What follows belongs to an exercise in optimizing a design on an open flow for small area, a short achievable clock period and few clock cycles; a production flow would make more cautious choices.
Only simulation tests tie the RTL to the original design; equivalence was not proved.
Not every run is shown, and edits may drop behaviour that the tests do not exercise.

[flow/design.v]
module parameterized_fft #(
    parameter DATA_WIDTH = 16,
    parameter FFT_POINTS = 8,   
    parameter LOG2_FFT_POINTS = $clog2(FFT_POINTS)
)(
    input wire clk,
    input wire rst_n,
    input wire start,
    input wire [DATA_WIDTH-1:0] data_in_real,
    input wire [DATA_WIDTH-1:0] data_in_imag,
    input wire data_valid_in,
    output reg data_ready,
    output reg [(DATA_WIDTH*FFT_POINTS)-1:0] data_out_real,
    output reg [(DATA_WIDTH*FFT_POINTS)-1:0] data_out_imag,
    output reg data_valid_out,
    output reg busy
);
    localparam IDLE = 2'd0;
    localparam LOAD = 2'd1;
    localparam COMPUTE = 2'd2;
    localparam OUTPUT = 2'd3;
    reg [1:0] state;
    reg signed [DATA_WIDTH-1:0] samples_real [0:FFT_POINTS-1];
    reg signed [DATA_WIDTH-1:0] samples_imag [0:FFT_POINTS-1];
    reg [LOG2_FFT_POINTS-1:0] sample_count;
    reg [LOG2_FFT_POINTS-1:0] stage;
    reg [LOG2_FFT_POINTS-1:0] butterfly_count;
    reg [LOG2_FFT_POINTS-1:0] group;
    reg [LOG2_FFT_POINTS-1:0] butterfly_in_group;
    reg [LOG2_FFT_POINTS-1:0] idx1;
    reg [LOG2_FFT_POINTS-1:0] idx2;
    reg [LOG2_FFT_POINTS-1:0] twiddle_idx;
    reg signed [DATA_WIDTH-1:0] temp_real;
    reg signed [DATA_WIDTH-1:0] temp_imag;
    reg signed [2*DATA_WIDTH:0] prod_real;
    reg signed [2*DATA_WIDTH:0] prod_imag;
    reg signed [DATA_WIDTH:0] sum_real;
    reg signed [DATA_WIDTH:0] sum_imag;
    reg signed [DATA_WIDTH:0] diff_real;
    reg signed [DATA_WIDTH:0] diff_imag;
    localparam signed [DATA_WIDTH:0] SAT_MAX = (1 << (DATA_WIDTH-1)) - 1;
    localparam signed [DATA_WIDTH:0] SAT_MIN = -(1 << (DATA_WIDTH-1));
    wire signed [DATA_WIDTH-1:0] twiddle_real [0:FFT_POINTS/2-1];
    wire signed [DATA_WIDTH-1:0] twiddle_imag [0:FFT_POINTS/2-1];
    function [DATA_WIDTH-1:0] get_sample;
        input [(DATA_WIDTH*FFT_POINTS)-1:0] array;
        input [LOG2_FFT_POINTS-1:0] index;
        reg [31:0] full_index;
        begin
            full_index = {28'b0, index} + 1;
            get_sample = array[(full_index*DATA_WIDTH)-1 -: DATA_WIDTH];
        end
    endfunction
    task set_sample;
        inout [(DATA_WIDTH*FFT_POINTS)-1:0] array;
        input [LOG2_FFT_POINTS-1:0] index;
        input [DATA_WIDTH-1:0] value;
        reg [31:0] full_index;
        begin
            full_index = {28'b0, index} + 1;
            array[(full_index*DATA_WIDTH)-1 -: DATA_WIDTH] = value;
        end
    endtask
    integer i;
    assign twiddle_real[0] = 16'h7FFF;   
    assign twiddle_imag[0] = 16'h0000;   
    assign twiddle_real[1] = 16'h5A82;   
    assign twiddle_imag[1] = 16'hA57E;   
    assign twiddle_real[2] = 16'h0000;   
    assign twiddle_imag[2] = 16'h8000;   
    assign twiddle_real[3] = 16'hA57E;   
    assign twiddle_imag[3] = 16'hA57E;   
    /*verilator lint_off BLKSEQ*/
    function [LOG2_FFT_POINTS-1:0] bit_reverse;
        input [LOG2_FFT_POINTS-1:0] in;
        reg [LOG2_FFT_POINTS-1:0] out;
        integer j;
        begin
            out = 0;  
            for (j = 0; j < LOG2_FFT_POINTS; j = j + 1) begin
                out[LOG2_FFT_POINTS-1-j] = in[j];
            end
            bit_reverse = out;
        end
    endfunction
    /*verilator lint_on BLKSEQ*/
    function [DATA_WIDTH-1:0] sat;
        input signed [DATA_WIDTH:0] v;
        begin
            if (v > SAT_MAX)
                sat = SAT_MAX[DATA_WIDTH-1:0];
            else if (v < SAT_MIN)
                sat = SAT_MIN[DATA_WIDTH-1:0];
            else
                sat = v[DATA_WIDTH-1:0];
        end
    endfunction
    always @(*) begin
        group = {29'b0, butterfly_count} >> stage;
        butterfly_in_group = {29'b0, butterfly_count} & ((32'b1 << stage) - 1);
        idx1 = ({29'b0, group} << (stage + 1)) + {29'b0, butterfly_in_group};
        idx2 = ({29'b0, group} << (stage + 1)) + {29'b0, butterfly_in_group} + (32'b1 << stage);
        twiddle_idx = ({29'b0, butterfly_in_group} << (LOG2_FFT_POINTS-1)) >> stage;
        prod_real = samples_real[idx2] * twiddle_real[twiddle_idx[LOG2_FFT_POINTS-2:0]] -
                    samples_imag[idx2] * twiddle_imag[twiddle_idx[LOG2_FFT_POINTS-2:0]];
        prod_imag = samples_real[idx2] * twiddle_imag[twiddle_idx[LOG2_FFT_POINTS-2:0]] +
                    samples_imag[idx2] * twiddle_real[twiddle_idx[LOG2_FFT_POINTS-2:0]];
        temp_real = prod_real >>> (DATA_WIDTH-1);
        temp_imag = prod_imag >>> (DATA_WIDTH-1);
        sum_real  = samples_real[idx1] + temp_real;
        sum_imag  = samples_imag[idx1] + temp_imag;
        diff_real = samples_real[idx1] - temp_real;
        diff_imag = samples_imag[idx1] - temp_imag;
    end
    always @(posedge clk or negedge rst_n) begin
        if (!rst_n) begin
            state <= IDLE;
            sample_count <= 0;
            stage <= 0;
            butterfly_count <= 0;
            busy <= 0;
            data_ready <= 1;
            data_valid_out <= 0;
            for (i = 0; i < FFT_POINTS; i = i + 1) begin
                samples_real[i] <= 0;
                samples_imag[i] <= 0;
            end
            data_out_real <= 0;
            data_out_imag <= 0;
        end
        else begin
            case (state)
                IDLE: begin
                    if (start) begin
                        state <= LOAD;
                        sample_count <= 0;
                        busy <= 1;
                        data_ready <= 1;
                        data_valid_out <= 0;
                    end
                end
                LOAD: begin
                    if (data_valid_in) begin
                        samples_real[bit_reverse(sample_count)] <= data_in_real;
                        samples_imag[bit_reverse(sample_count)] <= data_in_imag;
                        if (sample_count == {LOG2_FFT_POINTS{1'b1}}) begin   
                            sample_count <= 0;
                            state <= COMPUTE;
                            stage <= 0;
                            butterfly_count <= 0;
                            data_ready <= 0;
                        end
                        else begin
                            sample_count <= sample_count + 1'b1;
                        end
                    end
                end
                COMPUTE: begin
                    if ({29'b0, stage} < LOG2_FFT_POINTS) begin
                        if ({29'b0, butterfly_count} < (FFT_POINTS >> 1)) begin
                            samples_real[idx1] <= sat(sum_real);
                            samples_imag[idx1] <= sat(sum_imag);
                            samples_real[idx2] <= sat(diff_real);
                            samples_imag[idx2] <= sat(diff_imag);
                            butterfly_count <= butterfly_count + 1'b1;
                        end
                        else begin
                            stage <= stage + 1'b1;
                            butterfly_count <= 0;
                        end
                    end
                    else begin
                        state <= OUTPUT;
                        sample_count <= 0;
                    end
                end
                OUTPUT: begin
                    for (i = 0; i < FFT_POINTS; i = i + 1) begin
                        data_out_real[(i+1)*DATA_WIDTH-1 -: DATA_WIDTH] <= samples_real[i];
                        data_out_imag[(i+1)*DATA_WIDTH-1 -: DATA_WIDTH] <= samples_imag[i];
                    end
                    data_valid_out <= 1;
                    busy <= 0;
                    state <= IDLE;
                    data_ready <= 1;
                end
            endcase
        end
    end
endmodule 
[flow/run.sh]
#!/bin/bash
# synth_recipe.tcl (not shown) runs the flow's synth.tcl, then flattens the netlist and writes it again
# the make line also repeats each setting of config.mk as NAME=value (left out here)
make -C /OpenROAD-flow-scripts/flow DESIGN_CONFIG=/design/flow/config.mk WORK_HOME=/design/flow/orfs CLKGATE_MAP_FILE= SYNTH_SCRIPT=/design/flow/synth_recipe.tcl finish
[flow/config.mk]
export PLATFORM = sky130hd
export DESIGN_NAME = parameterized_fft
export DESIGN_NICKNAME = parameterized_fft
export VERILOG_FILES = /design/flow/design.v
export SDC_FILE = /design/flow/constraint.sdc
export NUM_CORES = 4
export LEC_CHECK = 0
export CAP_MARGIN = 20
export CORE_MARGIN = 2
export CORE_UTILIZATION = 40
export SLEW_MARGIN = 20
[flow/constraint.sdc]
create_clock -name core_clock -period 25.0 [get_ports {clk}]
set_input_delay 5.0000 -clock core_clock [delete_from_list [all_inputs] [get_ports {clk}]]
set_output_delay 5.0000 -clock core_clock [all_outputs]
set_load 0.01 [all_outputs]
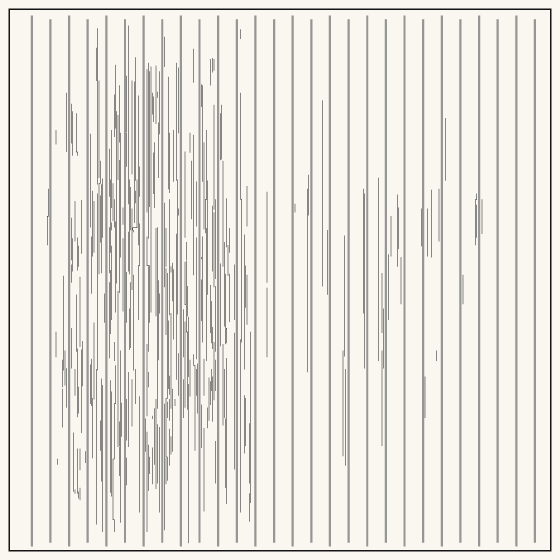
**Above:** run 1 (the metal 4 layer).
Supply wires on this layer in gray.
longest straight run: 179 um
wire length on this layer: 13700 um
nets with wire on the layer: 186
share of all routed wire: 6.0%
final wirelength: 227400 um
vias: 48810

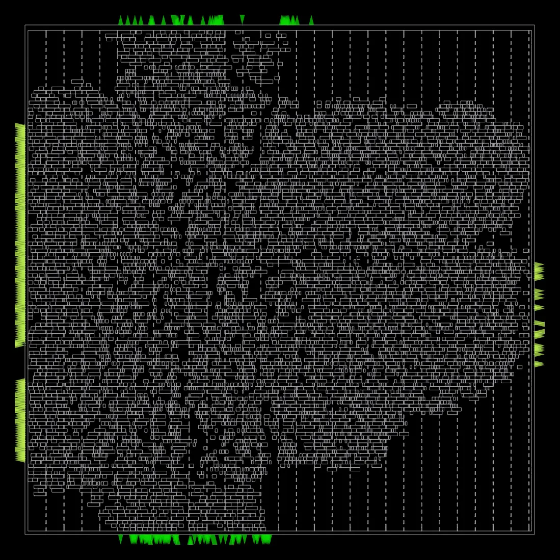
**Above:** run 1 (cell outlines without signal wires).
count of flip-flops and latches: 526
Rows: 142
final core utilization: 45.42%

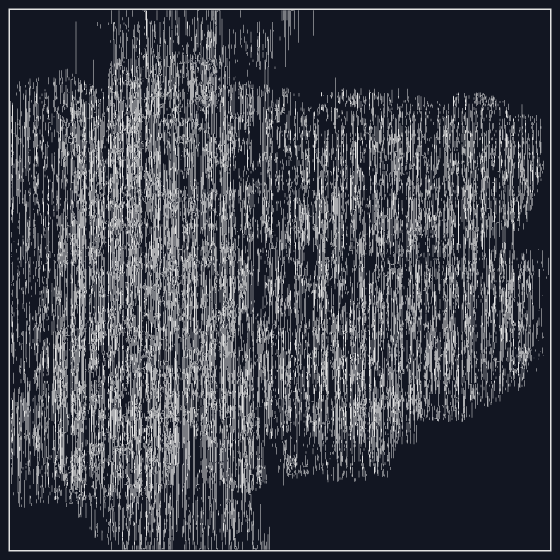
**Above:** run 1 (metal 2).
wire length on this layer: 99.8 mm
longest straight run: 119 um
share of all routed wire: 44%
main direction: vertical
met2 Use GR: 45.68%

[run 1: layer usage]
metal,vias to the layer above,routed length (um)
li1,20850,-
met1,24630,92070
met2,2645,99780
met3,674,21840
met4,2,13680
met5,-,11
[run 1: cell families (layout without fill, tap and decap cells)]
group / after synthesis / after routing / share of synthesized area (%)
compound gates: 1154 / 1154 / 12.54
xor+xnor: 170 / 170 / 2.513
fa+ha+maj: 1327 / 1327 / 37.59
buf+inv: 1482 / 1712 / 9.245
flops: 526 / 526 / 21.73
mux: 364 / 364 / 7.316
other cells: 1 / 3 / 0.006189
simple gates: 1241 / 1241 / 9.059
[run 1: layout make-up]
cell class / instances / share of cell area, %
clock buffer: 66 / 2.226
multi-input combinational: 4257 / 61.72
timing repair buffer: 403 / 5.545
sequential: 526 / 19.31
inverter: 1205 / 6.633
clock inverter: 38 / 0.8588
antenna: 2 / 0.007340
tap: 2016 / 3.699
==> flow_summary.toml, run 1 <==
[run_status]
status = "no timing/DRC/antenna violations"

[cts]
cts.sinks = 526
h-tree-depth = 2

[route]
vias_per_cell = 5.733
wl_per_cell_um = 26.71
postRouteAntennaNets = 0
initialDrtViolationCount = 5302
drc_errors = 0

[setup_path]
critPathCapture = "samples_imag[0][6]$_DFFE_PN0P_"
critPathKind = "flip-flop to flip-flop"
cp.arrival_ns = 19.35
crit_path_max_incr_delay_ns = 0.93
end_kind = "flip-flop"
startpoint_type = "flip-flop"
worstPathRequired_ns = 25.52

[finish]
final_cell_mix = "inv_1 (1202), fa_1 (823), nand2_1 (530)"
stdcell_count = 8513
drive_gt1_share_pct = 9.900
design_area_um2 = 68190
multiInputGateArea_um2 = 42090

[global_route]
top_usage_layer = "met2"
antenna_found_initial = 17
grt_use_met3_pct = 6.193
grt_max_degree = 161
grtUsageTotal_pct = 29.83

[min_path]
min_from = "data_out_imag[57]$_DFFE_PN0P_"
min_path_type = "flip-flop to flip-flop"
hold_depth = 1
whs_endpoint = "data_out_imag[57]$_DFFE_PN0P_"

[placed_design]
pre_cts_ws_ns = 6.254
place_congestion = 0.9827

[logic_synthesis]
synthTopCellsByCount = "inv_1 (1203), fa_1 (825), nand2_1 (530)"
yosysMostFrequentCell = "inv_1"
syn_area_um2 = 60590
synth-main-ff-cell = "dfrtp_1"
ys_types = 96
synth_nets = 7620
ys_seq_elements = 526

[sta]
maxSlewViolCount = 0
tns_ns = 0
hold_viol = 0

[flow_run]
drv_cap = 0
Testbench counts for the RTL of run 1, summed over its fixed seeds: cycles 8,328.
--- run 2 (changed files replaced; the others as in run 1) ---
==> flow/design.v <==
module parameterized_fft #(
    parameter DATA_WIDTH = 16,
    parameter FFT_POINTS = 8,
    parameter LOG2_FFT_POINTS = $clog2(FFT_POINTS)
)(
    input wire clk,
    input wire rst_n,
    input wire start,
    input wire [DATA_WIDTH-1:0] data_in_real,
    input wire [DATA_WIDTH-1:0] data_in_imag,
    input wire data_valid_in,
    output reg data_ready,
    output wire [(DATA_WIDTH*FFT_POINTS)-1:0] data_out_real,
    output wire [(DATA_WIDTH*FFT_POINTS)-1:0] data_out_imag,
    output reg data_valid_out,
    output reg busy
);
    reg [15:0] sr [0:7];
    reg [15:0] si [0:7];
    genvar gk;
    generate for (gk = 0; gk < 8; gk = gk + 1) begin : g_out
        assign data_out_real[16*gk +: 16] = sr[gk];
        assign data_out_imag[16*gk +: 16] = si[gk];
    end endgenerate
    function [15:0] sat;
        input [16:0] v;
        sat = (v[16] ^ v[15]) ? {v[16], {15{~v[16]}}} : v[15:0];
    endfunction
    reg loading;             
    reg [2:0] cnt;           
    reg [1:0] pre;           
    reg [4:0] seq;           
    wire take = loading & data_valid_in;
    always @(posedge clk or negedge rst_n) begin
        if (!rst_n) begin
            loading <= 1'b0;
            cnt <= 3'd0;
            pre <= 2'd0;
            seq <= 5'd0;
            busy <= 1'b0;
            data_ready <= 1'b1;
            data_valid_out <= 1'b0;
        end else begin
            pre <= 2'd0;
            seq <= {seq[3:0], 1'b0};
            if (start) begin
                loading <= 1'b1;
                cnt <= 3'd0;
                busy <= 1'b1;
                data_valid_out <= 1'b0;
                seq <= 5'd0;
            end else if (take) begin
                cnt <= cnt + 3'd1;
                if (cnt == 3'd4) pre <= 2'd1;
                if (cnt == 3'd5) pre <= 2'd2;
                if (cnt == 3'd6) pre <= 2'd3;
                if (cnt == 3'd7) begin
                    loading <= 1'b0;
                    data_ready <= 1'b0;
                    seq <= 5'd1;
                end
            end
            if (seq[4]) begin
                busy <= 1'b0;
                data_ready <= 1'b1;
                data_valid_out <= 1'b1;
            end
        end
    end
    reg [2:0] ua, ub;
    reg u_w2;
    always @(*) begin
        ua = 3'd0; ub = 3'd1; u_w2 = 1'b0;
        case (1'b1)
            seq[0]: begin ua = 3'd0; ub = 3'd2; end
            seq[1]: begin ua = 3'd4; ub = 3'd6; end
            seq[2]: begin ua = 3'd0; ub = 3'd4; end
            seq[3]: begin ua = 3'd2; ub = 3'd6; u_w2 = 1'b1; end
            default: begin
                case (pre)
                    2'd2: begin ua = 3'd4; ub = 3'd5; end
                    2'd3: begin ua = 3'd2; ub = 3'd3; end
                    default: begin ua = 3'd0; ub = 3'd1; end
                endcase
            end
        endcase
    end
    wire u_en = seq[0] | seq[1] | seq[2] | seq[3] | (pre != 2'd0);
    reg [2:0] va, vb;
    reg v_w0, v_w2;
    always @(*) begin
        va = 3'd6; vb = 3'd7; v_w0 = 1'b1; v_w2 = 1'b0;
        case (1'b1)
            seq[1]: begin va = 3'd5; vb = 3'd7; v_w0 = 1'b0; v_w2 = 1'b1; end
            seq[2]: begin va = 3'd1; vb = 3'd3; v_w0 = 1'b0; v_w2 = 1'b1; end
            seq[3]: begin va = 3'd1; vb = 3'd5; v_w0 = 1'b0; end
            seq[4]: begin va = 3'd3; vb = 3'd7; v_w0 = 1'b0; end
            default: ;
        endcase
    end
    wire v_en = seq[0] | seq[1] | seq[2] | seq[3] | seq[4];
    function [63:0] bfly;
        input [15:0] ar, ai, br, bi;
        input w0, w2;
        reg [15:0] tr, ti;
        reg cr, ci, sw;
        reg [16:0] s1r, s1i, s2r, s2i;
        reg [15:0] o1r, o1i, o2r, o2i;
        begin
            tr = w2 ? bi : ((w0 & ~br[15] & (|br)) ? br - 16'd1 : br);
            ti = w2 ? br : ((w0 & ~bi[15] & (|bi)) ? bi - 16'd1 : bi);
            cr = ~w2 & w0 & (br == 16'h8000);
            ci = ~w2 & w0 & (bi == 16'h8000);
            sw = w2 & (br != 16'h8000);
            s1r = {ar[15], ar} + {tr[15], tr} + {16'd0, cr};
            s2r = {ar[15], ar} + {~tr[15], ~tr} + {16'd0, ~cr};
            s1i = {ai[15], ai} + {ti[15], ti} + {16'd0, ci};
            s2i = {ai[15], ai} + {~ti[15], ~ti} + {16'd0, ~ci};
            o1r = sat(s1r); o2r = sat(s2r);
            o1i = sw ? sat(s2i) : sat(s1i);
            o2i = sw ? sat(s1i) : sat(s2i);
            bfly = {o1r, o1i, o2r, o2i};
        end
    endfunction
    wire [63:0] uo = bfly(sr[ua], si[ua], sr[ub], si[ub], 1'b1, u_w2);
    wire [63:0] vo = bfly(sr[va], si[va], sr[vb], si[vb], v_w0, v_w2);
    localparam [33:0] C = 34'd23170;
    wire [15:0] pr = seq[2] ? sr[5] : sr[7];
    wire [15:0] pi = seq[2] ? si[5] : si[7];
    wire [16:0] pa = {pr[15], pr} + {pi[15], pi};        
    wire [16:0] pb = {pi[15], pi} - {pr[15], pr};        
    wire [16:0] m1 = seq[2] ? pa : pb;
    wire [16:0] m2 = seq[2] ? pb : pa;
    wire [33:0] p1 = {{17{m1[16]}}, m1} * C;
    wire [33:0] p2 = {{17{m2[16]}}, m2} * C;
    wire [15:0] t_re = p1[30:15];
    wire [15:0] p2n = ~p2[30:15] + {15'd0, (p2[14:0] == 15'd0)};
    wire [15:0] t_im = seq[2] ? p2[30:15] : p2n;
    wire p_en = seq[2] | seq[3];
    wire [2:0] pslot = seq[2] ? 3'd5 : 3'd7;
    wire [2:0] nslot = {cnt[0], cnt[1], cnt[2]};
    integer k;
    always @(posedge clk) begin
        for (k = 0; k < 8; k = k + 1) begin
            if (take && nslot == k[2:0]) begin
                sr[k] <= data_in_real; si[k] <= data_in_imag;
            end
            if (u_en && ua == k[2:0]) begin sr[k] <= uo[63:48]; si[k] <= uo[47:32]; end
            if (u_en && ub == k[2:0]) begin sr[k] <= uo[31:16]; si[k] <= uo[15:0]; end
            if (v_en && va == k[2:0]) begin sr[k] <= vo[63:48]; si[k] <= vo[47:32]; end
            if (v_en && vb == k[2:0]) begin sr[k] <= vo[31:16]; si[k] <= vo[15:0]; end
            if (p_en && pslot == k[2:0]) begin sr[k] <= t_re; si[k] <= t_im; end
        end
    end
endmodule
==> run 2 against run 1 <==
Net effect: largest cell class unchanged; still clean; first-iteration DRC count is 12% higher; global-route usage is 7.4 points higher; via count is 18% lower.
==> flow_summary.toml, run 2 <==
[finish]
seq_cells = 270
buf_share_pct = 8.628
seq-cell-share_pct = 18.59
multiInputGateArea_um2 = 27770
n_all_buffers = 401
antenna_cells = 5
clkCellAreaFrac_pct = 2.638
multi_input_area_share_pct = 64.13
final_common_cell = "nand2_1"
utilization_pct = 46.26
largest_cell_class = "multi-input gates"
final_cell_mix = "nand2_1 (518), o21ai_0 (410), nor2_1 (348), ha_1 (348), a21oi_1 (309)"
clock_buffers = 56
top_regs = "si x128, sr x128, seq x5"
design_area_um2 = 43300
synthToLayoutAreaGrowth_pct = 14.29
drive_gt1_share_pct = 6.364
n_all_inverters = 272
nMultiInputCombCells = 3814
nets = 5320

[sta]
maxSlewViolCount = 0
setup_viol = 0
finalClockSkew_ns = 0.03192
tightestPinTransition_ns = 1.215
timing.final.crit_share_pct = 44.55
relSlewSlack_pct = 18.14
min_period_ns = 11.14
hold_viol = 0
tns_ns = 0
max_freq_mhz = 89.78

[cts]
cts_tree = "built"
path_clk_slew_ns = 0.06
clock_latency_ns = 0.59
cts.sinks = 270
h-tree-depth = 2

[route]
top_layer = "met5"
vias_per_cell = 6.616
wl_met2_um = 77300
drt-met1-wl_um = 76800
drc_errors = 0
wl_met3_um = 22720
postRouteAntennaNets = 0
initialDrtViolationCount = 5941
wl_per_cell_um = 30.98

[logic_synthesis]
synth_compound_area_share_pct = 26.71
yosysMostFrequentCell = "nand2_1"
synthTopCellsByArea = "edfxtp_1 (20%), ha_1 (11%), fa_1 (7.4%)"
async_reset_ff_share_pct = 5.185
synth_nets = 5206
synth-xor-area-share_pct = 5.109
synth_top_family_by_area = "compound AO/OA/AOI/OAI gates"
ys_seq_elements = 270
synth-main-ff-cell = "edfxtp_1"
yosys.area_share.simple_pct = 17.01
syn_area_um2 = 37890
yosysSeqAreaShare_pct = 21.22
synthAdderAreaFrac_pct = 19.42
synth_mux_area_share_pct = 4.432
yosysWarnings = 3
yosys.area.top_type = "edfxtp_1"
syn_avg_cell_area_um2 = 8.092
ys_types = 104
synthTopCellsByCount = "nand2_1 (520), o21ai_0 (412), nor2_1 (357)"

[setup_path]
path_buf_inv = 3
end_kind = "flip-flop"
cpMostUsedCell = "o21ai_0"
crit_path_max_incr_delay_ns = 0.99
critPathKind = "flip-flop to flip-flop"
cp.arrival_ns = 11.42
crit_chain = "buf_4 > nor2_4 > nor2_2 > buf_4 > a2bb2oi_1 > nor2b_1 > and4b_1 > a311oi_2 > nand3b_1 > xor2_1 > o21ai_0 > ha_1 > o21bai_1 > o21ai_0 > a31oi_1 > a211o_1 > nor3_2 > a21oi_1 > o21ai_0 > a2111oi_2 > buf_2 > a21oi_1"
cp_max_fo = 35
worstPathRequired_ns = 25.28
startpoint_type = "flip-flop"
reg2reg_from = "seq[2]$_DFF_PN0_"
path_delay_family = "compound AO/OA/AOI/OAI gates"

[placed_design]
place_congestion = 1.074
post_dp_cell_area_um2 = 42130
hpwlAfterDp_um = 147200

[min_path]
min_path_type = "flip-flop to flip-flop"
min_from = "data_valid_out$_DFFE_PN0P_"

[flow_run]
drv_cap = 0

[floorplan]
start_util_pct = 40.47
die-area_um2 = 97190
fp.dieW_um = 311.8
die_y_um = 311.8

[global_route]
grt-ovfl-total = 0
grt_max_degree = 79
antenna_found_initial = 14
grtUsageTotal_pct = 37.26

[run_status]
status = "no timing/DRC/antenna violations"
Testbench counts for the RTL of run 2, summed over its fixed seeds: cycles 4,488.
run 2: stage by stage:
step           cells  hold WS, ns  setup WS [ns]
2_1_floorplan   4682       0.4874          13.94
3_3_place_gp    6007       0.4653          13.38
3_5_place_dp    6009       0.4706          14.37
4_1_cts         6076       0.4983          14.32
5_1_grt         6078       0.5120          13.52
6_report        6083       0.4914          13.86
run 2: final timing paths:
kind | endpoint | slack [ns] | cells after the start
setup / recovery | si[5][1]$_DFFE_PP_ | 13.86 | 22
hold / removal | data_valid_out$_DFFE_PN0P_ | 0.49 | 1
setup reg to reg | si[5][1]$_DFFE_PP_ | 13.86 | 22
hold reg to reg | data_valid_out$_DFFE_PN0P_ | 0.49 | 1
max in group asynchronous | seq[2]$_DFF_PN0_ | 19.55 | 1
min in group asynchronous | data_valid_out$_DFFE_PN0P_ | 4.87 | 1
run 2: routing by layer:
layer,global-route usage [%],vias to the layer above
li1,-,17390
met3,9.211,556
met5,0,-
met2,54.28,2805
met4,18.30,24
met1,51.16,19470
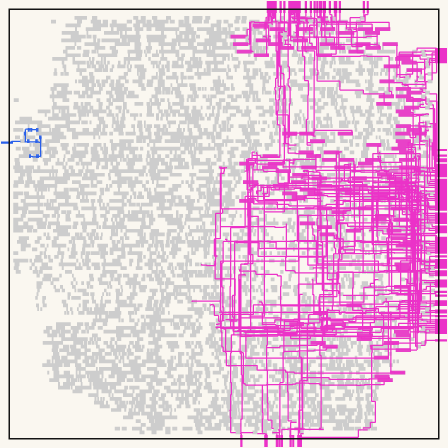
**Above:** run 2 (I/O nets highlighted).
legend:
  magenta:
    port: data_out_imag
    direction: output
    end_cells: 128
    wire: 17000 um
  blue:
    port: start
    direction: input
    end_cells: 9
    wire: 61.0 um
IO buf count: 294
Ports: 295

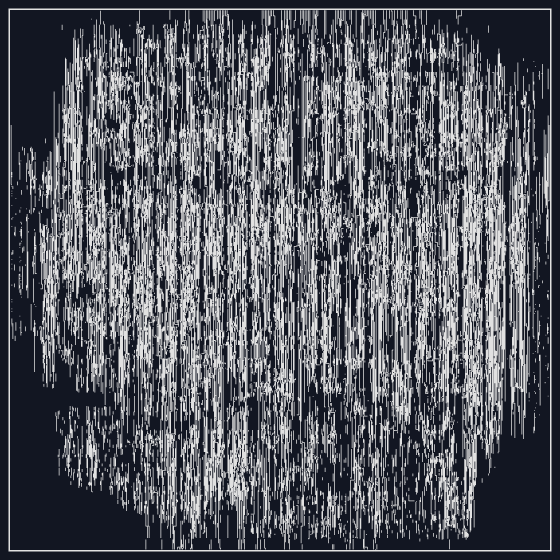
**Above:** run 2 (metal 2).
main direction: vertical
wire length on this layer: 77.3 mm
nets with wire on the layer: 4370
met2 Use GR: 54.28%
vias: 40250
final wirelength: 188500 um

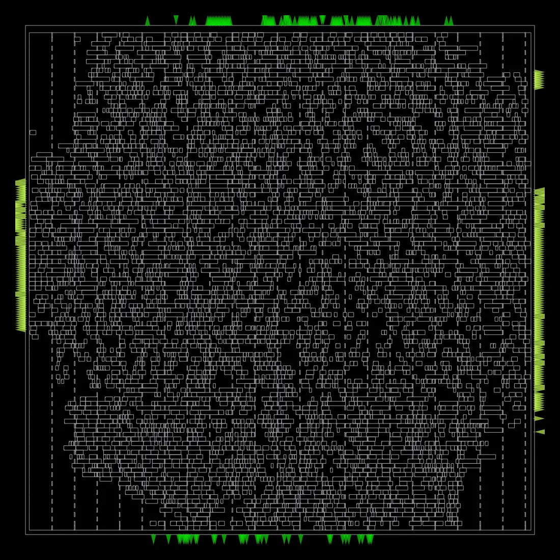
**Above:** run 2 (cell outlines without signal wires).
Rows: 112
Tapcells: 1254
Non-Filler Instances: 6083

==> run 3: a larger rewrite; changed files in full <==
==> flow/design.v <==
module parameterized_fft #(
    parameter DATA_WIDTH = 16,
    parameter FFT_POINTS = 8,
    parameter LOG2_FFT_POINTS = $clog2(FFT_POINTS)
)(
    input wire clk,
    input wire rst_n,
    input wire start,
    input wire [DATA_WIDTH-1:0] data_in_real,
    input wire [DATA_WIDTH-1:0] data_in_imag,
    input wire data_valid_in,
    output reg data_ready,
    output wire [(DATA_WIDTH*FFT_POINTS)-1:0] data_out_real,
    output wire [(DATA_WIDTH*FFT_POINTS)-1:0] data_out_imag,
    output reg data_valid_out,
    output reg busy
);
    reg [15:0] sr [0:7];
    reg [15:0] si [0:7];
    reg [15:0] xr, xi;
    genvar gk;
    generate for (gk = 0; gk < 8; gk = gk + 1) begin : g_out
        assign data_out_real[16*gk +: 16] = sr[gk];
        assign data_out_imag[16*gk +: 16] = si[gk];
    end endgenerate
    function [15:0] sat;
        input [16:0] v;
        sat = (v[16] ^ v[15]) ? {v[16], {15{~v[16]}}} : v[15:0];
    endfunction
    reg loading;             
    reg [2:0] cnt;           
    reg got;                 
    reg [2:0] gcnt;          
    reg [5:1] seq;           
    wire take = loading & data_valid_in;
    always @(posedge clk) begin
        xr <= data_in_real;
        xi <= data_in_imag;
        gcnt <= cnt;
    end
    always @(posedge clk or negedge rst_n) begin
        if (!rst_n) begin
            loading <= 1'b0;
            cnt <= 3'd0;
            got <= 1'b0;
            seq <= 5'd0;
            busy <= 1'b0;
            data_ready <= 1'b1;
            data_valid_out <= 1'b0;
        end else begin
            got <= take;
            seq <= {seq[4:1], k1};
            if (start) begin
                loading <= 1'b1;
                cnt <= 3'd0;
                busy <= 1'b1;
                data_valid_out <= 1'b0;
            end else if (take) begin
                cnt <= cnt + 3'd1;
                if (cnt == 3'd7) begin
                    loading <= 1'b0;
                    data_ready <= 1'b0;
                end
            end
            if (seq[5]) begin
                busy <= 1'b0;
                data_ready <= 1'b1;
                data_valid_out <= 1'b1;
            end
        end
    end
    wire k1 = got & (gcnt == 3'd7);
    wire [2:0] pre = {got & (gcnt == 3'd6), got & (gcnt == 3'd5), got & (gcnt == 3'd4)};
    wire [3:0] ld = {4{got & ~gcnt[2]}} & {gcnt[1:0] == 2'd3, gcnt[1:0] == 2'd2, gcnt[1:0] == 2'd1, gcnt[1:0] == 2'd0};
    function [63:0] bfly;
        input [15:0] ar, ai, br, bi;
        input w0, w2;
        reg [15:0] tr, ti;
        reg cr, ci, sw;
        reg [16:0] s1r, s1i, s2r, s2i;
        reg [15:0] o1r, o1i, o2r, o2i;
        begin
            tr = w2 ? bi : ((w0 & ~br[15] & (|br)) ? br - 16'd1 : br);
            ti = w2 ? br : ((w0 & ~bi[15] & (|bi)) ? bi - 16'd1 : bi);
            cr = ~w2 & w0 & (br == 16'h8000);
            ci = ~w2 & w0 & (bi == 16'h8000);
            sw = w2 & (br != 16'h8000);
            s1r = {ar[15], ar} + {tr[15], tr} + {16'd0, cr};
            s2r = {ar[15], ar} + {~tr[15], ~tr} + {16'd0, ~cr};
            s1i = {ai[15], ai} + {ti[15], ti} + {16'd0, ci};
            s2i = {ai[15], ai} + {~ti[15], ~ti} + {16'd0, ~ci};
            o1r = sat(s1r); o2r = sat(s2r);
            o1i = sw ? sat(s2i) : sat(s1i);
            o2i = sw ? sat(s1i) : sat(s2i);
            bfly = {o1r, o1i, o2r, o2i};
        end
    endfunction
    wire u_k1 = k1, u_k2 = seq[1], u_k3 = seq[2], u_k4 = seq[3];
    wire u_en = u_k1 | u_k2 | u_k3 | u_k4 | (|pre);
    wire [15:0] uar = (pre[0] | u_k1 | u_k3) ? sr[0] : ((pre[1] | u_k2) ? sr[4] : sr[2]);
    wire [15:0] uai = (pre[0] | u_k1 | u_k3) ? si[0] : ((pre[1] | u_k2) ? si[4] : si[2]);
    wire [15:0] ubr = u_k1 ? sr[2] : ((u_k2 | u_k4) ? sr[6] : (u_k3 ? sr[4] : xr));
    wire [15:0] ubi = u_k1 ? si[2] : ((u_k2 | u_k4) ? si[6] : (u_k3 ? si[4] : xi));
    wire [63:0] uo = bfly(uar, uai, ubr, ubi, 1'b1, u_k4);
    wire [7:0] u_top = {1'b0, 1'b0, 1'b0, pre[1] | u_k2, 1'b0, pre[2] | u_k4, 1'b0, pre[0] | u_k1 | u_k3};
    wire [7:0] u_bot = {1'b0, u_k2 | u_k4, pre[1], u_k3, pre[2], u_k1, pre[0], 1'b0};
    wire v_k1 = k1, v_k2 = seq[1], v_k3 = seq[2], v_k5 = seq[4], v_k6 = seq[5];
    wire v_en = v_k1 | v_k2 | v_k3 | v_k5 | v_k6;
    wire [15:0] var_ = v_k1 ? sr[6] : (v_k2 ? sr[5] : ((v_k3 | v_k5) ? sr[1] : sr[3]));
    wire [15:0] vai  = v_k1 ? si[6] : (v_k2 ? si[5] : ((v_k3 | v_k5) ? si[1] : si[3]));
    wire [15:0] vbr = v_k1 ? xr : ((v_k2 | v_k6) ? sr[7] : (v_k3 ? sr[3] : sr[5]));
    wire [15:0] vbi = v_k1 ? xi : ((v_k2 | v_k6) ? si[7] : (v_k3 ? si[3] : si[5]));
    wire [63:0] vo = bfly(var_, vai, vbr, vbi, v_k1, v_k2 | v_k3);
    wire [7:0] v_top = {1'b0, v_k1, v_k2, 1'b0, v_k6, 1'b0, v_k3 | v_k5, 1'b0};
    wire [7:0] v_bot = {v_k1 | v_k2 | v_k6, 1'b0, v_k5, 1'b0, v_k3, 1'b0, 1'b0, 1'b0};
    reg [16:0] ma, mb;
    reg mw3;
    wire pa_w3 = seq[3];
    wire [15:0] pre_ = pa_w3 ? sr[7] : sr[5];
    wire [15:0] pim = pa_w3 ? si[7] : si[5];
    wire [15:0] px = pa_w3 ? ~pre_ : pre_;
    wire [15:0] py = pa_w3 ? ~pim : pim;
    always @(posedge clk) begin
        if (seq[2] | seq[3]) begin
            ma <= {pim[15], pim} + {px[15], px} + {16'd0, pa_w3};
            mb <= {~pre_[15], ~pre_} + {py[15], py} + 17'd1;
            mw3 <= pa_w3;
        end
    end
    wire [30:0] ea = {{14{ma[16]}}, ma};
    wire [30:0] eb = {{14{mb[16]}}, mb};
    wire [30:0] kc = mw3 ? 31'd23170 : 31'd0;
    wire [30:0] p1 = (ea << 14) + (ea << 12) + (ea << 11) + (ea << 9) + (ea << 7) + (ea << 1);
    wire [30:0] p2 = (eb << 14) + (eb << 12) + (eb << 11) + (eb << 9) + (eb << 7) + (eb << 1) + kc;
    wire [7:0] p_dst = {seq[4], 1'b0, seq[3], 5'b0};
    wire [7:0] ld_dst = {1'b0, ld[3], 1'b0, ld[1], 1'b0, ld[2], 1'b0, ld[0]};
    integer k;
    always @(posedge clk) begin
        for (k = 0; k < 8; k = k + 1) begin
            if (ld_dst[k]) begin sr[k] <= xr; si[k] <= xi; end
            if (u_top[k]) begin sr[k] <= uo[63:48]; si[k] <= uo[47:32]; end
            if (u_bot[k]) begin sr[k] <= uo[31:16]; si[k] <= uo[15:0]; end
            if (v_top[k]) begin sr[k] <= vo[63:48]; si[k] <= vo[47:32]; end
            if (v_bot[k]) begin sr[k] <= vo[31:16]; si[k] <= vo[15:0]; end
            if (p_dst[k]) begin sr[k] <= p1[30:15]; si[k] <= p2[30:15]; end
        end
    end
endmodule
==> run 3 against run 2 <==
Net effect: routed wire length shrank 12%; synthesized cell count shrank 8.0%; first-iteration DRC count shrank 20%; core utilization grew 0.12 points; register-to-register slack gained 2.4 ns; clock-buffer cell count grew 2; setup slack gained 2.4 ns.
==> flow_summary.toml, run 3 <==
[logic_synthesis]
synth_nets = 4728
syn_avg_cell_area_um2 = 8.439
ys_seq_elements = 339
yosysWarnings = 3
async_reset_ff_share_pct = 3.835
yosys.area.top_type = "edfxtp_1"
yosysMostFrequentCell = "nor2_1"
synthTopCellsByCount = "nor2_1 (517), nand2_1 (458), a21oi_1 (390)"
yosysSeqAreaShare_pct = 26.87
synthTopCellsByArea = "edfxtp_1 (24%), ha_1 (8.7%), fa_1 (7.3%)"
ys_types = 127
syn_area_um2 = 36350
synth-main-ff-cell = "edfxtp_1"

[sta]
setup_ws_ns = 16.27
maxSlewViolCount = 0
timing.final.crit_share_pct = 34.94
hold_viol = 0
tightestPinTransition_ns = 1.225
setup_viol = 0
min_period_ns = 8.734
max_freq_mhz = 114.5
finalClockSkew_ns = 0.04387
holdWs_ns = 0.3963
tns_ns = 0

[floorplan]
io_pins = 295
start_util_pct = 40.38

[setup_path]
crit_path_max_incr_delay_ns = 0.84
path_buf_inv = 1
critical_path_depth = 21
path_delay_family = "compound AO/OA/AOI/OAI gates"
end_kind = "flip-flop"
reg2reg_from = "seq[3]$_DFF_PN0_"
startpoint_type = "flip-flop"
r2r_end = "sr[5][11]$_DFFE_PP_"
cp.arrival_ns = 9.12
r2r_cells = 21
critPathKind = "flip-flop to flip-flop"
worstPathRequired_ns = 25.38
cp_max_fo = 49
cp-startpoint = "seq[3]$_DFF_PN0_"
rrSetupSlack_ns = 16.27
critPathCapture = "sr[5][11]$_DFFE_PP_"
crit_chain = "or2_4 > o21ai_0 > mux2i_2 > o211ai_2 > or3_4 > o21a_1 > xnor2_1 > o21a_1 > inv_1 > fa_1 > fa_1 > nor2b_1 > o21ai_1 > o211ai_1 > a311o_1 > a21oi_1 > a21oi_1 > maj3_1 > nor2_1 > a211oi_1 > a221o_1"

[finish]
stdcell_count = 5670
drive_gt1_share_pct = 6.729
nets = 4873
final_common_cell = "nor2_1"
synthToLayoutAreaGrowth_pct = 14.85
top_regs = "si x128, sr x128"
fillers = 8877

[route]
drt-met1-wl_um = 67900
wl_met3_um = 21170
drc_errors = 0
initialDrtViolationCount = 4754
vias_per_cell = 6.256
wl_met2_um = 67510
postRouteAntennaNets = 0
top_layer = "met5"

[placed_design]
place_congestion = 0.9992
post_dp_cell_area_um2 = 40200
dp.cells = 5582
hpwlAfterDp_um = 126300
portBuffers = 294
pre_cts_ws_ns = 16.41

[cts]
cts_tree = "built"
cts_resized = 0
cts.sinks = 339
clock_latency_ns = 0.63
path_clk_slew_ns = 0.07
h-tree-depth = 2
clockBufferDepth = 3
cts_hold_buffers = 0

[min_path]
min_from = "cnt[1]$_DFFE_PN0P_"
whs_endpoint = "gcnt[1]$_DFF_P_"
min_path_type = "flip-flop to flip-flop"
hold_depth = 0

[run_status]
status = "no timing/DRC/antenna violations"

[flow_run]
drv_cap = 0

[global_route]
antenna_found_initial = 13
grt-ovfl-total = 0
grt_max_degree = 138
Testbench counts for the RTL of run 3, summed over its fixed seeds: cycles 4,808.
[run 3: cell count changes after synthesis, sizes merged, moves of 45 or more]
cell	before	now
o21ai	421	323
a21oi	311	391
nor2	358	520
a22oi	89	17
nor3	104	59
a221o	52	3
clkbuf	243	166
ha	348	252
nand2	520	460
[run 3: cells by family after synthesis]
logic type      count (synthesis)  share of synthesized area, %
compound gates               1277                         22.44
xor+xnor                      203                         4.912
mux                           216                         6.344
fa+ha+maj                     423                         17.05
simple gates                 1323                         16.24
flops                         339                         26.87
buf+inv                       526                         6.148
[run 3: metal layers]
| metal | up-vias | track usage, % |
|---|---|---|
| met2 | 2408 | 49.36 |
| met5 | - | 0 |
| met4 | 16 | 16.49 |
| met3 | 437 | 9.692 |
| li1 | 15590 | - |
| met1 | 17020 | 48.02 |
[run 3: cell type report]
type / count / area, um2 / area share, %
Antenna cell: 6 / 15.01 / 0.03597
Clock buffer: 58 / 1236 / 2.961
Clock inverter: 24 / 285.3 / 0.6834
Inverter: 271 / 1022 / 2.449
Multi-Input combinational cell: 3442 / 24530 / 58.76
Sequential cell: 339 / 9779 / 23.43
Tap cell: 1176 / 1471 / 3.525
Timing Repair Buffer: 354 / 3406 / 8.159
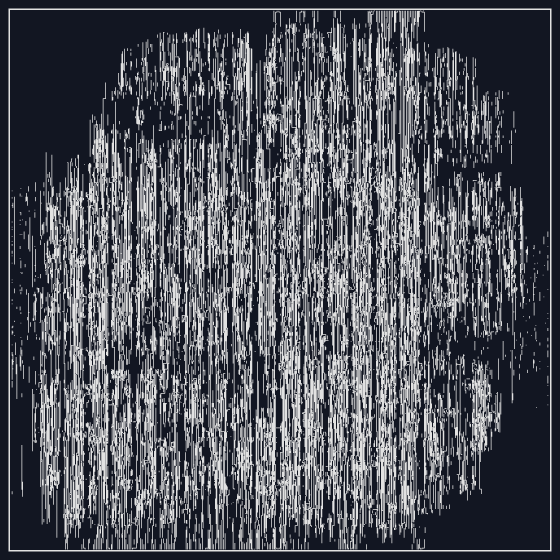
**Above:** run 3 (metal 2).
longest straight run: 134 um
nets with wire on the layer: 3918
wire length on this layer: 67.5 mm
main direction: vertical
met2 Use GR: 49.36%
vias: 35470

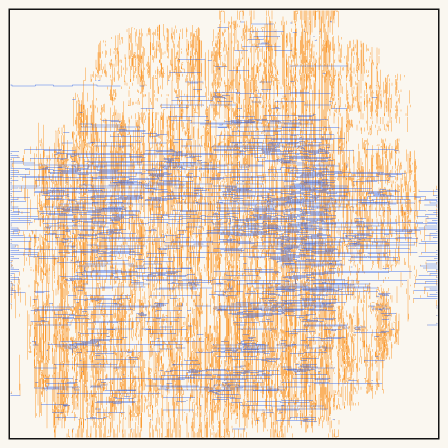
**Above:** run 3 (signal wires by layer).
Two of the layers only.
legend:
  blue:
    layer: metal 3
    wire_length: 21.2 mm
  orange:
    layer: metal 2
    wire_length: 67.5 mm
GRT Resource Usage Total: 34.61%
final wirelength: 166400 um
routed len/inst: 29.35 um

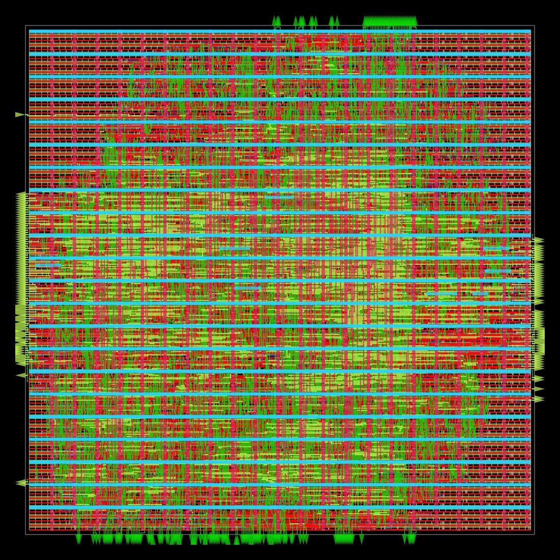
**Above:** run 3 (the whole layout, all layers).
final core utilization: 46.38%
design area: 41750 um2
Die ar.: 93290 um2
Chip Width: 305.4 um
Rows: 110

## Run 4: files that changed since run 3, shown whole
==> flow/design.v <==
module parameterized_fft #(
    parameter DATA_WIDTH = 16,
    parameter FFT_POINTS = 8,
    parameter LOG2_FFT_POINTS = $clog2(FFT_POINTS)
)(
    input wire clk,
    input wire rst_n,
    input wire start,
    input wire [DATA_WIDTH-1:0] data_in_real,
    input wire [DATA_WIDTH-1:0] data_in_imag,
    input wire data_valid_in,
    output reg data_ready,
    output wire [(DATA_WIDTH*FFT_POINTS)-1:0] data_out_real,
    output wire [(DATA_WIDTH*FFT_POINTS)-1:0] data_out_imag,
    output reg data_valid_out,
    output reg busy
);
    reg [15:0] sr [0:7];
    reg [15:0] si [0:7];
    reg [15:0] xr, xi;
    reg h5r, h5i, h7r, h7i;
    genvar gk;
    generate for (gk = 0; gk < 8; gk = gk + 1) begin : g_out
        assign data_out_real[16*gk +: 16] = sr[gk];
        assign data_out_imag[16*gk +: 16] = si[gk];
    end endgenerate
    reg loading;             
    reg [2:0] cnt;           
    reg got;                 
    reg [2:0] gcnt;          
    reg [5:1] seq;           
    wire take = loading & data_valid_in;
    always @(posedge clk) begin
        xr <= data_in_real;
        xi <= data_in_imag;
        gcnt <= cnt;
    end
    wire k1 = got & (gcnt == 3'd7);
    always @(posedge clk or negedge rst_n) begin
        if (!rst_n) begin
            loading <= 1'b0;
            cnt <= 3'd0;
            got <= 1'b0;
            seq <= 5'd0;
            busy <= 1'b0;
            data_ready <= 1'b1;
            data_valid_out <= 1'b0;
        end else begin
            got <= take;
            seq <= {seq[4:1], k1};
            if (start) begin
                loading <= 1'b1;
                cnt <= 3'd0;
                busy <= 1'b1;
                data_valid_out <= 1'b0;
            end else if (take) begin
                cnt <= cnt + 3'd1;
                if (cnt == 3'd7) begin
                    loading <= 1'b0;
                    data_ready <= 1'b0;
                end
            end
            if (seq[5]) begin
                busy <= 1'b0;
                data_ready <= 1'b1;
                data_valid_out <= 1'b1;
            end
        end
    end
    wire k2 = seq[1], k3 = seq[2], k4 = seq[3], k5 = seq[4], k6 = seq[5];
    wire pre0 = got & (gcnt == 3'd4);
    wire pre1 = got & (gcnt == 3'd5);
    wire pre2 = got & (gcnt == 3'd6);
    wire ld0 = got & (gcnt == 3'd0);
    wire ld1 = got & (gcnt == 3'd1);
    wire ld2 = got & (gcnt == 3'd2);
    wire ld3 = got & (gcnt == 3'd3);
    function [15:0] sat;
        input [16:0] v;
        sat = (v[16] ^ v[15]) ? {v[16], {15{~v[16]}}} : v[15:0];
    endfunction
    wire u_sa0 = pre0 | k3 | k4, u_sa4 = pre1 | k2, u_sa2 = pre2;    
    wire u_sb6 = k2, u_sb2 = k3, u_sb4 = k4;                          
    wire [15:0] uar = u_sa0 ? sr[0] : u_sa4 ? sr[4] : u_sa2 ? sr[2] : sr[6];
    wire [15:0] uai = u_sa0 ? si[0] : u_sa4 ? si[4] : u_sa2 ? si[2] : si[6];
    wire [15:0] ubr = u_sb6 ? sr[6] : u_sb2 ? sr[2] : u_sb4 ? sr[4] : xr;
    wire [15:0] ubi = u_sb6 ? si[6] : u_sb2 ? si[2] : u_sb4 ? si[4] : xi;
    wire [15:0] utr = (~ubr[15] & (|ubr)) ? ubr - 16'd1 : ubr;
    wire [15:0] uti = (~ubi[15] & (|ubi)) ? ubi - 16'd1 : ubi;
    wire ucr = (ubr == 16'h8000), uci = (ubi == 16'h8000);
    wire [16:0] us1r = {uar[15], uar} + {utr[15], utr} + {16'd0, ucr};
    wire [16:0] us2r = {uar[15], uar} + {~utr[15], ~utr} + {16'd0, ~ucr};
    wire [16:0] us1i = {uai[15], uai} + {uti[15], uti} + {16'd0, uci};
    wire [16:0] us2i = {uai[15], uai} + {~uti[15], ~uti} + {16'd0, ~uci};
    wire [15:0] u1r = sat(us1r), u1i = sat(us1i), u2r = sat(us2r), u2i = sat(us2i);
    wire [7:0] u_top = {1'b0, k1, 1'b0, pre1 | k2, 1'b0, pre2, 1'b0, pre0 | k3 | k4};
    wire [7:0] u_bot = {k1, k2, pre1, k4, pre2, k3, pre0, 1'b0};
    wire v_w2 = k1 | k2 | k4;
    wire [15:0] var_ = (k1 | k6) ? sr[1] : k2 ? sr[5] : k3 ? si[5] : k4 ? sr[2] : sr[3];
    wire [15:0] vai  = (k1 | k6) ? si[1] : k2 ? si[5] : k3 ? si[7] : k4 ? si[2] : si[3];
    wire [15:0] vbr = k1 ? sr[3] : k2 ? sr[7] : (k3 | k6) ? sr[5] : k4 ? sr[6] : si[5];
    wire [15:0] vbi = k1 ? si[3] : k3 ? sr[7] : k4 ? si[6] : k6 ? si[5] : si[7];
    wire [15:0] vtr = v_w2 ? vbi : vbr;
    wire [15:0] vti = v_w2 ? vbr : vbi;
    wire vsw = v_w2 & (vbr != 16'h8000);
    wire [16:0] vs1r = {var_[15], var_} + {vtr[15], vtr};
    wire [16:0] vs2r = {var_[15], var_} - {vtr[15], vtr};
    wire [16:0] vs1i = {vai[15], vai} + {vti[15], vti};
    wire [16:0] vs2i = {vai[15], vai} - {vti[15], vti};
    wire [15:0] v1r = k3 ? vs1r[15:0] : sat(vs1r);
    wire [15:0] v2r = k3 ? vs2r[15:0] : sat(vs2r);
    wire [15:0] v1i = k3 ? vs1i[15:0] : (vsw ? sat(vs2i) : sat(vs1i));
    wire [15:0] v2i = k3 ? vs2i[15:0] : (vsw ? sat(vs1i) : sat(vs2i));
    wire [7:0] v_top = {1'b0, 1'b0, k2 | k3, 1'b0, k5, k4, k1 | k6, 1'b0};
    wire [7:0] v_bot = {k2 | k3 | k5, k4, k6, 1'b0, k1, 1'b0, 1'b0, 1'b0};
    wire [16:0] mx = k4 ? {h7i, si[7]} : {h5r, sr[5]};
    wire [16:0] myv = k4 ? {h5i, si[5]} : {h7r, sr[7]};
    wire [16:0] my = myv ^ {17{k4}};              
    wire [30:0] ex = {{14{mx[16]}}, mx};
    wire [30:0] ey = {{14{my[16]}}, my};
    wire [30:0] kc = k4 ? 31'd23170 : 31'd0;
    wire [30:0] px = (ex << 14) + (ex << 12) + (ex << 11) + (ex << 9) + (ex << 7) + (ex << 1);
    wire [30:0] py = (ey << 14) + (ey << 12) + (ey << 11) + (ey << 9) + (ey << 7) + (ey << 1) + kc;
    wire [15:0] tx = px[30:15], ty = py[30:15];
    integer k;
    always @(posedge clk) begin
        if (k3) begin
            h5r <= vs1r[16]; h5i <= vs1i[16]; h7r <= vs2r[16]; h7i <= vs2i[16];
        end
        for (k = 0; k < 8; k = k + 1) begin
            if (u_top[k]) begin sr[k] <= u1r; si[k] <= u1i; end
            if (u_bot[k]) begin sr[k] <= u2r; si[k] <= u2i; end
            if (v_top[k]) begin sr[k] <= v1r; si[k] <= v1i; end
            if (v_bot[k]) begin sr[k] <= v2r; si[k] <= v2i; end
        end
        if (ld0) begin sr[0] <= xr; si[0] <= xi; end
        if (ld1) begin sr[4] <= xr; si[4] <= xi; end
        if (ld2) begin sr[2] <= xr; si[2] <= xi; end
        if (ld3) begin sr[6] <= xr; si[6] <= xi; end
        if (k4) begin si[5] <= tx; si[7] <= ty; end
        if (k5) begin sr[5] <= tx; si[5] <= ty; end
    end
endmodule
==> run 4 against run 3 <==
Net effect: critical path type unchanged; still clean; first-iteration DRC count rose by 11%; fmax rose by 4.1%; cell count fell by 1.3%; die area fell by 5.2%; clock skew fell by 0.015 ns; critical path depth rose by 2; routed wire length rose by 3.9%.
==> flow_summary.toml, run 4 <==
[run_status]
status = "no timing/DRC/antenna violations"

[logic_synthesis]
synthTopCellsByArea = "edfxtp_1 (23%), ha_1 (8.0%), fa_1 (7.1%)"
ys_seq_elements = 308
synth-main-ff-cell = "edfxtp_1"
syn_area_um2 = 34430
synth_nets = 4655
yosysMostFrequentCell = "nor2_1"
yosysWarnings = 3
async_reset_ff_share_pct = 4.221
yosysSeqAreaShare_pct = 25.66

[cts]
h-tree-depth = 2
cts_tree = "built"
cts.sinks = 308
path_clk_slew_ns = 0.06

[global_route]
grt_util_met1_pct = 51.70
top_usage_layer = "met2"
grt-ovfl-total = 0
grt_max_degree = 132

[sta]
setup_viol = 0
tns_ns = 0
timing.final.crit_share_pct = 33.57
tightestPinTransition_ns = 1.297
min_period_ns = 8.393
holdWs_ns = 0.4131
max_freq_mhz = 119.1

[setup_path]
end_kind = "flip-flop"
reg2reg_from = "seq[3]$_DFF_PN0_"
crit_path_max_incr_delay_ns = 1.02
cp.arrival_ns = 8.87
worstPathRequired_ns = 25.48
cp_max_fo = 131
cp-startpoint = "seq[3]$_DFF_PN0_"

[finish]
utilization_pct = 46.76
drive_gt1_share_pct = 5.778
top_regs = "si x128, sr x128"
design_area_um2 = 39880
final_common_cell = "nor2_1"

[route]
vias_per_cell = 6.343
initialDrtViolationCount = 5273
top_layer = "met5"
postRouteAntennaNets = 0

[placed_design]
place_congestion = 1.072
post_dp_cell_area_um2 = 38330

[flow_run]
drv_cap = 0

[floorplan]
fp.dieW_um = 297.4
start_util_pct = 40.38
io_pins = 295
Testbench counts for the RTL of run 4, summed over its fixed seeds: cycles 4,808.
-- run 4: worst paths after layout --
kind | endpoint | cells after the start | slack [ns]
setup / recovery | si[5][13]$_DFFE_PP_ | 23 | 16.61
hold / removal | gcnt[2]$_DFF_P_ | 0 | 0.41
setup reg to reg | si[5][13]$_DFFE_PP_ | 23 | 16.61
hold reg to reg | gcnt[2]$_DFF_P_ | 0 | 0.41
max in group asynchronous | seq[3]$_DFF_PN0_ | 1 | 19.56
min in group asynchronous | busy$_DFFE_PN0P_ | 1 | 4.86
-- run 4: logic make-up after synthesis --
| family | after synthesis | share of synthesized area (%) |
|---|---|---|
| buffers and inverters | 586 | 6.653 |
| multiplexers | 254 | 7.533 |
| flip-flops | 308 | 25.66 |
| XOR/XNOR | 155 | 3.943 |
| adder cells (fa/ha/maj) | 370 | 15.91 |
| AND/OR/NAND/NOR | 1301 | 16.41 |
| AO/OA/AOI/OAI | 1302 | 23.90 |
-- run 4: area by class of cell --
type                    count  area (um2)
clock inverters            30       459.2
clock buffers              47        1070
flip-flops and latches    308        8848
diodes                      3       7.507
multi-input cells        3382       23390
inverters                 317        1190
well taps                1144        1431
repair buffers            364        3481
fillers                  8416       45400
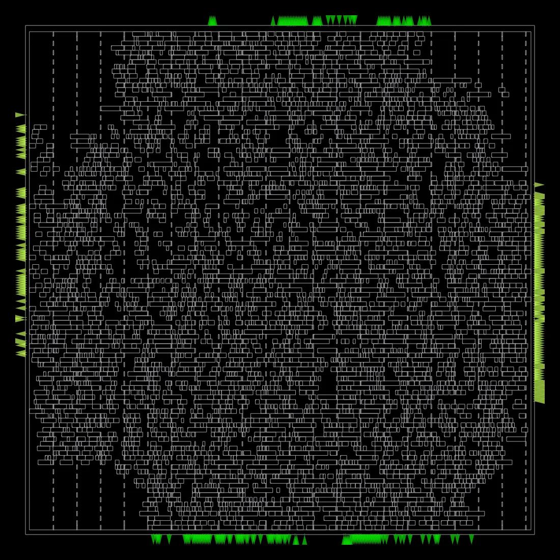
**Above:** run 4 (cell outlines without signal wires).
fillers: 8416
Tapcells: 1144

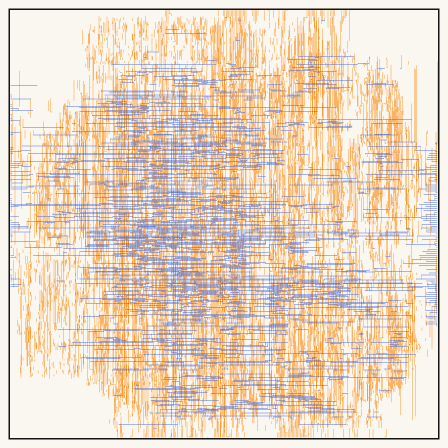
**Above:** run 4 (signal wires by layer).
Two of the layers only.
GRT Resource Usage Total: 37.67%
routed len/inst: 30.91 um

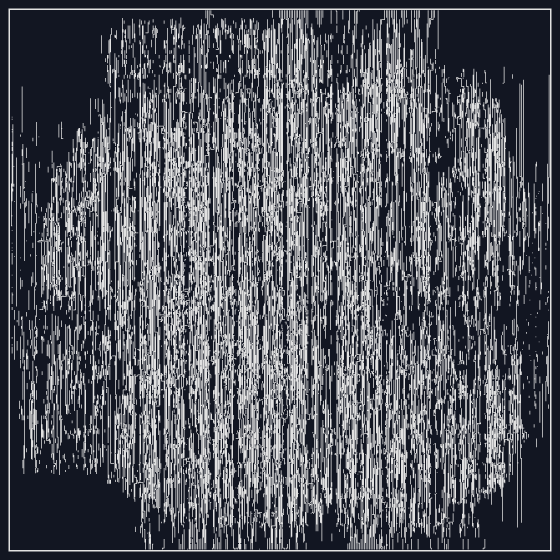
**Above:** run 4 (metal 2).
wire length on this layer: 69.4 mm
nets with wire on the layer: 3743
share of all routed wire: 40%
longest straight run: 128 um
main direction: vertical
vias: 35490
final wirelength: 172900 um
met2 Use GR: 52.57%

--- run 5 (changed files replaced; the others as in run 4) ---
==> flow/design.v <==
module parameterized_fft #(
    parameter DATA_WIDTH = 16,
    parameter FFT_POINTS = 8,
    parameter LOG2_FFT_POINTS = $clog2(FFT_POINTS)
)(
    input wire clk,
    input wire rst_n,
    input wire start,
    input wire [DATA_WIDTH-1:0] data_in_real,
    input wire [DATA_WIDTH-1:0] data_in_imag,
    input wire data_valid_in,
    output reg data_ready,
    output wire [(DATA_WIDTH*FFT_POINTS)-1:0] data_out_real,
    output wire [(DATA_WIDTH*FFT_POINTS)-1:0] data_out_imag,
    output reg data_valid_out,
    output reg busy
);
    reg [15:0] sr [0:7];
    reg [15:0] si [0:7];
    reg [15:0] xr, xi;
    reg h5r, h5i, h7r, h7i;
    genvar gk;
    generate for (gk = 0; gk < 8; gk = gk + 1) begin : g_out
        assign data_out_real[16*gk +: 16] = sr[gk];
        assign data_out_imag[16*gk +: 16] = si[gk];
    end endgenerate
    reg loading;             
    reg [2:0] cnt;           
    reg got;                 
    reg [2:0] gcnt;          
    reg [5:1] seq;           
    wire take = loading & data_valid_in;
    always @(posedge clk) begin
        xr <= data_in_real;
        xi <= data_in_imag;
        gcnt <= cnt;
    end
    wire k1 = got & (gcnt == 3'd7);
    always @(posedge clk or negedge rst_n) begin
        if (!rst_n) begin
            loading <= 1'b0;
            cnt <= 3'd0;
            got <= 1'b0;
            seq <= 5'd0;
            busy <= 1'b0;
            data_ready <= 1'b1;
            data_valid_out <= 1'b0;
        end else begin
            got <= take;
            seq <= {seq[4:1], k1};
            if (start) begin
                loading <= 1'b1;
                cnt <= 3'd0;
                busy <= 1'b1;
                data_valid_out <= 1'b0;
            end else if (take) begin
                cnt <= cnt + 3'd1;
                if (cnt == 3'd7) begin
                    loading <= 1'b0;
                    data_ready <= 1'b0;
                end
            end
            if (seq[5]) begin
                busy <= 1'b0;
                data_ready <= 1'b1;
                data_valid_out <= 1'b1;
            end
        end
    end
    wire k2 = seq[1], k3 = seq[2], k4 = seq[3], k5 = seq[4], k6 = seq[5];
    wire pre0 = got & (gcnt == 3'd4);
    wire pre1 = got & (gcnt == 3'd5);
    wire pre2 = got & (gcnt == 3'd6);
    wire ld0 = got & (gcnt == 3'd0);
    wire ld1 = got & (gcnt == 3'd1);
    wire ld2 = got & (gcnt == 3'd2);
    wire ld3 = got & (gcnt == 3'd3);
    function [15:0] sat;
        input [16:0] v;
        sat = (v[16] ^ v[15]) ? {v[16], {15{~v[16]}}} : v[15:0];
    endfunction
    wire [15:0] u_ar =
        (pre0 | k3 | k4) ? sr[6] :
        (pre1 | k2) ? sr[3] :
        (pre2) ? sr[0] :
        sr[7];
    wire [15:0] u_ai =
        (pre0 | k3 | k4) ? si[6] :
        (pre1 | k2) ? si[3] :
        (pre2) ? si[0] :
        si[7];
    wire [15:0] u_br =
        (pre0 | pre1 | pre2 | k1) ? xr :
        (k2 | k4) ? sr[0] :
        sr[5];
    wire [15:0] u_bi =
        (pre0 | pre1 | pre2 | k1) ? xi :
        (k2 | k4) ? si[0] :
        si[5];
    wire [15:0] v_ar =
        (k1 | k6) ? sr[1] :
        (k2 | k4) ? sr[2] :
        (k3) ? si[2] :
        sr[7];
    wire [15:0] v_ai =
        (k1 | k6) ? si[1] :
        (k2 | k4) ? si[2] :
        (k3) ? si[3] :
        si[7];
    wire [15:0] v_br =
        (k1 | k2 | k4) ? sr[4] :
        (k3) ? sr[2] :
        (k5) ? si[5] :
        sr[5];
    wire [15:0] v_bi =
        (k1 | k2 | k4) ? si[4] :
        (k3) ? sr[3] :
        (k5) ? si[3] :
        si[5];
    wire [15:0] utr = (~u_br[15] & (|u_br)) ? u_br - 16'd1 : u_br;
    wire [15:0] uti = (~u_bi[15] & (|u_bi)) ? u_bi - 16'd1 : u_bi;
    wire ucr = (u_br == 16'h8000), uci = (u_bi == 16'h8000);
    wire [16:0] us1r = {u_ar[15], u_ar} + {utr[15], utr} + {16'd0, ucr};
    wire [16:0] us2r = {u_ar[15], u_ar} + {~utr[15], ~utr} + {16'd0, ~ucr};
    wire [16:0] us1i = {u_ai[15], u_ai} + {uti[15], uti} + {16'd0, uci};
    wire [16:0] us2i = {u_ai[15], u_ai} + {~uti[15], ~uti} + {16'd0, ~uci};
    wire [15:0] u1r = sat(us1r), u1i = sat(us1i), u2r = sat(us2r), u2i = sat(us2i);
    wire v_w2 = k1 | k2 | k4;
    wire [15:0] vtr = v_w2 ? v_bi : v_br;
    wire [15:0] vti = v_w2 ? v_br : v_bi;
    wire vsw = v_w2 & (v_br != 16'h8000);
    wire [16:0] vs1r = {v_ar[15], v_ar} + {vtr[15], vtr};
    wire [16:0] vs2r = {v_ar[15], v_ar} - {vtr[15], vtr};
    wire [16:0] vs1i = {v_ai[15], v_ai} + {vti[15], vti};
    wire [16:0] vs2i = {v_ai[15], v_ai} - {vti[15], vti};
    wire [15:0] v1r = k3 ? vs1r[15:0] : sat(vs1r);
    wire [15:0] v2r = k3 ? vs2r[15:0] : sat(vs2r);
    wire [15:0] v1i = k3 ? vs1i[15:0] : (vsw ? sat(vs2i) : sat(vs1i));
    wire [15:0] v2i = k3 ? vs2i[15:0] : (vsw ? sat(vs1i) : sat(vs2i));
    wire [16:0] mx = k4 ? {h7i, si[3]} : {h5r, sr[5]};
    wire [16:0] myv = k4 ? {h5i, si[5]} : {h7r, sr[3]};
    wire [16:0] my = myv ^ {17{k4}};              
    wire [30:0] ex = {{14{mx[16]}}, mx};
    wire [30:0] ey = {{14{my[16]}}, my};
    wire [30:0] kc = k4 ? 31'd23170 : 31'd0;
    wire [30:0] px = (ex << 14) + (ex << 12) + (ex << 11) + (ex << 9) + (ex << 7) + (ex << 1);
    wire [30:0] py = (ey << 14) + (ey << 12) + (ey << 11) + (ey << 9) + (ey << 7) + (ey << 1) + kc;
    wire [15:0] tx = px[30:15], ty = py[30:15];
    always @(posedge clk) begin
        if (k3) begin
            h5r <= vs1r[16]; h5i <= vs1i[16]; h7r <= vs2r[16]; h7i <= vs2i[16];
        end
        if (k1) begin sr[0] <= u1r; si[0] <= u1i; end
        if (k2) begin sr[0] <= u1r; si[0] <= u1i; end
        if (k4) begin sr[0] <= u1r; si[0] <= u1i; end
        if (pre0) begin sr[1] <= u2r; si[1] <= u2i; end
        if (k1) begin sr[1] <= v1r; si[1] <= v1i; end
        if (k6) begin sr[1] <= v1r; si[1] <= v1i; end
        if (pre1) begin sr[2] <= u2r; si[2] <= u2i; end
        if (k3) begin sr[2] <= u2r; si[2] <= u2i; end
        if (k2) begin sr[2] <= v1r; si[2] <= v1i; end
        if (k4) begin sr[2] <= v1r; si[2] <= v1i; end
        if (pre1) begin sr[3] <= u1r; si[3] <= u1i; end
        if (k2) begin sr[3] <= v2r; si[3] <= v2i; end
        if (k3) begin sr[3] <= v2r; si[3] <= v2i; end
        if (k5) begin sr[3] <= v1r; si[3] <= v1i; end
        if (pre2) begin sr[4] <= u2r; si[4] <= u2i; end
        if (k1) begin sr[4] <= u2r; si[4] <= u2i; end
        if (k2) begin sr[4] <= u2r; si[4] <= u2i; end
        if (k4) begin sr[4] <= u2r; si[4] <= u2i; end
        if (pre2) begin sr[5] <= u1r; si[5] <= u1i; end
        if (k3) begin sr[5] <= v1r; si[5] <= v1i; end
        if (k6) begin sr[5] <= v2r; si[5] <= v2i; end
        if (pre0) begin sr[6] <= u1r; si[6] <= u1i; end
        if (k3) begin sr[6] <= u1r; si[6] <= u1i; end
        if (k4) begin sr[6] <= v2r; si[6] <= v2i; end
        if (k1) begin sr[7] <= v2r; si[7] <= v2i; end
        if (k5) begin sr[7] <= v2r; si[7] <= v2i; end
        if (ld0) begin sr[6] <= xr; si[6] <= xi; end
        if (ld1) begin sr[3] <= xr; si[3] <= xi; end
        if (ld2) begin sr[0] <= xr; si[0] <= xi; end
        if (ld3) begin sr[7] <= xr; si[7] <= xi; end
        if (k4) begin si[5] <= tx; si[3] <= ty; end
        if (k5) begin sr[5] <= tx; si[5] <= ty; end
    end
endmodule
==> run 5 against run 4 <==
Net effect: cell count decreased by 8.8%; fmax increased by 7.4%; sequential share of layout area increased by 1.4 points; still clean on timing, DRC and antenna.
==> flow_summary.toml, run 5 <==
[logic_synthesis]
synth_compound_area_share_pct = 22.55
yosys.area_share.simple_pct = 15.61
ys_seq_elements = 308
synth_mux_area_share_pct = 6.553
syn_avg_cell_area_um2 = 8.410
yosys.area.top_type = "edfxtp_1"
synth-xor-area-share_pct = 4.150
async_reset_ff_share_pct = 4.221
yosysWarnings = 3
synthTopCellsByArea = "edfxtp_1 (24%), ha_1 (8.6%), fa_1 (7.6%)"
synthTopCellsByCount = "nand2_1 (411), nor2_1 (368), a21oi_1 (327)"
synthAdderAreaFrac_pct = 17.13
yosysSeqAreaShare_pct = 27.36
synth_nets = 4218

[finish]
multi_input_area_share_pct = 57.14
fillers = 7896
n_all_inverters = 315
nMultiInputCombCells = 2989
seq-cell-share_pct = 23.61
register_area_um2 = 8846
nets = 4383
clock_buffers = 51
largest_cell_class = "multi-input gates"
final_common_cell = "nand2_1"
clkCellAreaFrac_pct = 3.554
drive_gt1_share_pct = 6.194
multiInputGateArea_um2 = 21410
n_all_buffers = 349
utilization_pct = 46.73
seq_cells = 308
antenna_cells = 5
buf_share_pct = 8.958
top_regs = "si x128, sr x128"

[sta]
max_freq_mhz = 128.0
timing.final.crit_share_pct = 31.26
maxSlewViolCount = 0
setup_viol = 0
min_period_ns = 7.815
rsz0062_at_grt = "false"
holdWs_ns = 0.4040
tns_ns = 0
tightestPinTransition_ns = 1.318

[setup_path]
reg2reg_from = "seq[1]$_DFF_PN0_"
r2r_cells = 20
cp-startpoint = "seq[1]$_DFF_PN0_"
r2r_end = "si[2][2]$_DFFE_PP_"
cp.arrival_ns = 8.13
end_kind = "flip-flop"
critPathCapture = "si[2][2]$_DFFE_PP_"
cp_max_fo = 53
worstPathRequired_ns = 25.32
rrSetupSlack_ns = 17.18

[global_route]
grt_util_met1_pct = 53.92
grt_max_degree = 83
grtUsageTotal_pct = 38.55
top_usage_layer = "met1"

[route]
firstDrtPassIters = 6
wl_per_cell_um = 32.12
initialDrtViolationCount = 5190
vias_per_cell = 6.366
top_layer = "met5"
postRouteAntennaNets = 0

[flow_run]
drv_cap = 0

[cts]
h-tree-depth = 2
cts_tree = "built"
path_clk_slew_ns = 0.06
clockBufferDepth = 3

[min_path]
min_from = "cnt[1]$_DFFE_PN0P_"
hold_depth = 0
whs_endpoint = "gcnt[1]$_DFF_P_"

[floorplan]
start_util_pct = 40.28
io_pins = 295
num_tap_cells = 1060

[placed_design]
pre_cts_ws_ns = 17.44
post_dp_cell_area_um2 = 36110
place_congestion = 1.065

[run_status]
status = "no timing/DRC/antenna violations"
Testbench counts for the RTL of run 5, summed over its fixed seeds: cycles 4,808.
run 5: changes by cell type after synthesis, moves of 14 or more:
cell and delta:
o21bai_1 -17, a21o_1 -24, xnor2_1 -18, nor2_1 -166, a211o_1 +14, a21oi_1 -47, nand2_1 -27, clkbuf_1 -43
xor2_1 +16, o211ai_1 -25, o21ai_0 -43, mux2i_1 -38
run 5: worst max-delay path, stage by stage, from the launching register on:
cell,delay (ns)
dfrtp_1,0.79
or2_4,0.88
mux2_2,0.45
o31ai_1,0.56
and3_1,0.29
a21oi_2,0.11
nand3_1,0.21
nor2_1,0.09
and2_1,0.17
xnor2_1,0.13
mux2_2,0.28
ha_1,0.41
inv_2,0.09
a21o_1,0.20
or3_1,0.29
or3_1,0.41
and3_1,0.22
o21ai_0,0.15
o41a_1,0.98
a21boi_0,0.63
o22ai_1,0.13
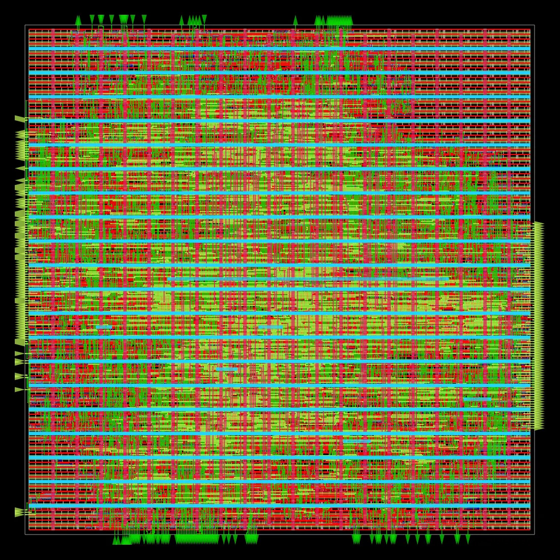
**Above:** run 5 (the whole layout, all layers).
Chip Width: 288.1 um
design area: 37460 um2
Rows: 104

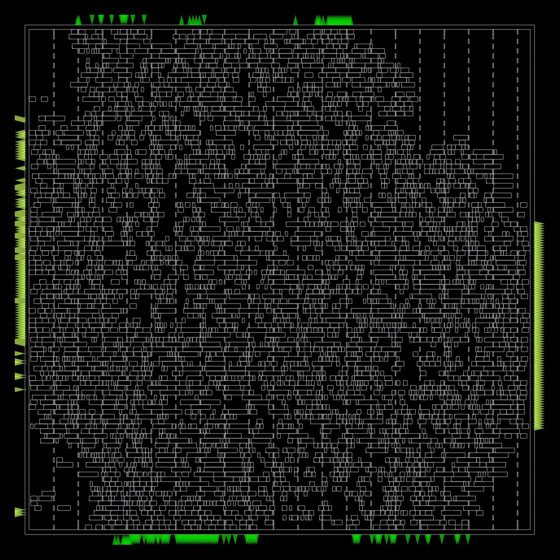
**Above:** run 5 (cell outlines without signal wires).
Non-Filler Instances: 5101
core area: 80160 um2

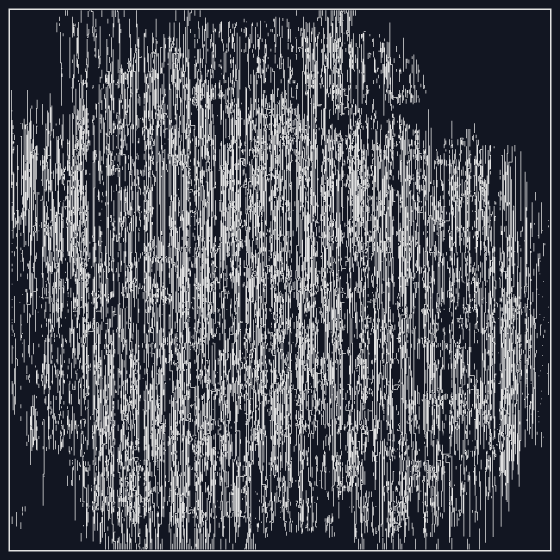
**Above:** run 5 (metal 2).
share of all routed wire: 39%
main direction: vertical
nets with wire on the layer: 3538
longest straight run: 108 um
wire length on this layer: 63.7 mm
met2 Use GR: 52.19%
vias: 32470
final wirelength: 163800 um

## Run 6: what changed since run 5
==> flow/flow/run.sh (new file) <==
#!/bin/bash
# Layout flow: the standard ORFS flow (standard.sh, unchanged synthesis,
# floorplan, power grid, placement, CTS and routing), with two settings:
#  - the port buffers are sky130_fd_sc_hd__buf_2 cells (every input and
#    output port still gets its own buffer);
#  - timing repair (after CTS and after global routing) aims at a setup
#    slack of MARGIN ns under the unchanged 25 ns clock, so it upsizes and
#    buffers the longest paths instead of stopping at slack 0.
# The full make output goes to flow.log; each ORFS step also writes its own
# log under orfs/logs/.
set -euo pipefail
MARGIN=18
bash standard.sh \
  SETUP_SLACK_MARGIN=$MARGIN \
  "BUFFER_PORTS_ARGS=-buffer_cell sky130_fd_sc_hd__buf_2" \
  finish > flow.log 2>&1
==> flow/standard.sh (new file) <==
#!/bin/bash
# synth_recipe.tcl (not shown) runs the flow's synth.tcl, then flattens the netlist and writes it again
# the make line also repeats each setting of config.mk as NAME=value (left out here)
make -C /OpenROAD-flow-scripts/flow DESIGN_CONFIG=/design/flow/config.mk WORK_HOME=/design/flow/orfs CLKGATE_MAP_FILE= SYNTH_SCRIPT=/design/flow/synth_recipe.tcl "${@:-finish}"
removed: flow/run.sh
==> run 6 against run 5 <==
Net effect: area after synthesis did not move; critical path depth did not move; cell count barely moved; die area did not move; hold slack barely moved; first-iteration DRC count fell by 5.0%; critical path type unchanged; highest routed layer unchanged.
==> flow_summary.toml, run 6 <==
[setup_path]
r2r_cells = 20
r2r_end = "si[3][10]$_DFFE_PP_"
cp_max_fo = 37
critPathKind = "flip-flop to flip-flop"
reg2reg_from = "seq[1]$_DFF_PN0_"
startpoint_type = "flip-flop"
cp-startpoint = "seq[1]$_DFF_PN0_"
rrSetupSlack_ns = 18.09
end_kind = "flip-flop"
critPathCapture = "si[3][10]$_DFFE_PP_"
worstPathRequired_ns = 25.37
cp.arrival_ns = 7.28

[logic_synthesis]
yosysSeqAreaShare_pct = 27.36
synth_nets = 4218
synth.top_cell.area_share_pct = 24.18
synthTopCellsByCount = "nand2_1 (411), nor2_1 (368), a21oi_1 (327)"
async_reset_ff_share_pct = 4.221
synth-main-ff-cell = "edfxtp_1"
yosysWarnings = 3
yosys.area_share.simple_pct = 15.61
synth_top_family_by_area = "compound AO/OA/AOI/OAI gates"
synthAdderAreaFrac_pct = 17.13
synthTopCellsByArea = "edfxtp_1 (24%), ha_1 (8.6%), fa_1 (7.6%)"
synth_compound_area_share_pct = 22.55
yosys.area.top_type = "edfxtp_1"
ys_seq_elements = 308
syn_inst = 3839
synth_mux_area_share_pct = 6.553
syn_avg_cell_area_um2 = 8.410
synth-xor-area-share_pct = 4.150

[route]
firstDrtPassIters = 8
wl_met3_um = 25750
drc_errors = 0
wl_met2_um = 62350
initialDrtViolationCount = 4932
drt-met1-wl_um = 63480
postRouteAntennaNets = 0
top_layer = "met5"
vias_per_cell = 6.449

[cts]
cts_resized = 14
clock_latency_ns = 0.61
path_clk_slew_ns = 0.07
clockBufferDepth = 3
numCtsBuffers = 40
cts_tree = "built"
cts_hold_buffers = 0
h-tree-depth = 2

[sta]
setup_ws_ns = 18.09
min_period_ns = 6.907
tns_ns = 0
tightestPinTransition_ns = 1.221
setup_viol = 0
max_freq_mhz = 144.8
hold_viol = 0
maxSlewViolCount = 0
timing.final.crit_share_pct = 27.63
holdWs_ns = 0.4039
rsz0062_at_grt = "true"

[min_path]
min_from = "cnt[2]$_DFFE_PN0P_"
min_path_type = "flip-flop to flip-flop"
hold_depth = 0
whs_endpoint = "gcnt[2]$_DFF_P_"

[finish]
stdcell_count = 5102
top_regs = "si x128, sr x128"
nets = 4382
final_common_cell = "nand2_1"
drive_gt1_share_pct = 13.73
final_cell_mix = "nand2_1 (410), nor2_1 (365), a21oi_1 (324)"
design_area_um2 = 36150

[floorplan]
num_rows = 104
fp.dieW_um = 288.1
die-area_um2 = 83010
start_util_pct = 40.28
core_um2 = 80160
die_y_um = 288.1
io_pins = 295

[placed_design]
post_dp_cell_area_um2 = 34580
place_congestion = 1.040
portBuffers = 294
dp.cells = 5015
pre_cts_ws_ns = 17.65

[global_route]
grt_max_degree = 71
grt_pass1_vias = 29370
antenna_found_initial = 9
use_met2_pct = 49.71
grt_util_met1_pct = 51.32
grt_pass1_wl_um = 221100
top_usage_layer = "met1"
grt-ovfl-total = 0

[run_status]
status = "no timing/DRC/antenna violations"

[flow_run]
drv_cap = 0
[run 6: cell count changes in the layout (fill, tap and decap cells not counted), sizes merged]
| cell | before | now |
|---|---|---|
| or2 | 21 | 23 |
| clkdlybuf4s50 | 294 | 0 |
| bufinv | 3 | 4 |
| clkinvlp | 3 | 2 |
| buf | 55 | 346 |
| clkinv | 20 | 16 |
| diode | 5 | 8 |
| clkbuf | 51 | 54 |
[run 6: critical path: stages, from the launching register on]
cell      delay, ns
dfrtp_1        0.32
buf_4          0.47
or2_4          0.49
mux2_2         0.45
o31ai_1        0.58
and3_1         0.31
a21oi_2        0.11
xor2_1         0.38
fa_1           0.27
inv_1          0.06
fa_1           0.46
a21o_1         0.20
a221oi_2       0.34
o31ai_2        0.17
a21oi_2        0.32
o21ai_1        0.19
o21bai_2       0.43
maj3_1         0.46
a221oi_1       0.15
o21bai_1       0.22
a31o_2         0.27
[run 6: layout make-up]
class                           count  area, um2
Fill cell                        8091      44010
Multi-Input combinational cell   2991      21470
Sequential cell                   308       8846
Timing Repair Buffer              347       1938
Tap cell                         1060       1326
Inverter                          315       1184
Clock buffer                       53       1126
Clock inverter                     20      239.0
Antenna cell                        8      20.02
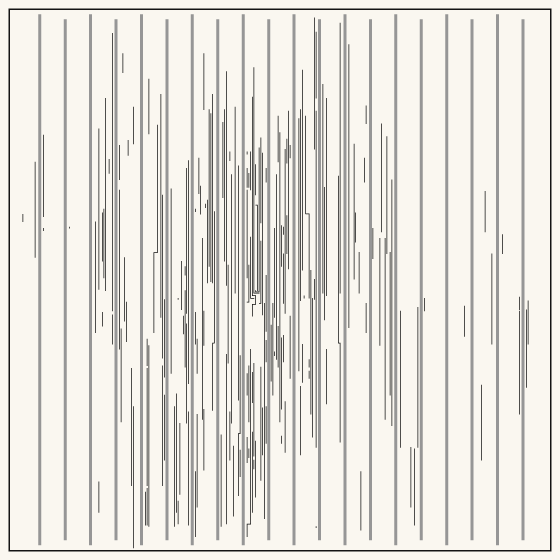
**Above:** run 6 (the metal 4 layer).
Supply wires on this layer in gray.
vias: 32900
final wirelength: 160800 um

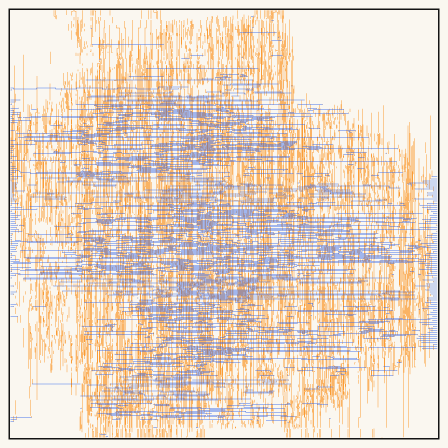
**Above:** run 6 (signal wires by layer).
Two of the layers only.
routed len/inst: 31.52 um
GRT Resource Usage Total: 37.40%

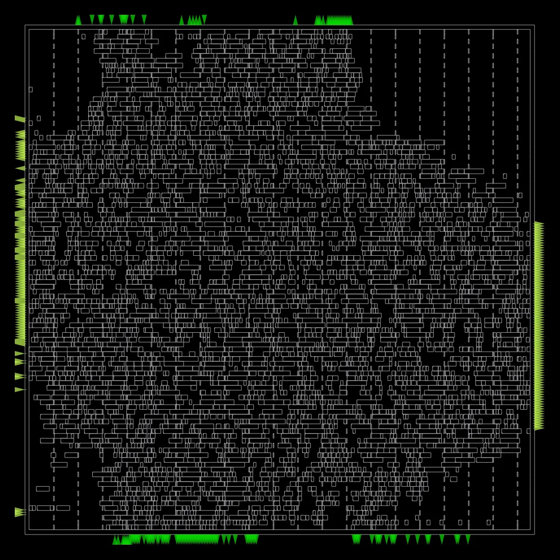
**Above:** run 6 (cell outlines without signal wires).
final core utilization: 45.10%
Tapcells: 1060
sequential cell area share: 24.47%

==> run 7: a larger rewrite; changed files in full <==
==> flow/design.v <==
module parameterized_fft #(
    parameter DATA_WIDTH = 16,
    parameter FFT_POINTS = 8,
    parameter LOG2_FFT_POINTS = $clog2(FFT_POINTS)
)(
    input wire clk,
    input wire rst_n,
    input wire start,
    input wire [DATA_WIDTH-1:0] data_in_real,
    input wire [DATA_WIDTH-1:0] data_in_imag,
    input wire data_valid_in,
    output reg data_ready,
    output wire [(DATA_WIDTH*FFT_POINTS)-1:0] data_out_real,
    output wire [(DATA_WIDTH*FFT_POINTS)-1:0] data_out_imag,
    output reg data_valid_out,
    output reg busy
);
    reg [15:0] sr [0:7];
    reg [15:0] si [0:7];
    reg [15:0] xr, xi;
    reg h5r, h5i, h7r, h7i;
    genvar gk;
    generate for (gk = 0; gk < 8; gk = gk + 1) begin : g_out
        assign data_out_real[16*gk +: 16] = sr[gk];
        assign data_out_imag[16*gk +: 16] = si[gk];
    end endgenerate
    reg loading;             
    reg [2:0] cnt;           
    reg ld0, ld1, ld2, ld3, pre0, pre1, pre2, k1, k2, k3, k4, k5, k6;
    wire take = loading & data_valid_in;
    wire n_ld0 = take & (cnt == 3'd0);
    wire n_ld1 = take & (cnt == 3'd1);
    wire n_ld2 = take & (cnt == 3'd2);
    wire n_ld3 = take & (cnt == 3'd3);
    wire n_pre0 = take & (cnt == 3'd4);
    wire n_pre1 = take & (cnt == 3'd5);
    wire n_pre2 = take & (cnt == 3'd6);
    wire n_k1 = take & (cnt == 3'd7);
    wire n_k2 = k1, n_k3 = k2, n_k4 = k3, n_k5 = k4, n_k6 = k5;
    always @(posedge clk) begin
        xr <= data_in_real;
        xi <= data_in_imag;
    end
    always @(posedge clk or negedge rst_n) begin
        if (!rst_n) begin
            loading <= 1'b0;
            cnt <= 3'd0;
            {ld0, ld1, ld2, ld3, pre0, pre1, pre2} <= 7'd0;
            {k1, k2, k3, k4, k5, k6} <= 6'd0;
            rs0 <= 1'b0;
            rs1 <= 1'b0;
            rs2 <= 1'b0;
            rs3 <= 1'b0;
            rs4 <= 1'b0;
            rs5 <= 1'b0;
            rs6 <= 1'b0;
            rs7 <= 1'b0;
            rs8 <= 1'b0;
            rs9 <= 1'b0;
            rs10 <= 1'b0;
            busy <= 1'b0;
            data_ready <= 1'b1;
            data_valid_out <= 1'b0;
        end else begin
            {ld0, ld1, ld2, ld3} <= {n_ld0, n_ld1, n_ld2, n_ld3};
            {pre0, pre1, pre2} <= {n_pre0, n_pre1, n_pre2};
            {k1, k2, k3, k4, k5, k6} <= {n_k1, n_k2, n_k3, n_k4, n_k5, n_k6};
            rs0 <= n_k3 | n_k4 | n_pre0;
            rs1 <= n_k2 | n_pre1;
            rs2 <= n_pre2;
            rs3 <= n_k1;
            rs4 <= n_k1 | n_pre0 | n_pre1 | n_pre2;
            rs5 <= n_k2 | n_k4;
            rs6 <= n_k3;
            rs7 <= n_k1 | n_k6;
            rs8 <= n_k5;
            rs9 <= n_k1 | n_k2 | n_k4;
            rs10 <= n_k6;
            if (start) begin
                loading <= 1'b1;
                cnt <= 3'd0;
                busy <= 1'b1;
                data_valid_out <= 1'b0;
            end else if (take) begin
                cnt <= cnt + 3'd1;
                if (cnt == 3'd7) begin
                    loading <= 1'b0;
                    data_ready <= 1'b0;
                end
            end
            if (k6) begin
                busy <= 1'b0;
                data_ready <= 1'b1;
                data_valid_out <= 1'b1;
            end
        end
    end
    reg rs0;    
    reg rs1;    
    reg rs2;    
    reg rs3;    
    reg rs4;    
    reg rs5;    
    reg rs6;    
    reg rs7;    
    reg rs8;    
    reg rs9;    
    reg rs10;    
    function [15:0] sat;
        input [16:0] v;
        sat = (v[16] ^ v[15]) ? {v[16], {15{~v[16]}}} : v[15:0];
    endfunction
    function [15:0] satx;
        input [16:0] v;
        input en;
        satx = (en & (v[16] ^ v[15])) ? {v[16], {15{~v[16]}}} : v[15:0];
    endfunction
    wire [15:0] u_ar =
        ({16{rs0}} & sr[6]) |
        ({16{rs1}} & sr[3]) |
        ({16{rs2}} & sr[0]) |
        ({16{rs3}} & sr[7]);
    wire [15:0] u_ai =
        ({16{rs0}} & si[6]) |
        ({16{rs1}} & si[3]) |
        ({16{rs2}} & si[0]) |
        ({16{rs3}} & si[7]);
    wire [15:0] u_br =
        ({16{rs4}} & xr) |
        ({16{rs5}} & sr[0]) |
        ({16{rs6}} & sr[5]);
    wire [15:0] u_bi =
        ({16{rs4}} & xi) |
        ({16{rs5}} & si[0]) |
        ({16{rs6}} & si[5]);
    wire [15:0] v_ar =
        ({16{rs7}} & sr[1]) |
        ({16{rs5}} & sr[2]) |
        ({16{rs6}} & si[2]) |
        ({16{rs8}} & sr[7]);
    wire [15:0] v_ai =
        ({16{rs7}} & si[1]) |
        ({16{rs5}} & si[2]) |
        ({16{rs6}} & si[3]) |
        ({16{rs8}} & si[7]);
    wire [15:0] v_br =
        ({16{rs9}} & sr[4]) |
        ({16{rs6}} & sr[2]) |
        ({16{rs8}} & si[5]) |
        ({16{rs10}} & sr[5]);
    wire [15:0] v_bi =
        ({16{rs9}} & si[4]) |
        ({16{rs6}} & sr[3]) |
        ({16{rs8}} & si[3]) |
        ({16{rs10}} & si[5]);
    wire [15:0] utr = (~u_br[15] & (|u_br)) ? u_br - 16'd1 : u_br;
    wire [15:0] uti = (~u_bi[15] & (|u_bi)) ? u_bi - 16'd1 : u_bi;
    wire ucr = (u_br == 16'h8000), uci = (u_bi == 16'h8000);
    wire [16:0] us1r = {u_ar[15], u_ar} + {utr[15], utr} + {16'd0, ucr};
    wire [16:0] us2r = {u_ar[15], u_ar} + {~utr[15], ~utr} + {16'd0, ~ucr};
    wire [16:0] us1i = {u_ai[15], u_ai} + {uti[15], uti} + {16'd0, uci};
    wire [16:0] us2i = {u_ai[15], u_ai} + {~uti[15], ~uti} + {16'd0, ~uci};
    wire [15:0] u1r = sat(us1r), u1i = sat(us1i), u2r = sat(us2r), u2i = sat(us2i);
    wire v_w2 = k1 | k2 | k4;
    wire [15:0] vtr = v_w2 ? v_bi : v_br;
    wire [15:0] vti = v_w2 ? v_br : v_bi;
    wire vsw = v_w2 & (v_br != 16'h8000);
    wire [16:0] vs1r = {v_ar[15], v_ar} + {vtr[15], vtr};
    wire [16:0] vs2r = {v_ar[15], v_ar} - {vtr[15], vtr};
    wire [16:0] vs1i = {v_ai[15], v_ai} + {vti[15], vti};
    wire [16:0] vs2i = {v_ai[15], v_ai} - {vti[15], vti};
    wire [15:0] v1r = satx(vs1r, ~k3);
    wire [15:0] v2r = satx(vs2r, ~k3);
    wire [15:0] v1i = satx(vsw ? vs2i : vs1i, ~k3);
    wire [15:0] v2i = satx(vsw ? vs1i : vs2i, ~k3);
    wire [16:0] mx = k4 ? {h7i, si[3]} : {h5r, sr[5]};
    wire [16:0] myv = k4 ? {h5i, si[5]} : {h7r, sr[3]};
    wire [16:0] my = myv ^ {17{k4}};              
    wire [30:0] ex = {{14{mx[16]}}, mx};
    wire [30:0] ey = {{14{my[16]}}, my};
    wire [30:0] kc = k4 ? 31'd23170 : 31'd0;
    wire [30:0] px = (ex << 14) + (ex << 12) + (ex << 11) + (ex << 9) + (ex << 7) + (ex << 1);
    wire [30:0] py = (ey << 14) + (ey << 12) + (ey << 11) + (ey << 9) + (ey << 7) + (ey << 1) + kc;
    wire [15:0] tx = px[30:15], ty = py[30:15];
    wire wer0 = k1 | k2 | k4 | ld2;
    wire [15:0] wdr0 =
        ({16{(k1 | k2 | k4)}} & u1r) |
        ({16{ld2}} & xr);
    wire wei0 = k1 | k2 | k4 | ld2;
    wire [15:0] wdi0 =
        ({16{(k1 | k2 | k4)}} & u1i) |
        ({16{ld2}} & xi);
    wire wer1 = pre0 | k1 | k6;
    wire [15:0] wdr1 =
        ({16{pre0}} & u2r) |
        ({16{(k1 | k6)}} & v1r);
    wire wei1 = pre0 | k1 | k6;
    wire [15:0] wdi1 =
        ({16{pre0}} & u2i) |
        ({16{(k1 | k6)}} & v1i);
    wire wer2 = pre1 | k3 | k2 | k4;
    wire [15:0] wdr2 =
        ({16{(pre1 | k3)}} & u2r) |
        ({16{(k2 | k4)}} & v1r);
    wire wei2 = pre1 | k3 | k2 | k4;
    wire [15:0] wdi2 =
        ({16{(pre1 | k3)}} & u2i) |
        ({16{(k2 | k4)}} & v1i);
    wire wer3 = pre1 | k2 | k3 | k5 | ld1;
    wire [15:0] wdr3 =
        ({16{pre1}} & u1r) |
        ({16{(k2 | k3)}} & v2r) |
        ({16{k5}} & v1r) |
        ({16{ld1}} & xr);
    wire wei3 = pre1 | k2 | k3 | k5 | ld1 | k4;
    wire [15:0] wdi3 =
        ({16{pre1}} & u1i) |
        ({16{(k2 | k3)}} & v2i) |
        ({16{k5}} & v1i) |
        ({16{ld1}} & xi) |
        ({16{k4}} & ty);
    wire wer4 = pre2 | k1 | k2 | k4;
    wire [15:0] wdr4 = u2r;
    wire wei4 = pre2 | k1 | k2 | k4;
    wire [15:0] wdi4 = u2i;
    wire wer5 = pre2 | k3 | k6 | k5;
    wire [15:0] wdr5 =
        ({16{pre2}} & u1r) |
        ({16{k3}} & v1r) |
        ({16{k6}} & v2r) |
        ({16{k5}} & tx);
    wire wei5 = pre2 | k3 | k6 | k4 | k5;
    wire [15:0] wdi5 =
        ({16{pre2}} & u1i) |
        ({16{k3}} & v1i) |
        ({16{k6}} & v2i) |
        ({16{k4}} & tx) |
        ({16{k5}} & ty);
    wire wer6 = pre0 | k3 | k4 | ld0;
    wire [15:0] wdr6 =
        ({16{(pre0 | k3)}} & u1r) |
        ({16{k4}} & v2r) |
        ({16{ld0}} & xr);
    wire wei6 = pre0 | k3 | k4 | ld0;
    wire [15:0] wdi6 =
        ({16{(pre0 | k3)}} & u1i) |
        ({16{k4}} & v2i) |
        ({16{ld0}} & xi);
    wire wer7 = k1 | k5 | ld3;
    wire [15:0] wdr7 =
        ({16{(k1 | k5)}} & v2r) |
        ({16{ld3}} & xr);
    wire wei7 = k1 | k5 | ld3;
    wire [15:0] wdi7 =
        ({16{(k1 | k5)}} & v2i) |
        ({16{ld3}} & xi);
    always @(posedge clk) begin
        if (k3) begin
            h5r <= vs1r[16]; h5i <= vs1i[16]; h7r <= vs2r[16]; h7i <= vs2i[16];
        end
        if (wer0) sr[0] <= wdr0;
        if (wei0) si[0] <= wdi0;
        if (wer1) sr[1] <= wdr1;
        if (wei1) si[1] <= wdi1;
        if (wer2) sr[2] <= wdr2;
        if (wei2) si[2] <= wdi2;
        if (wer3) sr[3] <= wdr3;
        if (wei3) si[3] <= wdi3;
        if (wer4) sr[4] <= wdr4;
        if (wei4) si[4] <= wdi4;
        if (wer5) sr[5] <= wdr5;
        if (wei5) si[5] <= wdi5;
        if (wer6) sr[6] <= wdr6;
        if (wei6) si[6] <= wdi6;
        if (wer7) sr[7] <= wdr7;
        if (wei7) si[7] <= wdi7;
    end
endmodule
==> flow/flow/run.sh <==
#!/bin/bash
# Layout flow: the standard ORFS flow (standard.sh, unchanged synthesis,
# floorplan, power grid, placement, CTS and routing), with two settings:
#  - the port buffers are sky130_fd_sc_hd__buf_2 cells (every input and
#    output port still gets its own buffer);
#  - timing repair (after CTS and after global routing) aims at a setup
#    slack of MARGIN ns under the unchanged 25 ns clock, so it upsizes and
#    buffers the longest paths instead of stopping at slack 0.
# The full make output goes to flow.log; each ORFS step also writes its own
# log under orfs/logs/.
set -euo pipefail
MARGIN=18.5
bash standard.sh \
  SETUP_SLACK_MARGIN=$MARGIN \
  "BUFFER_PORTS_ARGS=-buffer_cell sky130_fd_sc_hd__buf_2" \
  finish > flow.log 2>&1
==> run 7 against run 6 <==
Net effect: core utilization increased by 1.4 points; clock-buffer cell count decreased by 3; setup slack gained 0.32 ns; register-to-register slack better by 0.51 ns; fmax grew 4.8%; still clean on timing, DRC and antenna.
==> flow_summary.toml, run 7 <==
[route]
initialDrtViolationCount = 5726
top_layer = "met5"
wl_met3_um = 24730
wl_met2_um = 65070
drc_errors = 0
drt-met1-wl_um = 55420

[logic_synthesis]
ys_seq_elements = 318
yosysWarnings = 3
synthTopCellsByArea = "edfxtp_1 (26%), ha_1 (9.5%), fa_1 (8.1%)"
synth.top_cell.area_share_pct = 25.99
syn_avg_cell_area_um2 = 9.077

[finish]
seq-cell-share_pct = 26.34
antenna_cells = 7
register_area_um2 = 9119
buf_share_pct = 7.406
clkCellAreaFrac_pct = 3.474

[global_route]
grt_pass1_wl_um = 220800
grt_max_degree = 70
grt_util_met1_pct = 47.96
grt_pass1_vias = 28410
top_usage_layer = "met2"

[cts]
clockBufferDepth = 3
cts_resized = 41
cts_tree = "built"
cts_hold_buffers = 0
numCtsBuffers = 39

[sta]
timing.final.crit_share_pct = 26.37
setup_ws_ns = 18.41
min_period_ns = 6.592
hold_viol = 0
maxSlewViolCount = 0
setup_viol = 0

[setup_path]
r2r_end = "sr[3][0]$_DFFE_PP_"
reg2reg_from = "rs8$_DFF_PN0_"
crit_path_top_delay_cell = "edfxtp_1"
crit_path_max_incr_delay_ns = 0.74
r2r_cells = 14

[min_path]
whs_endpoint = "data_ready$_DFFE_PN1P_"
min_from = "data_ready$_DFFE_PN1P_"
min_path_type = "flip-flop to flip-flop"

[placed_design]
portBuffers = 294

[floorplan]
fp.dieW_um = 278.0
num_rows = 100
num_tap_cells = 969
io_pins = 295
core_um2 = 74450

[run_status]
status = "no timing/DRC/antenna violations"

[flow_run]
drv_cap = 0
Testbench counts for the RTL of run 7, summed over its fixed seeds: cycles 4,808.
-- run 7: changes by cell type after synthesis, moves of 43 or more --
cell      before  now
nand2_1      411  283
a22o_1         4   59
a222oi_1       2   45
nor2_1       368  185
a22oi_1       18  231
o21ai_0      314  173
mux2i_1      175   37
a21oi_1      327  181
-- run 7: worst max-delay path by stage --
stage	to	slack, ns
floorplan	sr[3][10]$_DFFE_PP_	18.83
global placement	sr[1][4]$_DFFE_PP_	17.00
detailed placement	sr[2][11]$_DFFE_PP_	16.86
CTS	data_out_imag[92]	18.49
global route	si[5][15]$_DFFE_PP_	18.45
finish	data_out_imag[82]	18.41
-- run 7: logic make-up (layout without fill, tap and decap cells) --
logic type / count (synthesis) / count (layout) / synth area share [%]
AO/OA/AOI/OAI: 1130 / 1131 / 26.85
XOR/XNOR: 167 / 167 / 4.870
adder cells (fa/ha/maj): 369 / 369 / 18.27
buffers and inverters: 523 / 818 / 6.598
flip-flops: 318 / 318 / 30.30
multiplexers: 48 / 48 / 1.645
other: 0 / 7 / 0
AND/OR/NAND/NOR: 754 / 754 / 11.47
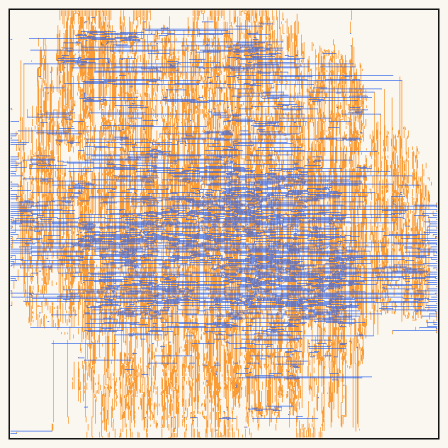
**Above:** run 7 (signal wires by layer).
Two of the layers only.
legend:
  orange:
    layer: metal 2
    wire_length: 65.1 mm
  blue:
    layer: metal 3
    wire_length: 24.7 mm
routed len/inst: 35.41 um
vias: 31140

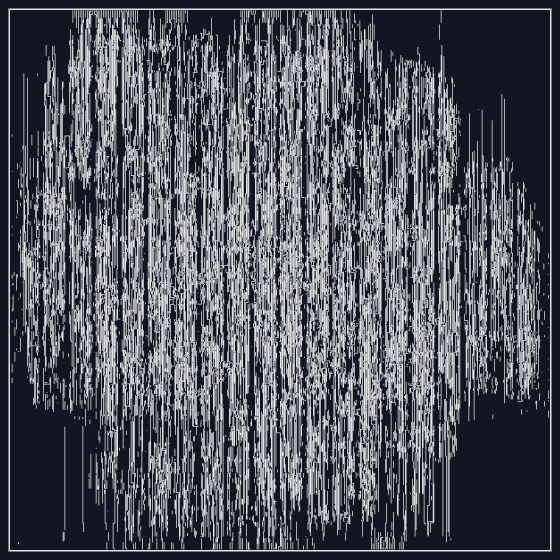
**Above:** run 7 (metal 2).
wire length on this layer: 65.1 mm
longest straight run: 138 um
main direction: vertical
final wirelength: 162200 um
met2 Use GR: 57.65%

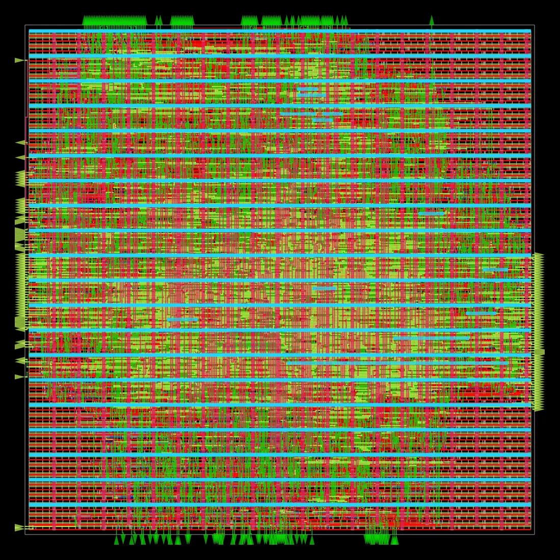
**Above:** run 7 (the whole layout, all layers).
Die ar.: 77300 um2
final core utilization: 46.50%
Die Y: 278.0 um
design area: 34610 um2

## Run 8: what changed since run 7
--- a/flow/design.v
+++ b/flow/design.v
@@ -222,5 +222,7 @@
     wire wer4 = pre2 | k1 | k2 | k4;
-    wire [15:0] wdr4 = u2r;
+    wire [15:0] wdr4 =
+        ({16{(pre2 | k1 | k2 | k4)}} & u2r);
     wire wei4 = pre2 | k1 | k2 | k4;
-    wire [15:0] wdi4 = u2i;
+    wire [15:0] wdi4 =
+        ({16{(pre2 | k1 | k2 | k4)}} & u2i);
     wire wer5 = pre2 | k3 | k6 | k5;
@@ -260,18 +262,18 @@
         end
-        if (wer0) sr[0] <= wdr0;
-        if (wei0) si[0] <= wdi0;
-        if (wer1) sr[1] <= wdr1;
-        if (wei1) si[1] <= wdi1;
-        if (wer2) sr[2] <= wdr2;
-        if (wei2) si[2] <= wdi2;
-        if (wer3) sr[3] <= wdr3;
-        if (wei3) si[3] <= wdi3;
-        if (wer4) sr[4] <= wdr4;
-        if (wei4) si[4] <= wdi4;
-        if (wer5) sr[5] <= wdr5;
-        if (wei5) si[5] <= wdi5;
-        if (wer6) sr[6] <= wdr6;
-        if (wei6) si[6] <= wdi6;
-        if (wer7) sr[7] <= wdr7;
-        if (wei7) si[7] <= wdi7;
+        sr[0] <= wdr0 | ({16{~wer0}} & sr[0]);
+        si[0] <= wdi0 | ({16{~wei0}} & si[0]);
+        sr[1] <= wdr1 | ({16{~wer1}} & sr[1]);
+        si[1] <= wdi1 | ({16{~wei1}} & si[1]);
+        sr[2] <= wdr2 | ({16{~wer2}} & sr[2]);
+        si[2] <= wdi2 | ({16{~wei2}} & si[2]);
+        sr[3] <= wdr3 | ({16{~wer3}} & sr[3]);
+        si[3] <= wdi3 | ({16{~wei3}} & si[3]);
+        sr[4] <= wdr4 | ({16{~wer4}} & sr[4]);
+        si[4] <= wdi4 | ({16{~wei4}} & si[4]);
+        sr[5] <= wdr5 | ({16{~wer5}} & sr[5]);
+        si[5] <= wdi5 | ({16{~wei5}} & si[5]);
+        sr[6] <= wdr6 | ({16{~wer6}} & sr[6]);
+        si[6] <= wdi6 | ({16{~wei6}} & si[6]);
+        sr[7] <= wdr7 | ({16{~wer7}} & sr[7]);
+        si[7] <= wdi7 | ({16{~wei7}} & si[7]);
     end
==> run 8 against run 7 <==
Net effect: flip-flop and latch count unchanged; hold slack better by 0.0012 ns; still clean; global-route usage is 1.4 points higher; critical endpoint is now data_out_imag[50]; cell area fell by 3.2%; area after synthesis shrank 3.4%.
==> flow_summary.toml, run 8 <==
[run_status]
status = "no timing/DRC/antenna violations"

[cts]
cts_tree = "built"
numCtsBuffers = 40
clockBufferDepth = 3
cts_hold_buffers = 0

[sta]
timing.final.crit_share_pct = 26.37
setup_viol = 0
min_period_ns = 6.592
hold_viol = 0
maxSlewViolCount = 0

[finish]
register_area_um2 = 6918
utilization_pct = 46.80
design_area_um2 = 33510

[route]
wl_met2_um = 66530
initialDrtViolationCount = 6034
wl_met3_um = 22490
drc_errors = 0
top_layer = "met5"

[setup_path]
reg2reg_from = "k4$_DFF_PN0_"
critPathCapture = "data_out_imag[50]"
r2r_cells = 17
r2r_end = "sr[7][4]$_DFF_P_"
crit_path_top_delay_cell = "dfxtp_1"
crit_path_max_incr_delay_ns = 0.75

[placed_design]
portBuffers = 294

[logic_synthesis]
synthTopCellsByArea = "dfxtp_1 (18%), ha_1 (9.9%), fa_1 (8.4%)"
syn_avg_cell_area_um2 = 8.376
async_reset_ff_share_pct = 8.176
synth.top_cell.area_share_pct = 17.66
yosysWarnings = 3
ys_seq_elements = 318

[floorplan]
die_y_um = 273.4
die-area_um2 = 74730
fp.dieW_um = 273.4
io_pins = 295

[global_route]
top_usage_layer = "met2"
grt_util_met1_pct = 49.86
grt_pass1_wl_um = 223500
grt_pass1_vias = 29590

[min_path]
whs_endpoint = "data_ready$_DFFE_PN1P_"

[flow_run]
drv_cap = 0
Testbench counts for the RTL of run 8, summed over its fixed seeds: cycles 4,808.
-- run 8: area by class of cell --
cell class / count / area share [%]
clock buffer: 51 / 3.353
clock inverter: 20 / 0.8513
sequential: 318 / 20.64
timing repair buffer: 391 / 6.851
multi-input combinational: 2610 / 61.06
inverter: 321 / 3.629
antenna: 9 / 0.06721
tap: 950 / 3.547
-- run 8: per-stage QoR --
step | std cells | worst slack (ns)
after global routing | 4663 | 18.45
after CTS | 4644 | 18.50
after floorplan | 3465 | 18.74
after global placement | 4556 | 17.06
after detailed placement | 4556 | 16.86
final | 4670 | 18.41
-- run 8: tightest hold or removal path: stages, from the launching register on --
cell and delay [ns]:
dfstp_2 0.37, o21ai_0 0.06, nand2_1 0.05
-- run 8: what timing repair did --
action / CTS / global route
resized for setup: 74 / 52
pin swaps: 17 / 10
setup buffers: 17 / 12
cloned: 0 / 1
endpoints found under the setup margin: 235 / 164
-- run 8: cells by family after synthesis --
kind of cell / after synthesis / share of synthesized area, %
muxes: 59 / 2.108
and+or+nand+nor: 795 / 12.84
AOI/OAI and AO/OA: 1240 / 30.97
xor gates and xnor gates: 163 / 4.919
DFF: 318 / 23.63
buffers and inverters: 537 / 7.174
adders and majority gates: 353 / 18.36
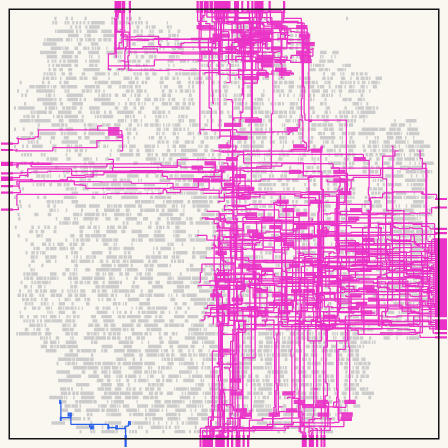
**Above:** run 8 (I/O nets highlighted).
legend:
  blue:
    port: start
    direction: input
    end_cells: 7
    wire: 76.0 um
  magenta:
    port: data_out_imag
    direction: output
    end_cells: 128
    wire: 20.6 mm

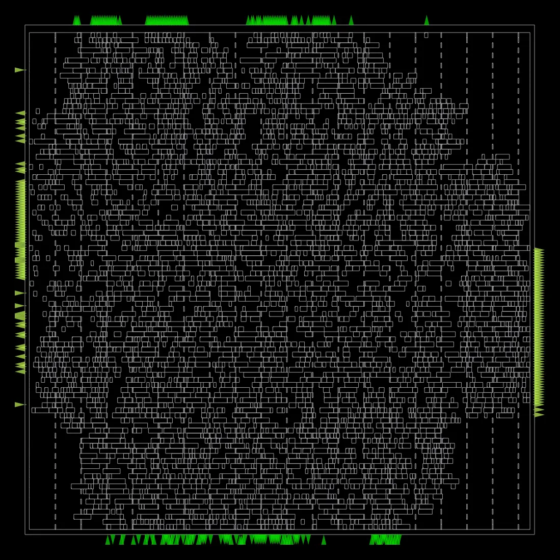
**Above:** run 8 (cell outlines without signal wires).
count of flip-flops and latches: 318
Rows: 98
sequential cell area share: 20.64%
core area: 71610 um2
Tapcells: 950

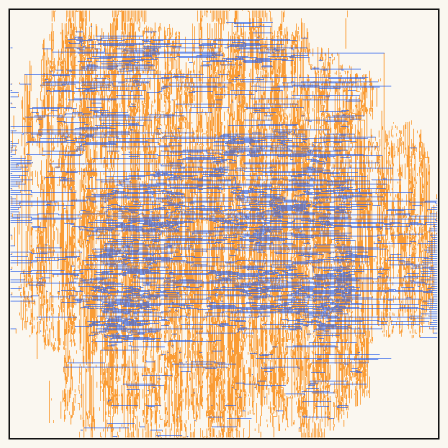
**Above:** run 8 (signal wires by layer).
Two of the layers only.
GRT Resource Usage Total: 41.96%
final wirelength: 162400 um
vias: 32070
routed len/inst: 34.77 um

## Run 9: what changed since run 8
--- a/flow/flow/run.sh
+++ b/flow/flow/run.sh
@@ -7,3 +7,4 @@
 #    slack of MARGIN ns under the unchanged 25 ns clock, so it upsizes and
-#    buffers the longest paths instead of stopping at slack 0.
+#    buffers the longest paths instead of stopping at slack 0; only the
+#    worst paths are repaired (TNS_END_PERCENT 0).
 # The full make output goes to flow.log; each ORFS step also writes its own
@@ -11,5 +12,6 @@
 set -euo pipefail
-MARGIN=18.5
+MARGIN=19
 bash standard.sh \
   SETUP_SLACK_MARGIN=$MARGIN \
+  TNS_END_PERCENT=0 \
   "BUFFER_PORTS_ARGS=-buffer_cell sky130_fd_sc_hd__buf_2" \
==> run 9 against run 8 <==
Net effect: routed wire length decreased by 2.8%.
==> flow_summary.toml, run 9 <==
[logic_synthesis]
ys_seq_elements = 318
synthTopCellsByCount = "inv_1 (321), a22oi_1 (300), nand2_1 (282)"
async_reset_ff_share_pct = 8.176
syn_area_um2 = 29020
yosysWarnings = 3
synthTopCellsByArea = "dfxtp_1 (18%), ha_1 (9.9%), fa_1 (8.4%)"
synth.top_cell.area_share_pct = 17.66
yosysMostFrequentCell = "inv_1"
syn_avg_cell_area_um2 = 8.376

[setup_path]
crit_path_max_incr_delay_ns = 0.56
crit_chain = "buf_2"
r2r_cells = 19
critPathKind = "flip-flop to output pin"
reg2reg_from = "k4$_DFF_PN0_"
crit_path_top_delay_cell = "dfxtp_1"

[sta]
timing.final.crit_share_pct = 25.49
min_period_ns = 6.372
setup_viol = 0
max_freq_mhz = 156.9
tightestPinTransition_ns = 1.293
maxSlewViolCount = 0
setup_ws_ns = 18.63
hold_viol = 0
relSlewSlack_pct = 12.87

[global_route]
grtUsageTotal_pct = 41.32
grt_pass1_vias = 29740
grt_util_met1_pct = 48.33
grt_use_met3_pct = 17.80
antenna_found_initial = 23
top_usage_layer = "met2"
grt_max_degree = 82
grt_pass1_wl_um = 220600

[finish]
final_cell_mix = "inv_1 (316), a22oi_1 (299), buf_2 (294)"
drive_gt1_share_pct = 19.24
antenna_cells = 15
register_area_um2 = 7047
nMultiInputCombCells = 2610
multi_input_area_share_pct = 60.82
clock_buffers = 60
clkCellAreaFrac_pct = 3.870
buf_share_pct = 7.192
multiInputGateArea_um2 = 20530
seq_cells = 318
design_area_um2 = 33750
n_all_buffers = 407
n_all_inverters = 321
largest_cell_class = "multi-input gates"

[cts]
cts_hold_buffers = 0
clockBufferDepth = 3
cts_tree = "built"
numCtsBuffers = 40

[floorplan]
num_tap_cells = 950
fp.dieW_um = 273.4
core_um2 = 71610
die-area_um2 = 74730
io_pins = 295
num_rows = 98

[route]
wl_met2_um = 63800
drc_errors = 0
initialDrtViolationCount = 6088
wl_per_cell_um = 33.65
wl_met3_um = 22740
top_layer = "met5"

[placed_design]
portBuffers = 294
dp.cells = 4548
pre_cts_ws_ns = 17.80
hpwlAfterDp_um = 117900

[flow_run]
drv_cap = 0

[run_status]
status = "no timing/DRC/antenna violations"
run 9: cell counts after synthesis:
Identical to the previous run, type by type.
run 9: cell families (layout without fill, tap and decap cells):
logic type               Yosys count  after routing  share of synthesized area (%)
other                              0             15                              0
XOR/XNOR                         163            163                          4.919
buffers and inverters            537            799                          7.174
AND/OR/NAND/NOR                  795            795                          12.84
adder cells (fa/ha/maj)          353            353                          18.36
flip-flops                       318            318                          23.63
AO/OA/AOI/OAI                   1240           1240                          30.97
multiplexers                      59             59                          2.108
run 9: path summary, 6_finish.rpt:
kind | to | slack [ns]
worst min register to register | data_ready$_DFFE_PN1P_ | 0.48
max in group asynchronous | k3$_DFF_PN0_ | 20.02
worst min-delay path | data_ready$_DFFE_PN1P_ | 0.48
worst max register to register | sr[6][9]$_DFF_P_ | 18.79
worst max-delay path | data_out_imag[17] | 18.63
min in group asynchronous | rs8$_DFF_PN0_ | 4.45
run 9: repair_timing:
item	in CTS	in global routing
pin swaps	18	11
resized for setup	153	60
endpoints found under the setup margin	482	492
buffers inserted	31	21
hold endpoints to repair	0	0
cloned	1	0
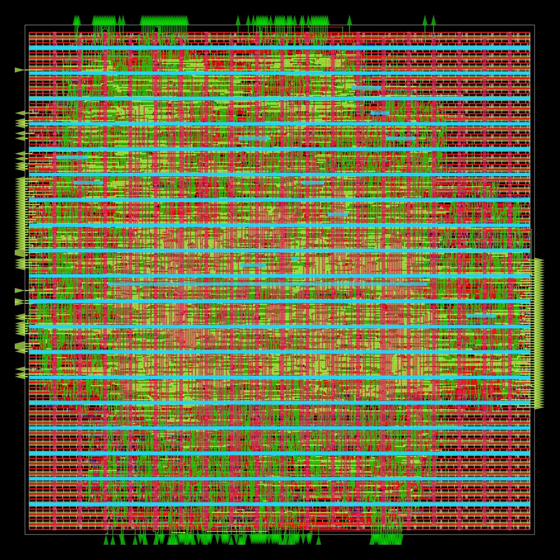
**Above:** run 9 (the whole layout, all layers).
Non-Filler Instances: 4692
Die Y: 273.4 um

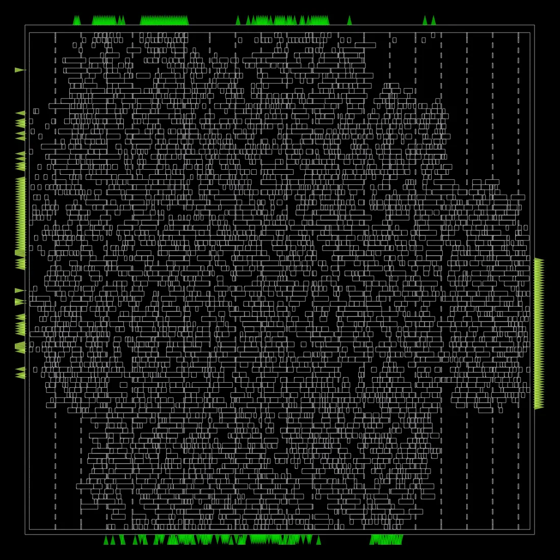
**Above:** run 9 (cell outlines without signal wires).
final core utilization: 47.13%
sequential cell area share: 20.88%
fillers: 7121

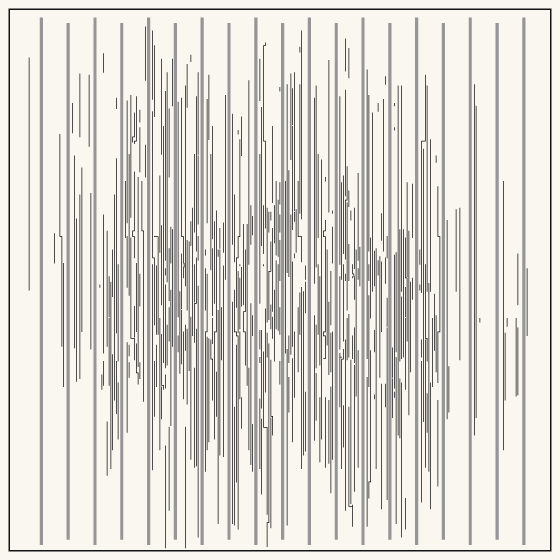
**Above:** run 9 (the metal 4 layer).
Supply wires on this layer in gray.
vias: 32090
final wirelength: 157900 um

## Run 10: what changed since run 9
--- a/flow/flow/run.sh
+++ b/flow/flow/run.sh
@@ -12,3 +12,3 @@
 set -euo pipefail
-MARGIN=19
+MARGIN=19.4
 bash standard.sh \
==> run 10 against run 9 <==
Net effect: non-clock buffer count grew 12; first-iteration DRC count is 2.7% lower; critical path depth unchanged; core utilization up 0.44 points; synthesized cell count unchanged; hold slack got worse by 0.0012 ns; clock skew shrank 0.0040 ns; sequential share of layout area hardly changed.
==> flow_summary.toml, run 10 <==
[floorplan]
die_y_um = 273.4
num_rows = 98
core_um2 = 71610
io_pins = 295
fp.dieW_um = 273.4
num_tap_cells = 950
die-area_um2 = 74730

[finish]
multi_input_area_share_pct = 60.34
design_area_um2 = 34070
fillers = 7086
seq-cell-share_pct = 20.91
stdcell_count = 4703
multiInputGateArea_um2 = 20560
clkCellAreaFrac_pct = 3.908
largest_cell_class = "multi-input gates"
clock_buffers = 47
utilization_pct = 47.57
n_all_buffers = 419
final_cell_mix = "inv_1 (315), a22oi_1 (300), buf_2 (292)"
buf_share_pct = 7.683
nMultiInputCombCells = 2610
n_all_inverters = 321

[sta]
hold_viol = 0
tightestPinTransition_ns = 1.266
timing.final.crit_share_pct = 25.55
relSlewSlack_pct = 15.57
min_period_ns = 6.388
max_freq_mhz = 156.6
setup_viol = 0
maxSlewViolCount = 0

[route]
drc_errors = 0
wl_met2_um = 67430
initialDrtViolationCount = 5922
drt-met1-wl_um = 57030
top_layer = "met5"

[cts]
numCtsBuffers = 39
clockBufferDepth = 3
cts_tree = "built"
cts_hold_buffers = 0

[setup_path]
reg2reg_from = "k4$_DFF_PN0_"
r2r_cells = 16
rrSetupSlack_ns = 18.78
critPathKind = "flip-flop to output pin"
r2r_end = "sr[5][13]$_DFF_P_"
crit_chain = "buf_2"
crit_path_top_delay_cell = "dfxtp_1"
crit_path_max_incr_delay_ns = 0.57

[logic_synthesis]
yosysWarnings = 3
synthTopCellsByArea = "dfxtp_1 (18%), ha_1 (9.9%), fa_1 (8.4%)"
ys_seq_elements = 318
synth_top_family_by_area = "compound AO/OA/AOI/OAI gates"
yosysMostFrequentCell = "inv_1"
synthTopCellsByCount = "inv_1 (321), a22oi_1 (300), nand2_1 (282)"
synthAdderAreaFrac_pct = 18.36
syn_avg_cell_area_um2 = 8.376
syn_area_um2 = 29020
synth_mux_area_share_pct = 2.108
synth_compound_area_share_pct = 30.97
async_reset_ff_share_pct = 8.176
synth.top_cell.area_share_pct = 17.66

[placed_design]
dp.cells = 4555
pre_cts_ws_ns = 17.69

[run_status]
status = "no timing/DRC/antenna violations"

[global_route]
antenna_found_initial = 25
grt_pass1_wl_um = 229500
grt_pass1_vias = 30060
grt_max_degree = 64

[flow_run]
drv_cap = 0

[min_path]
whs_endpoint = "data_ready$_DFFE_PN1P_"
[run 10: changes by cell type in the layout (fill, tap and decap cells not counted), moves of 7 or more]
cell / previous run / this run
buf_4: 98 / 106
clkbuf_1: 10 / 3
dfxtp_4: 23 / 45
dfxtp_1: 166 / 147
[run 10: what timing repair did]
item                       4_1_cts  5_1_grt
buffers inserted                39       18
pin swaps                       20        8
setup endpoints to repair      515      510
gates resized for setup        212       58
gates cloned                     1        1
[run 10: worst min-delay path: cells and delay by family (launching register included)]
family | cells | cell delay, ns
flops | 1 | 0.36
compound gates | 1 | 0.06
simple gates | 1 | 0.05
[run 10: routing by layer]
metal  GRT usage, %  vias up
met3          19.27      865
met4          35.91       18
met2          61.67     2877
met1          49.90    15630
met5          1.733        -
li1               -    13320
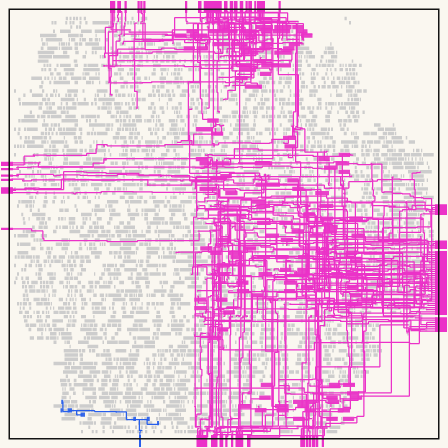
**Above:** run 10 (I/O nets highlighted).
legend:
  blue:
    port: start
    direction: input
    end_cells: 7
    wire: 98.4 um
  magenta:
    port: data_out_imag
    direction: output
    end_cells: 128
    wire: 21.0 mm

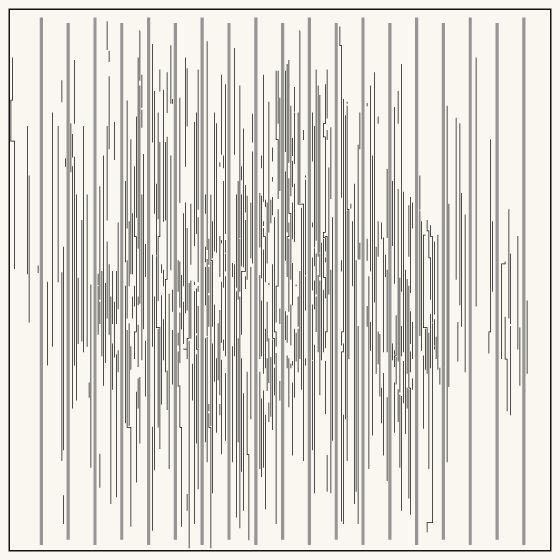
**Above:** run 10 (the metal 4 layer).
Supply wires on this layer in gray.
nets with wire on the layer: 288
share of all routed wire: 11%
longest straight run: 180 um
final wirelength: 167100 um
vias: 32710

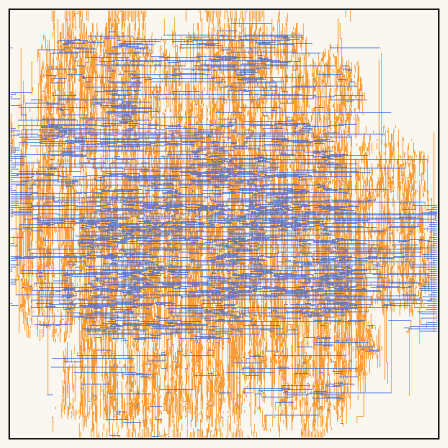
**Above:** run 10 (signal wires by layer).
Two of the layers only.
legend:
  blue:
    layer: metal 3
    wire_length: 24.8 mm
  orange:
    layer: metal 2
    wire_length: 67.4 mm
routed len/inst: 35.54 um
GRT Resource Usage Total: 43.43%

-- afterwards: timing with drivers on the ports --
Ports are ideal in the flow. The routed layouts listed here were re-timed in OpenROAD. Step 1 sets driving cells, clkbuf_16 on the clock port and buf_2 on the other inputs (assumed; they add their load-dependent delay and slew). Step 2, shift: input delay + t, output delay - t, t = (earliest + latest rising clock arrival at the registers) / 2. This alone moves slack from input paths to output paths. Slacks: no drivers / after step 1 / after step 2; pairs: no drivers / after step 1.
| run | t, ns | setup slack, ns | worst setup path after step 2 |
|---|---|---|---|
| run 1 | 0.724 | 6.166 / 6.166 / 6.166 | register to register |
| run 2 | 0.649 | 13.862 / 13.862 / 13.862 | register to register |
| run 3 | 0.672 | 16.266 / 16.266 / 16.266 | register to register |
| run 4 | 0.673 | 16.607 / 16.607 / 16.607 | register to register |
| run 5 | 0.669 | 17.185 / 17.185 / 17.185 | register to register |
| run 6 | 0.656 | 18.093 / 18.093 / 18.093 | register to register |
| run 7 | 0.663 | 18.409 / 18.344 / 18.600 | register to register |
| run 8 | 0.635 | 18.409 / 18.345 / 18.472 | input to register |
| run 9 | 0.660 | 18.628 / 18.561 / 18.487 | input to register |
| run 10 | 0.672 | 18.612 / 18.550 / 18.725 | input to register |
After both steps setup and hold are still met in every run listed. The setup slack of run 9, which loses most, moves by -0.067 ns with the drivers and by -0.141 ns with both steps.
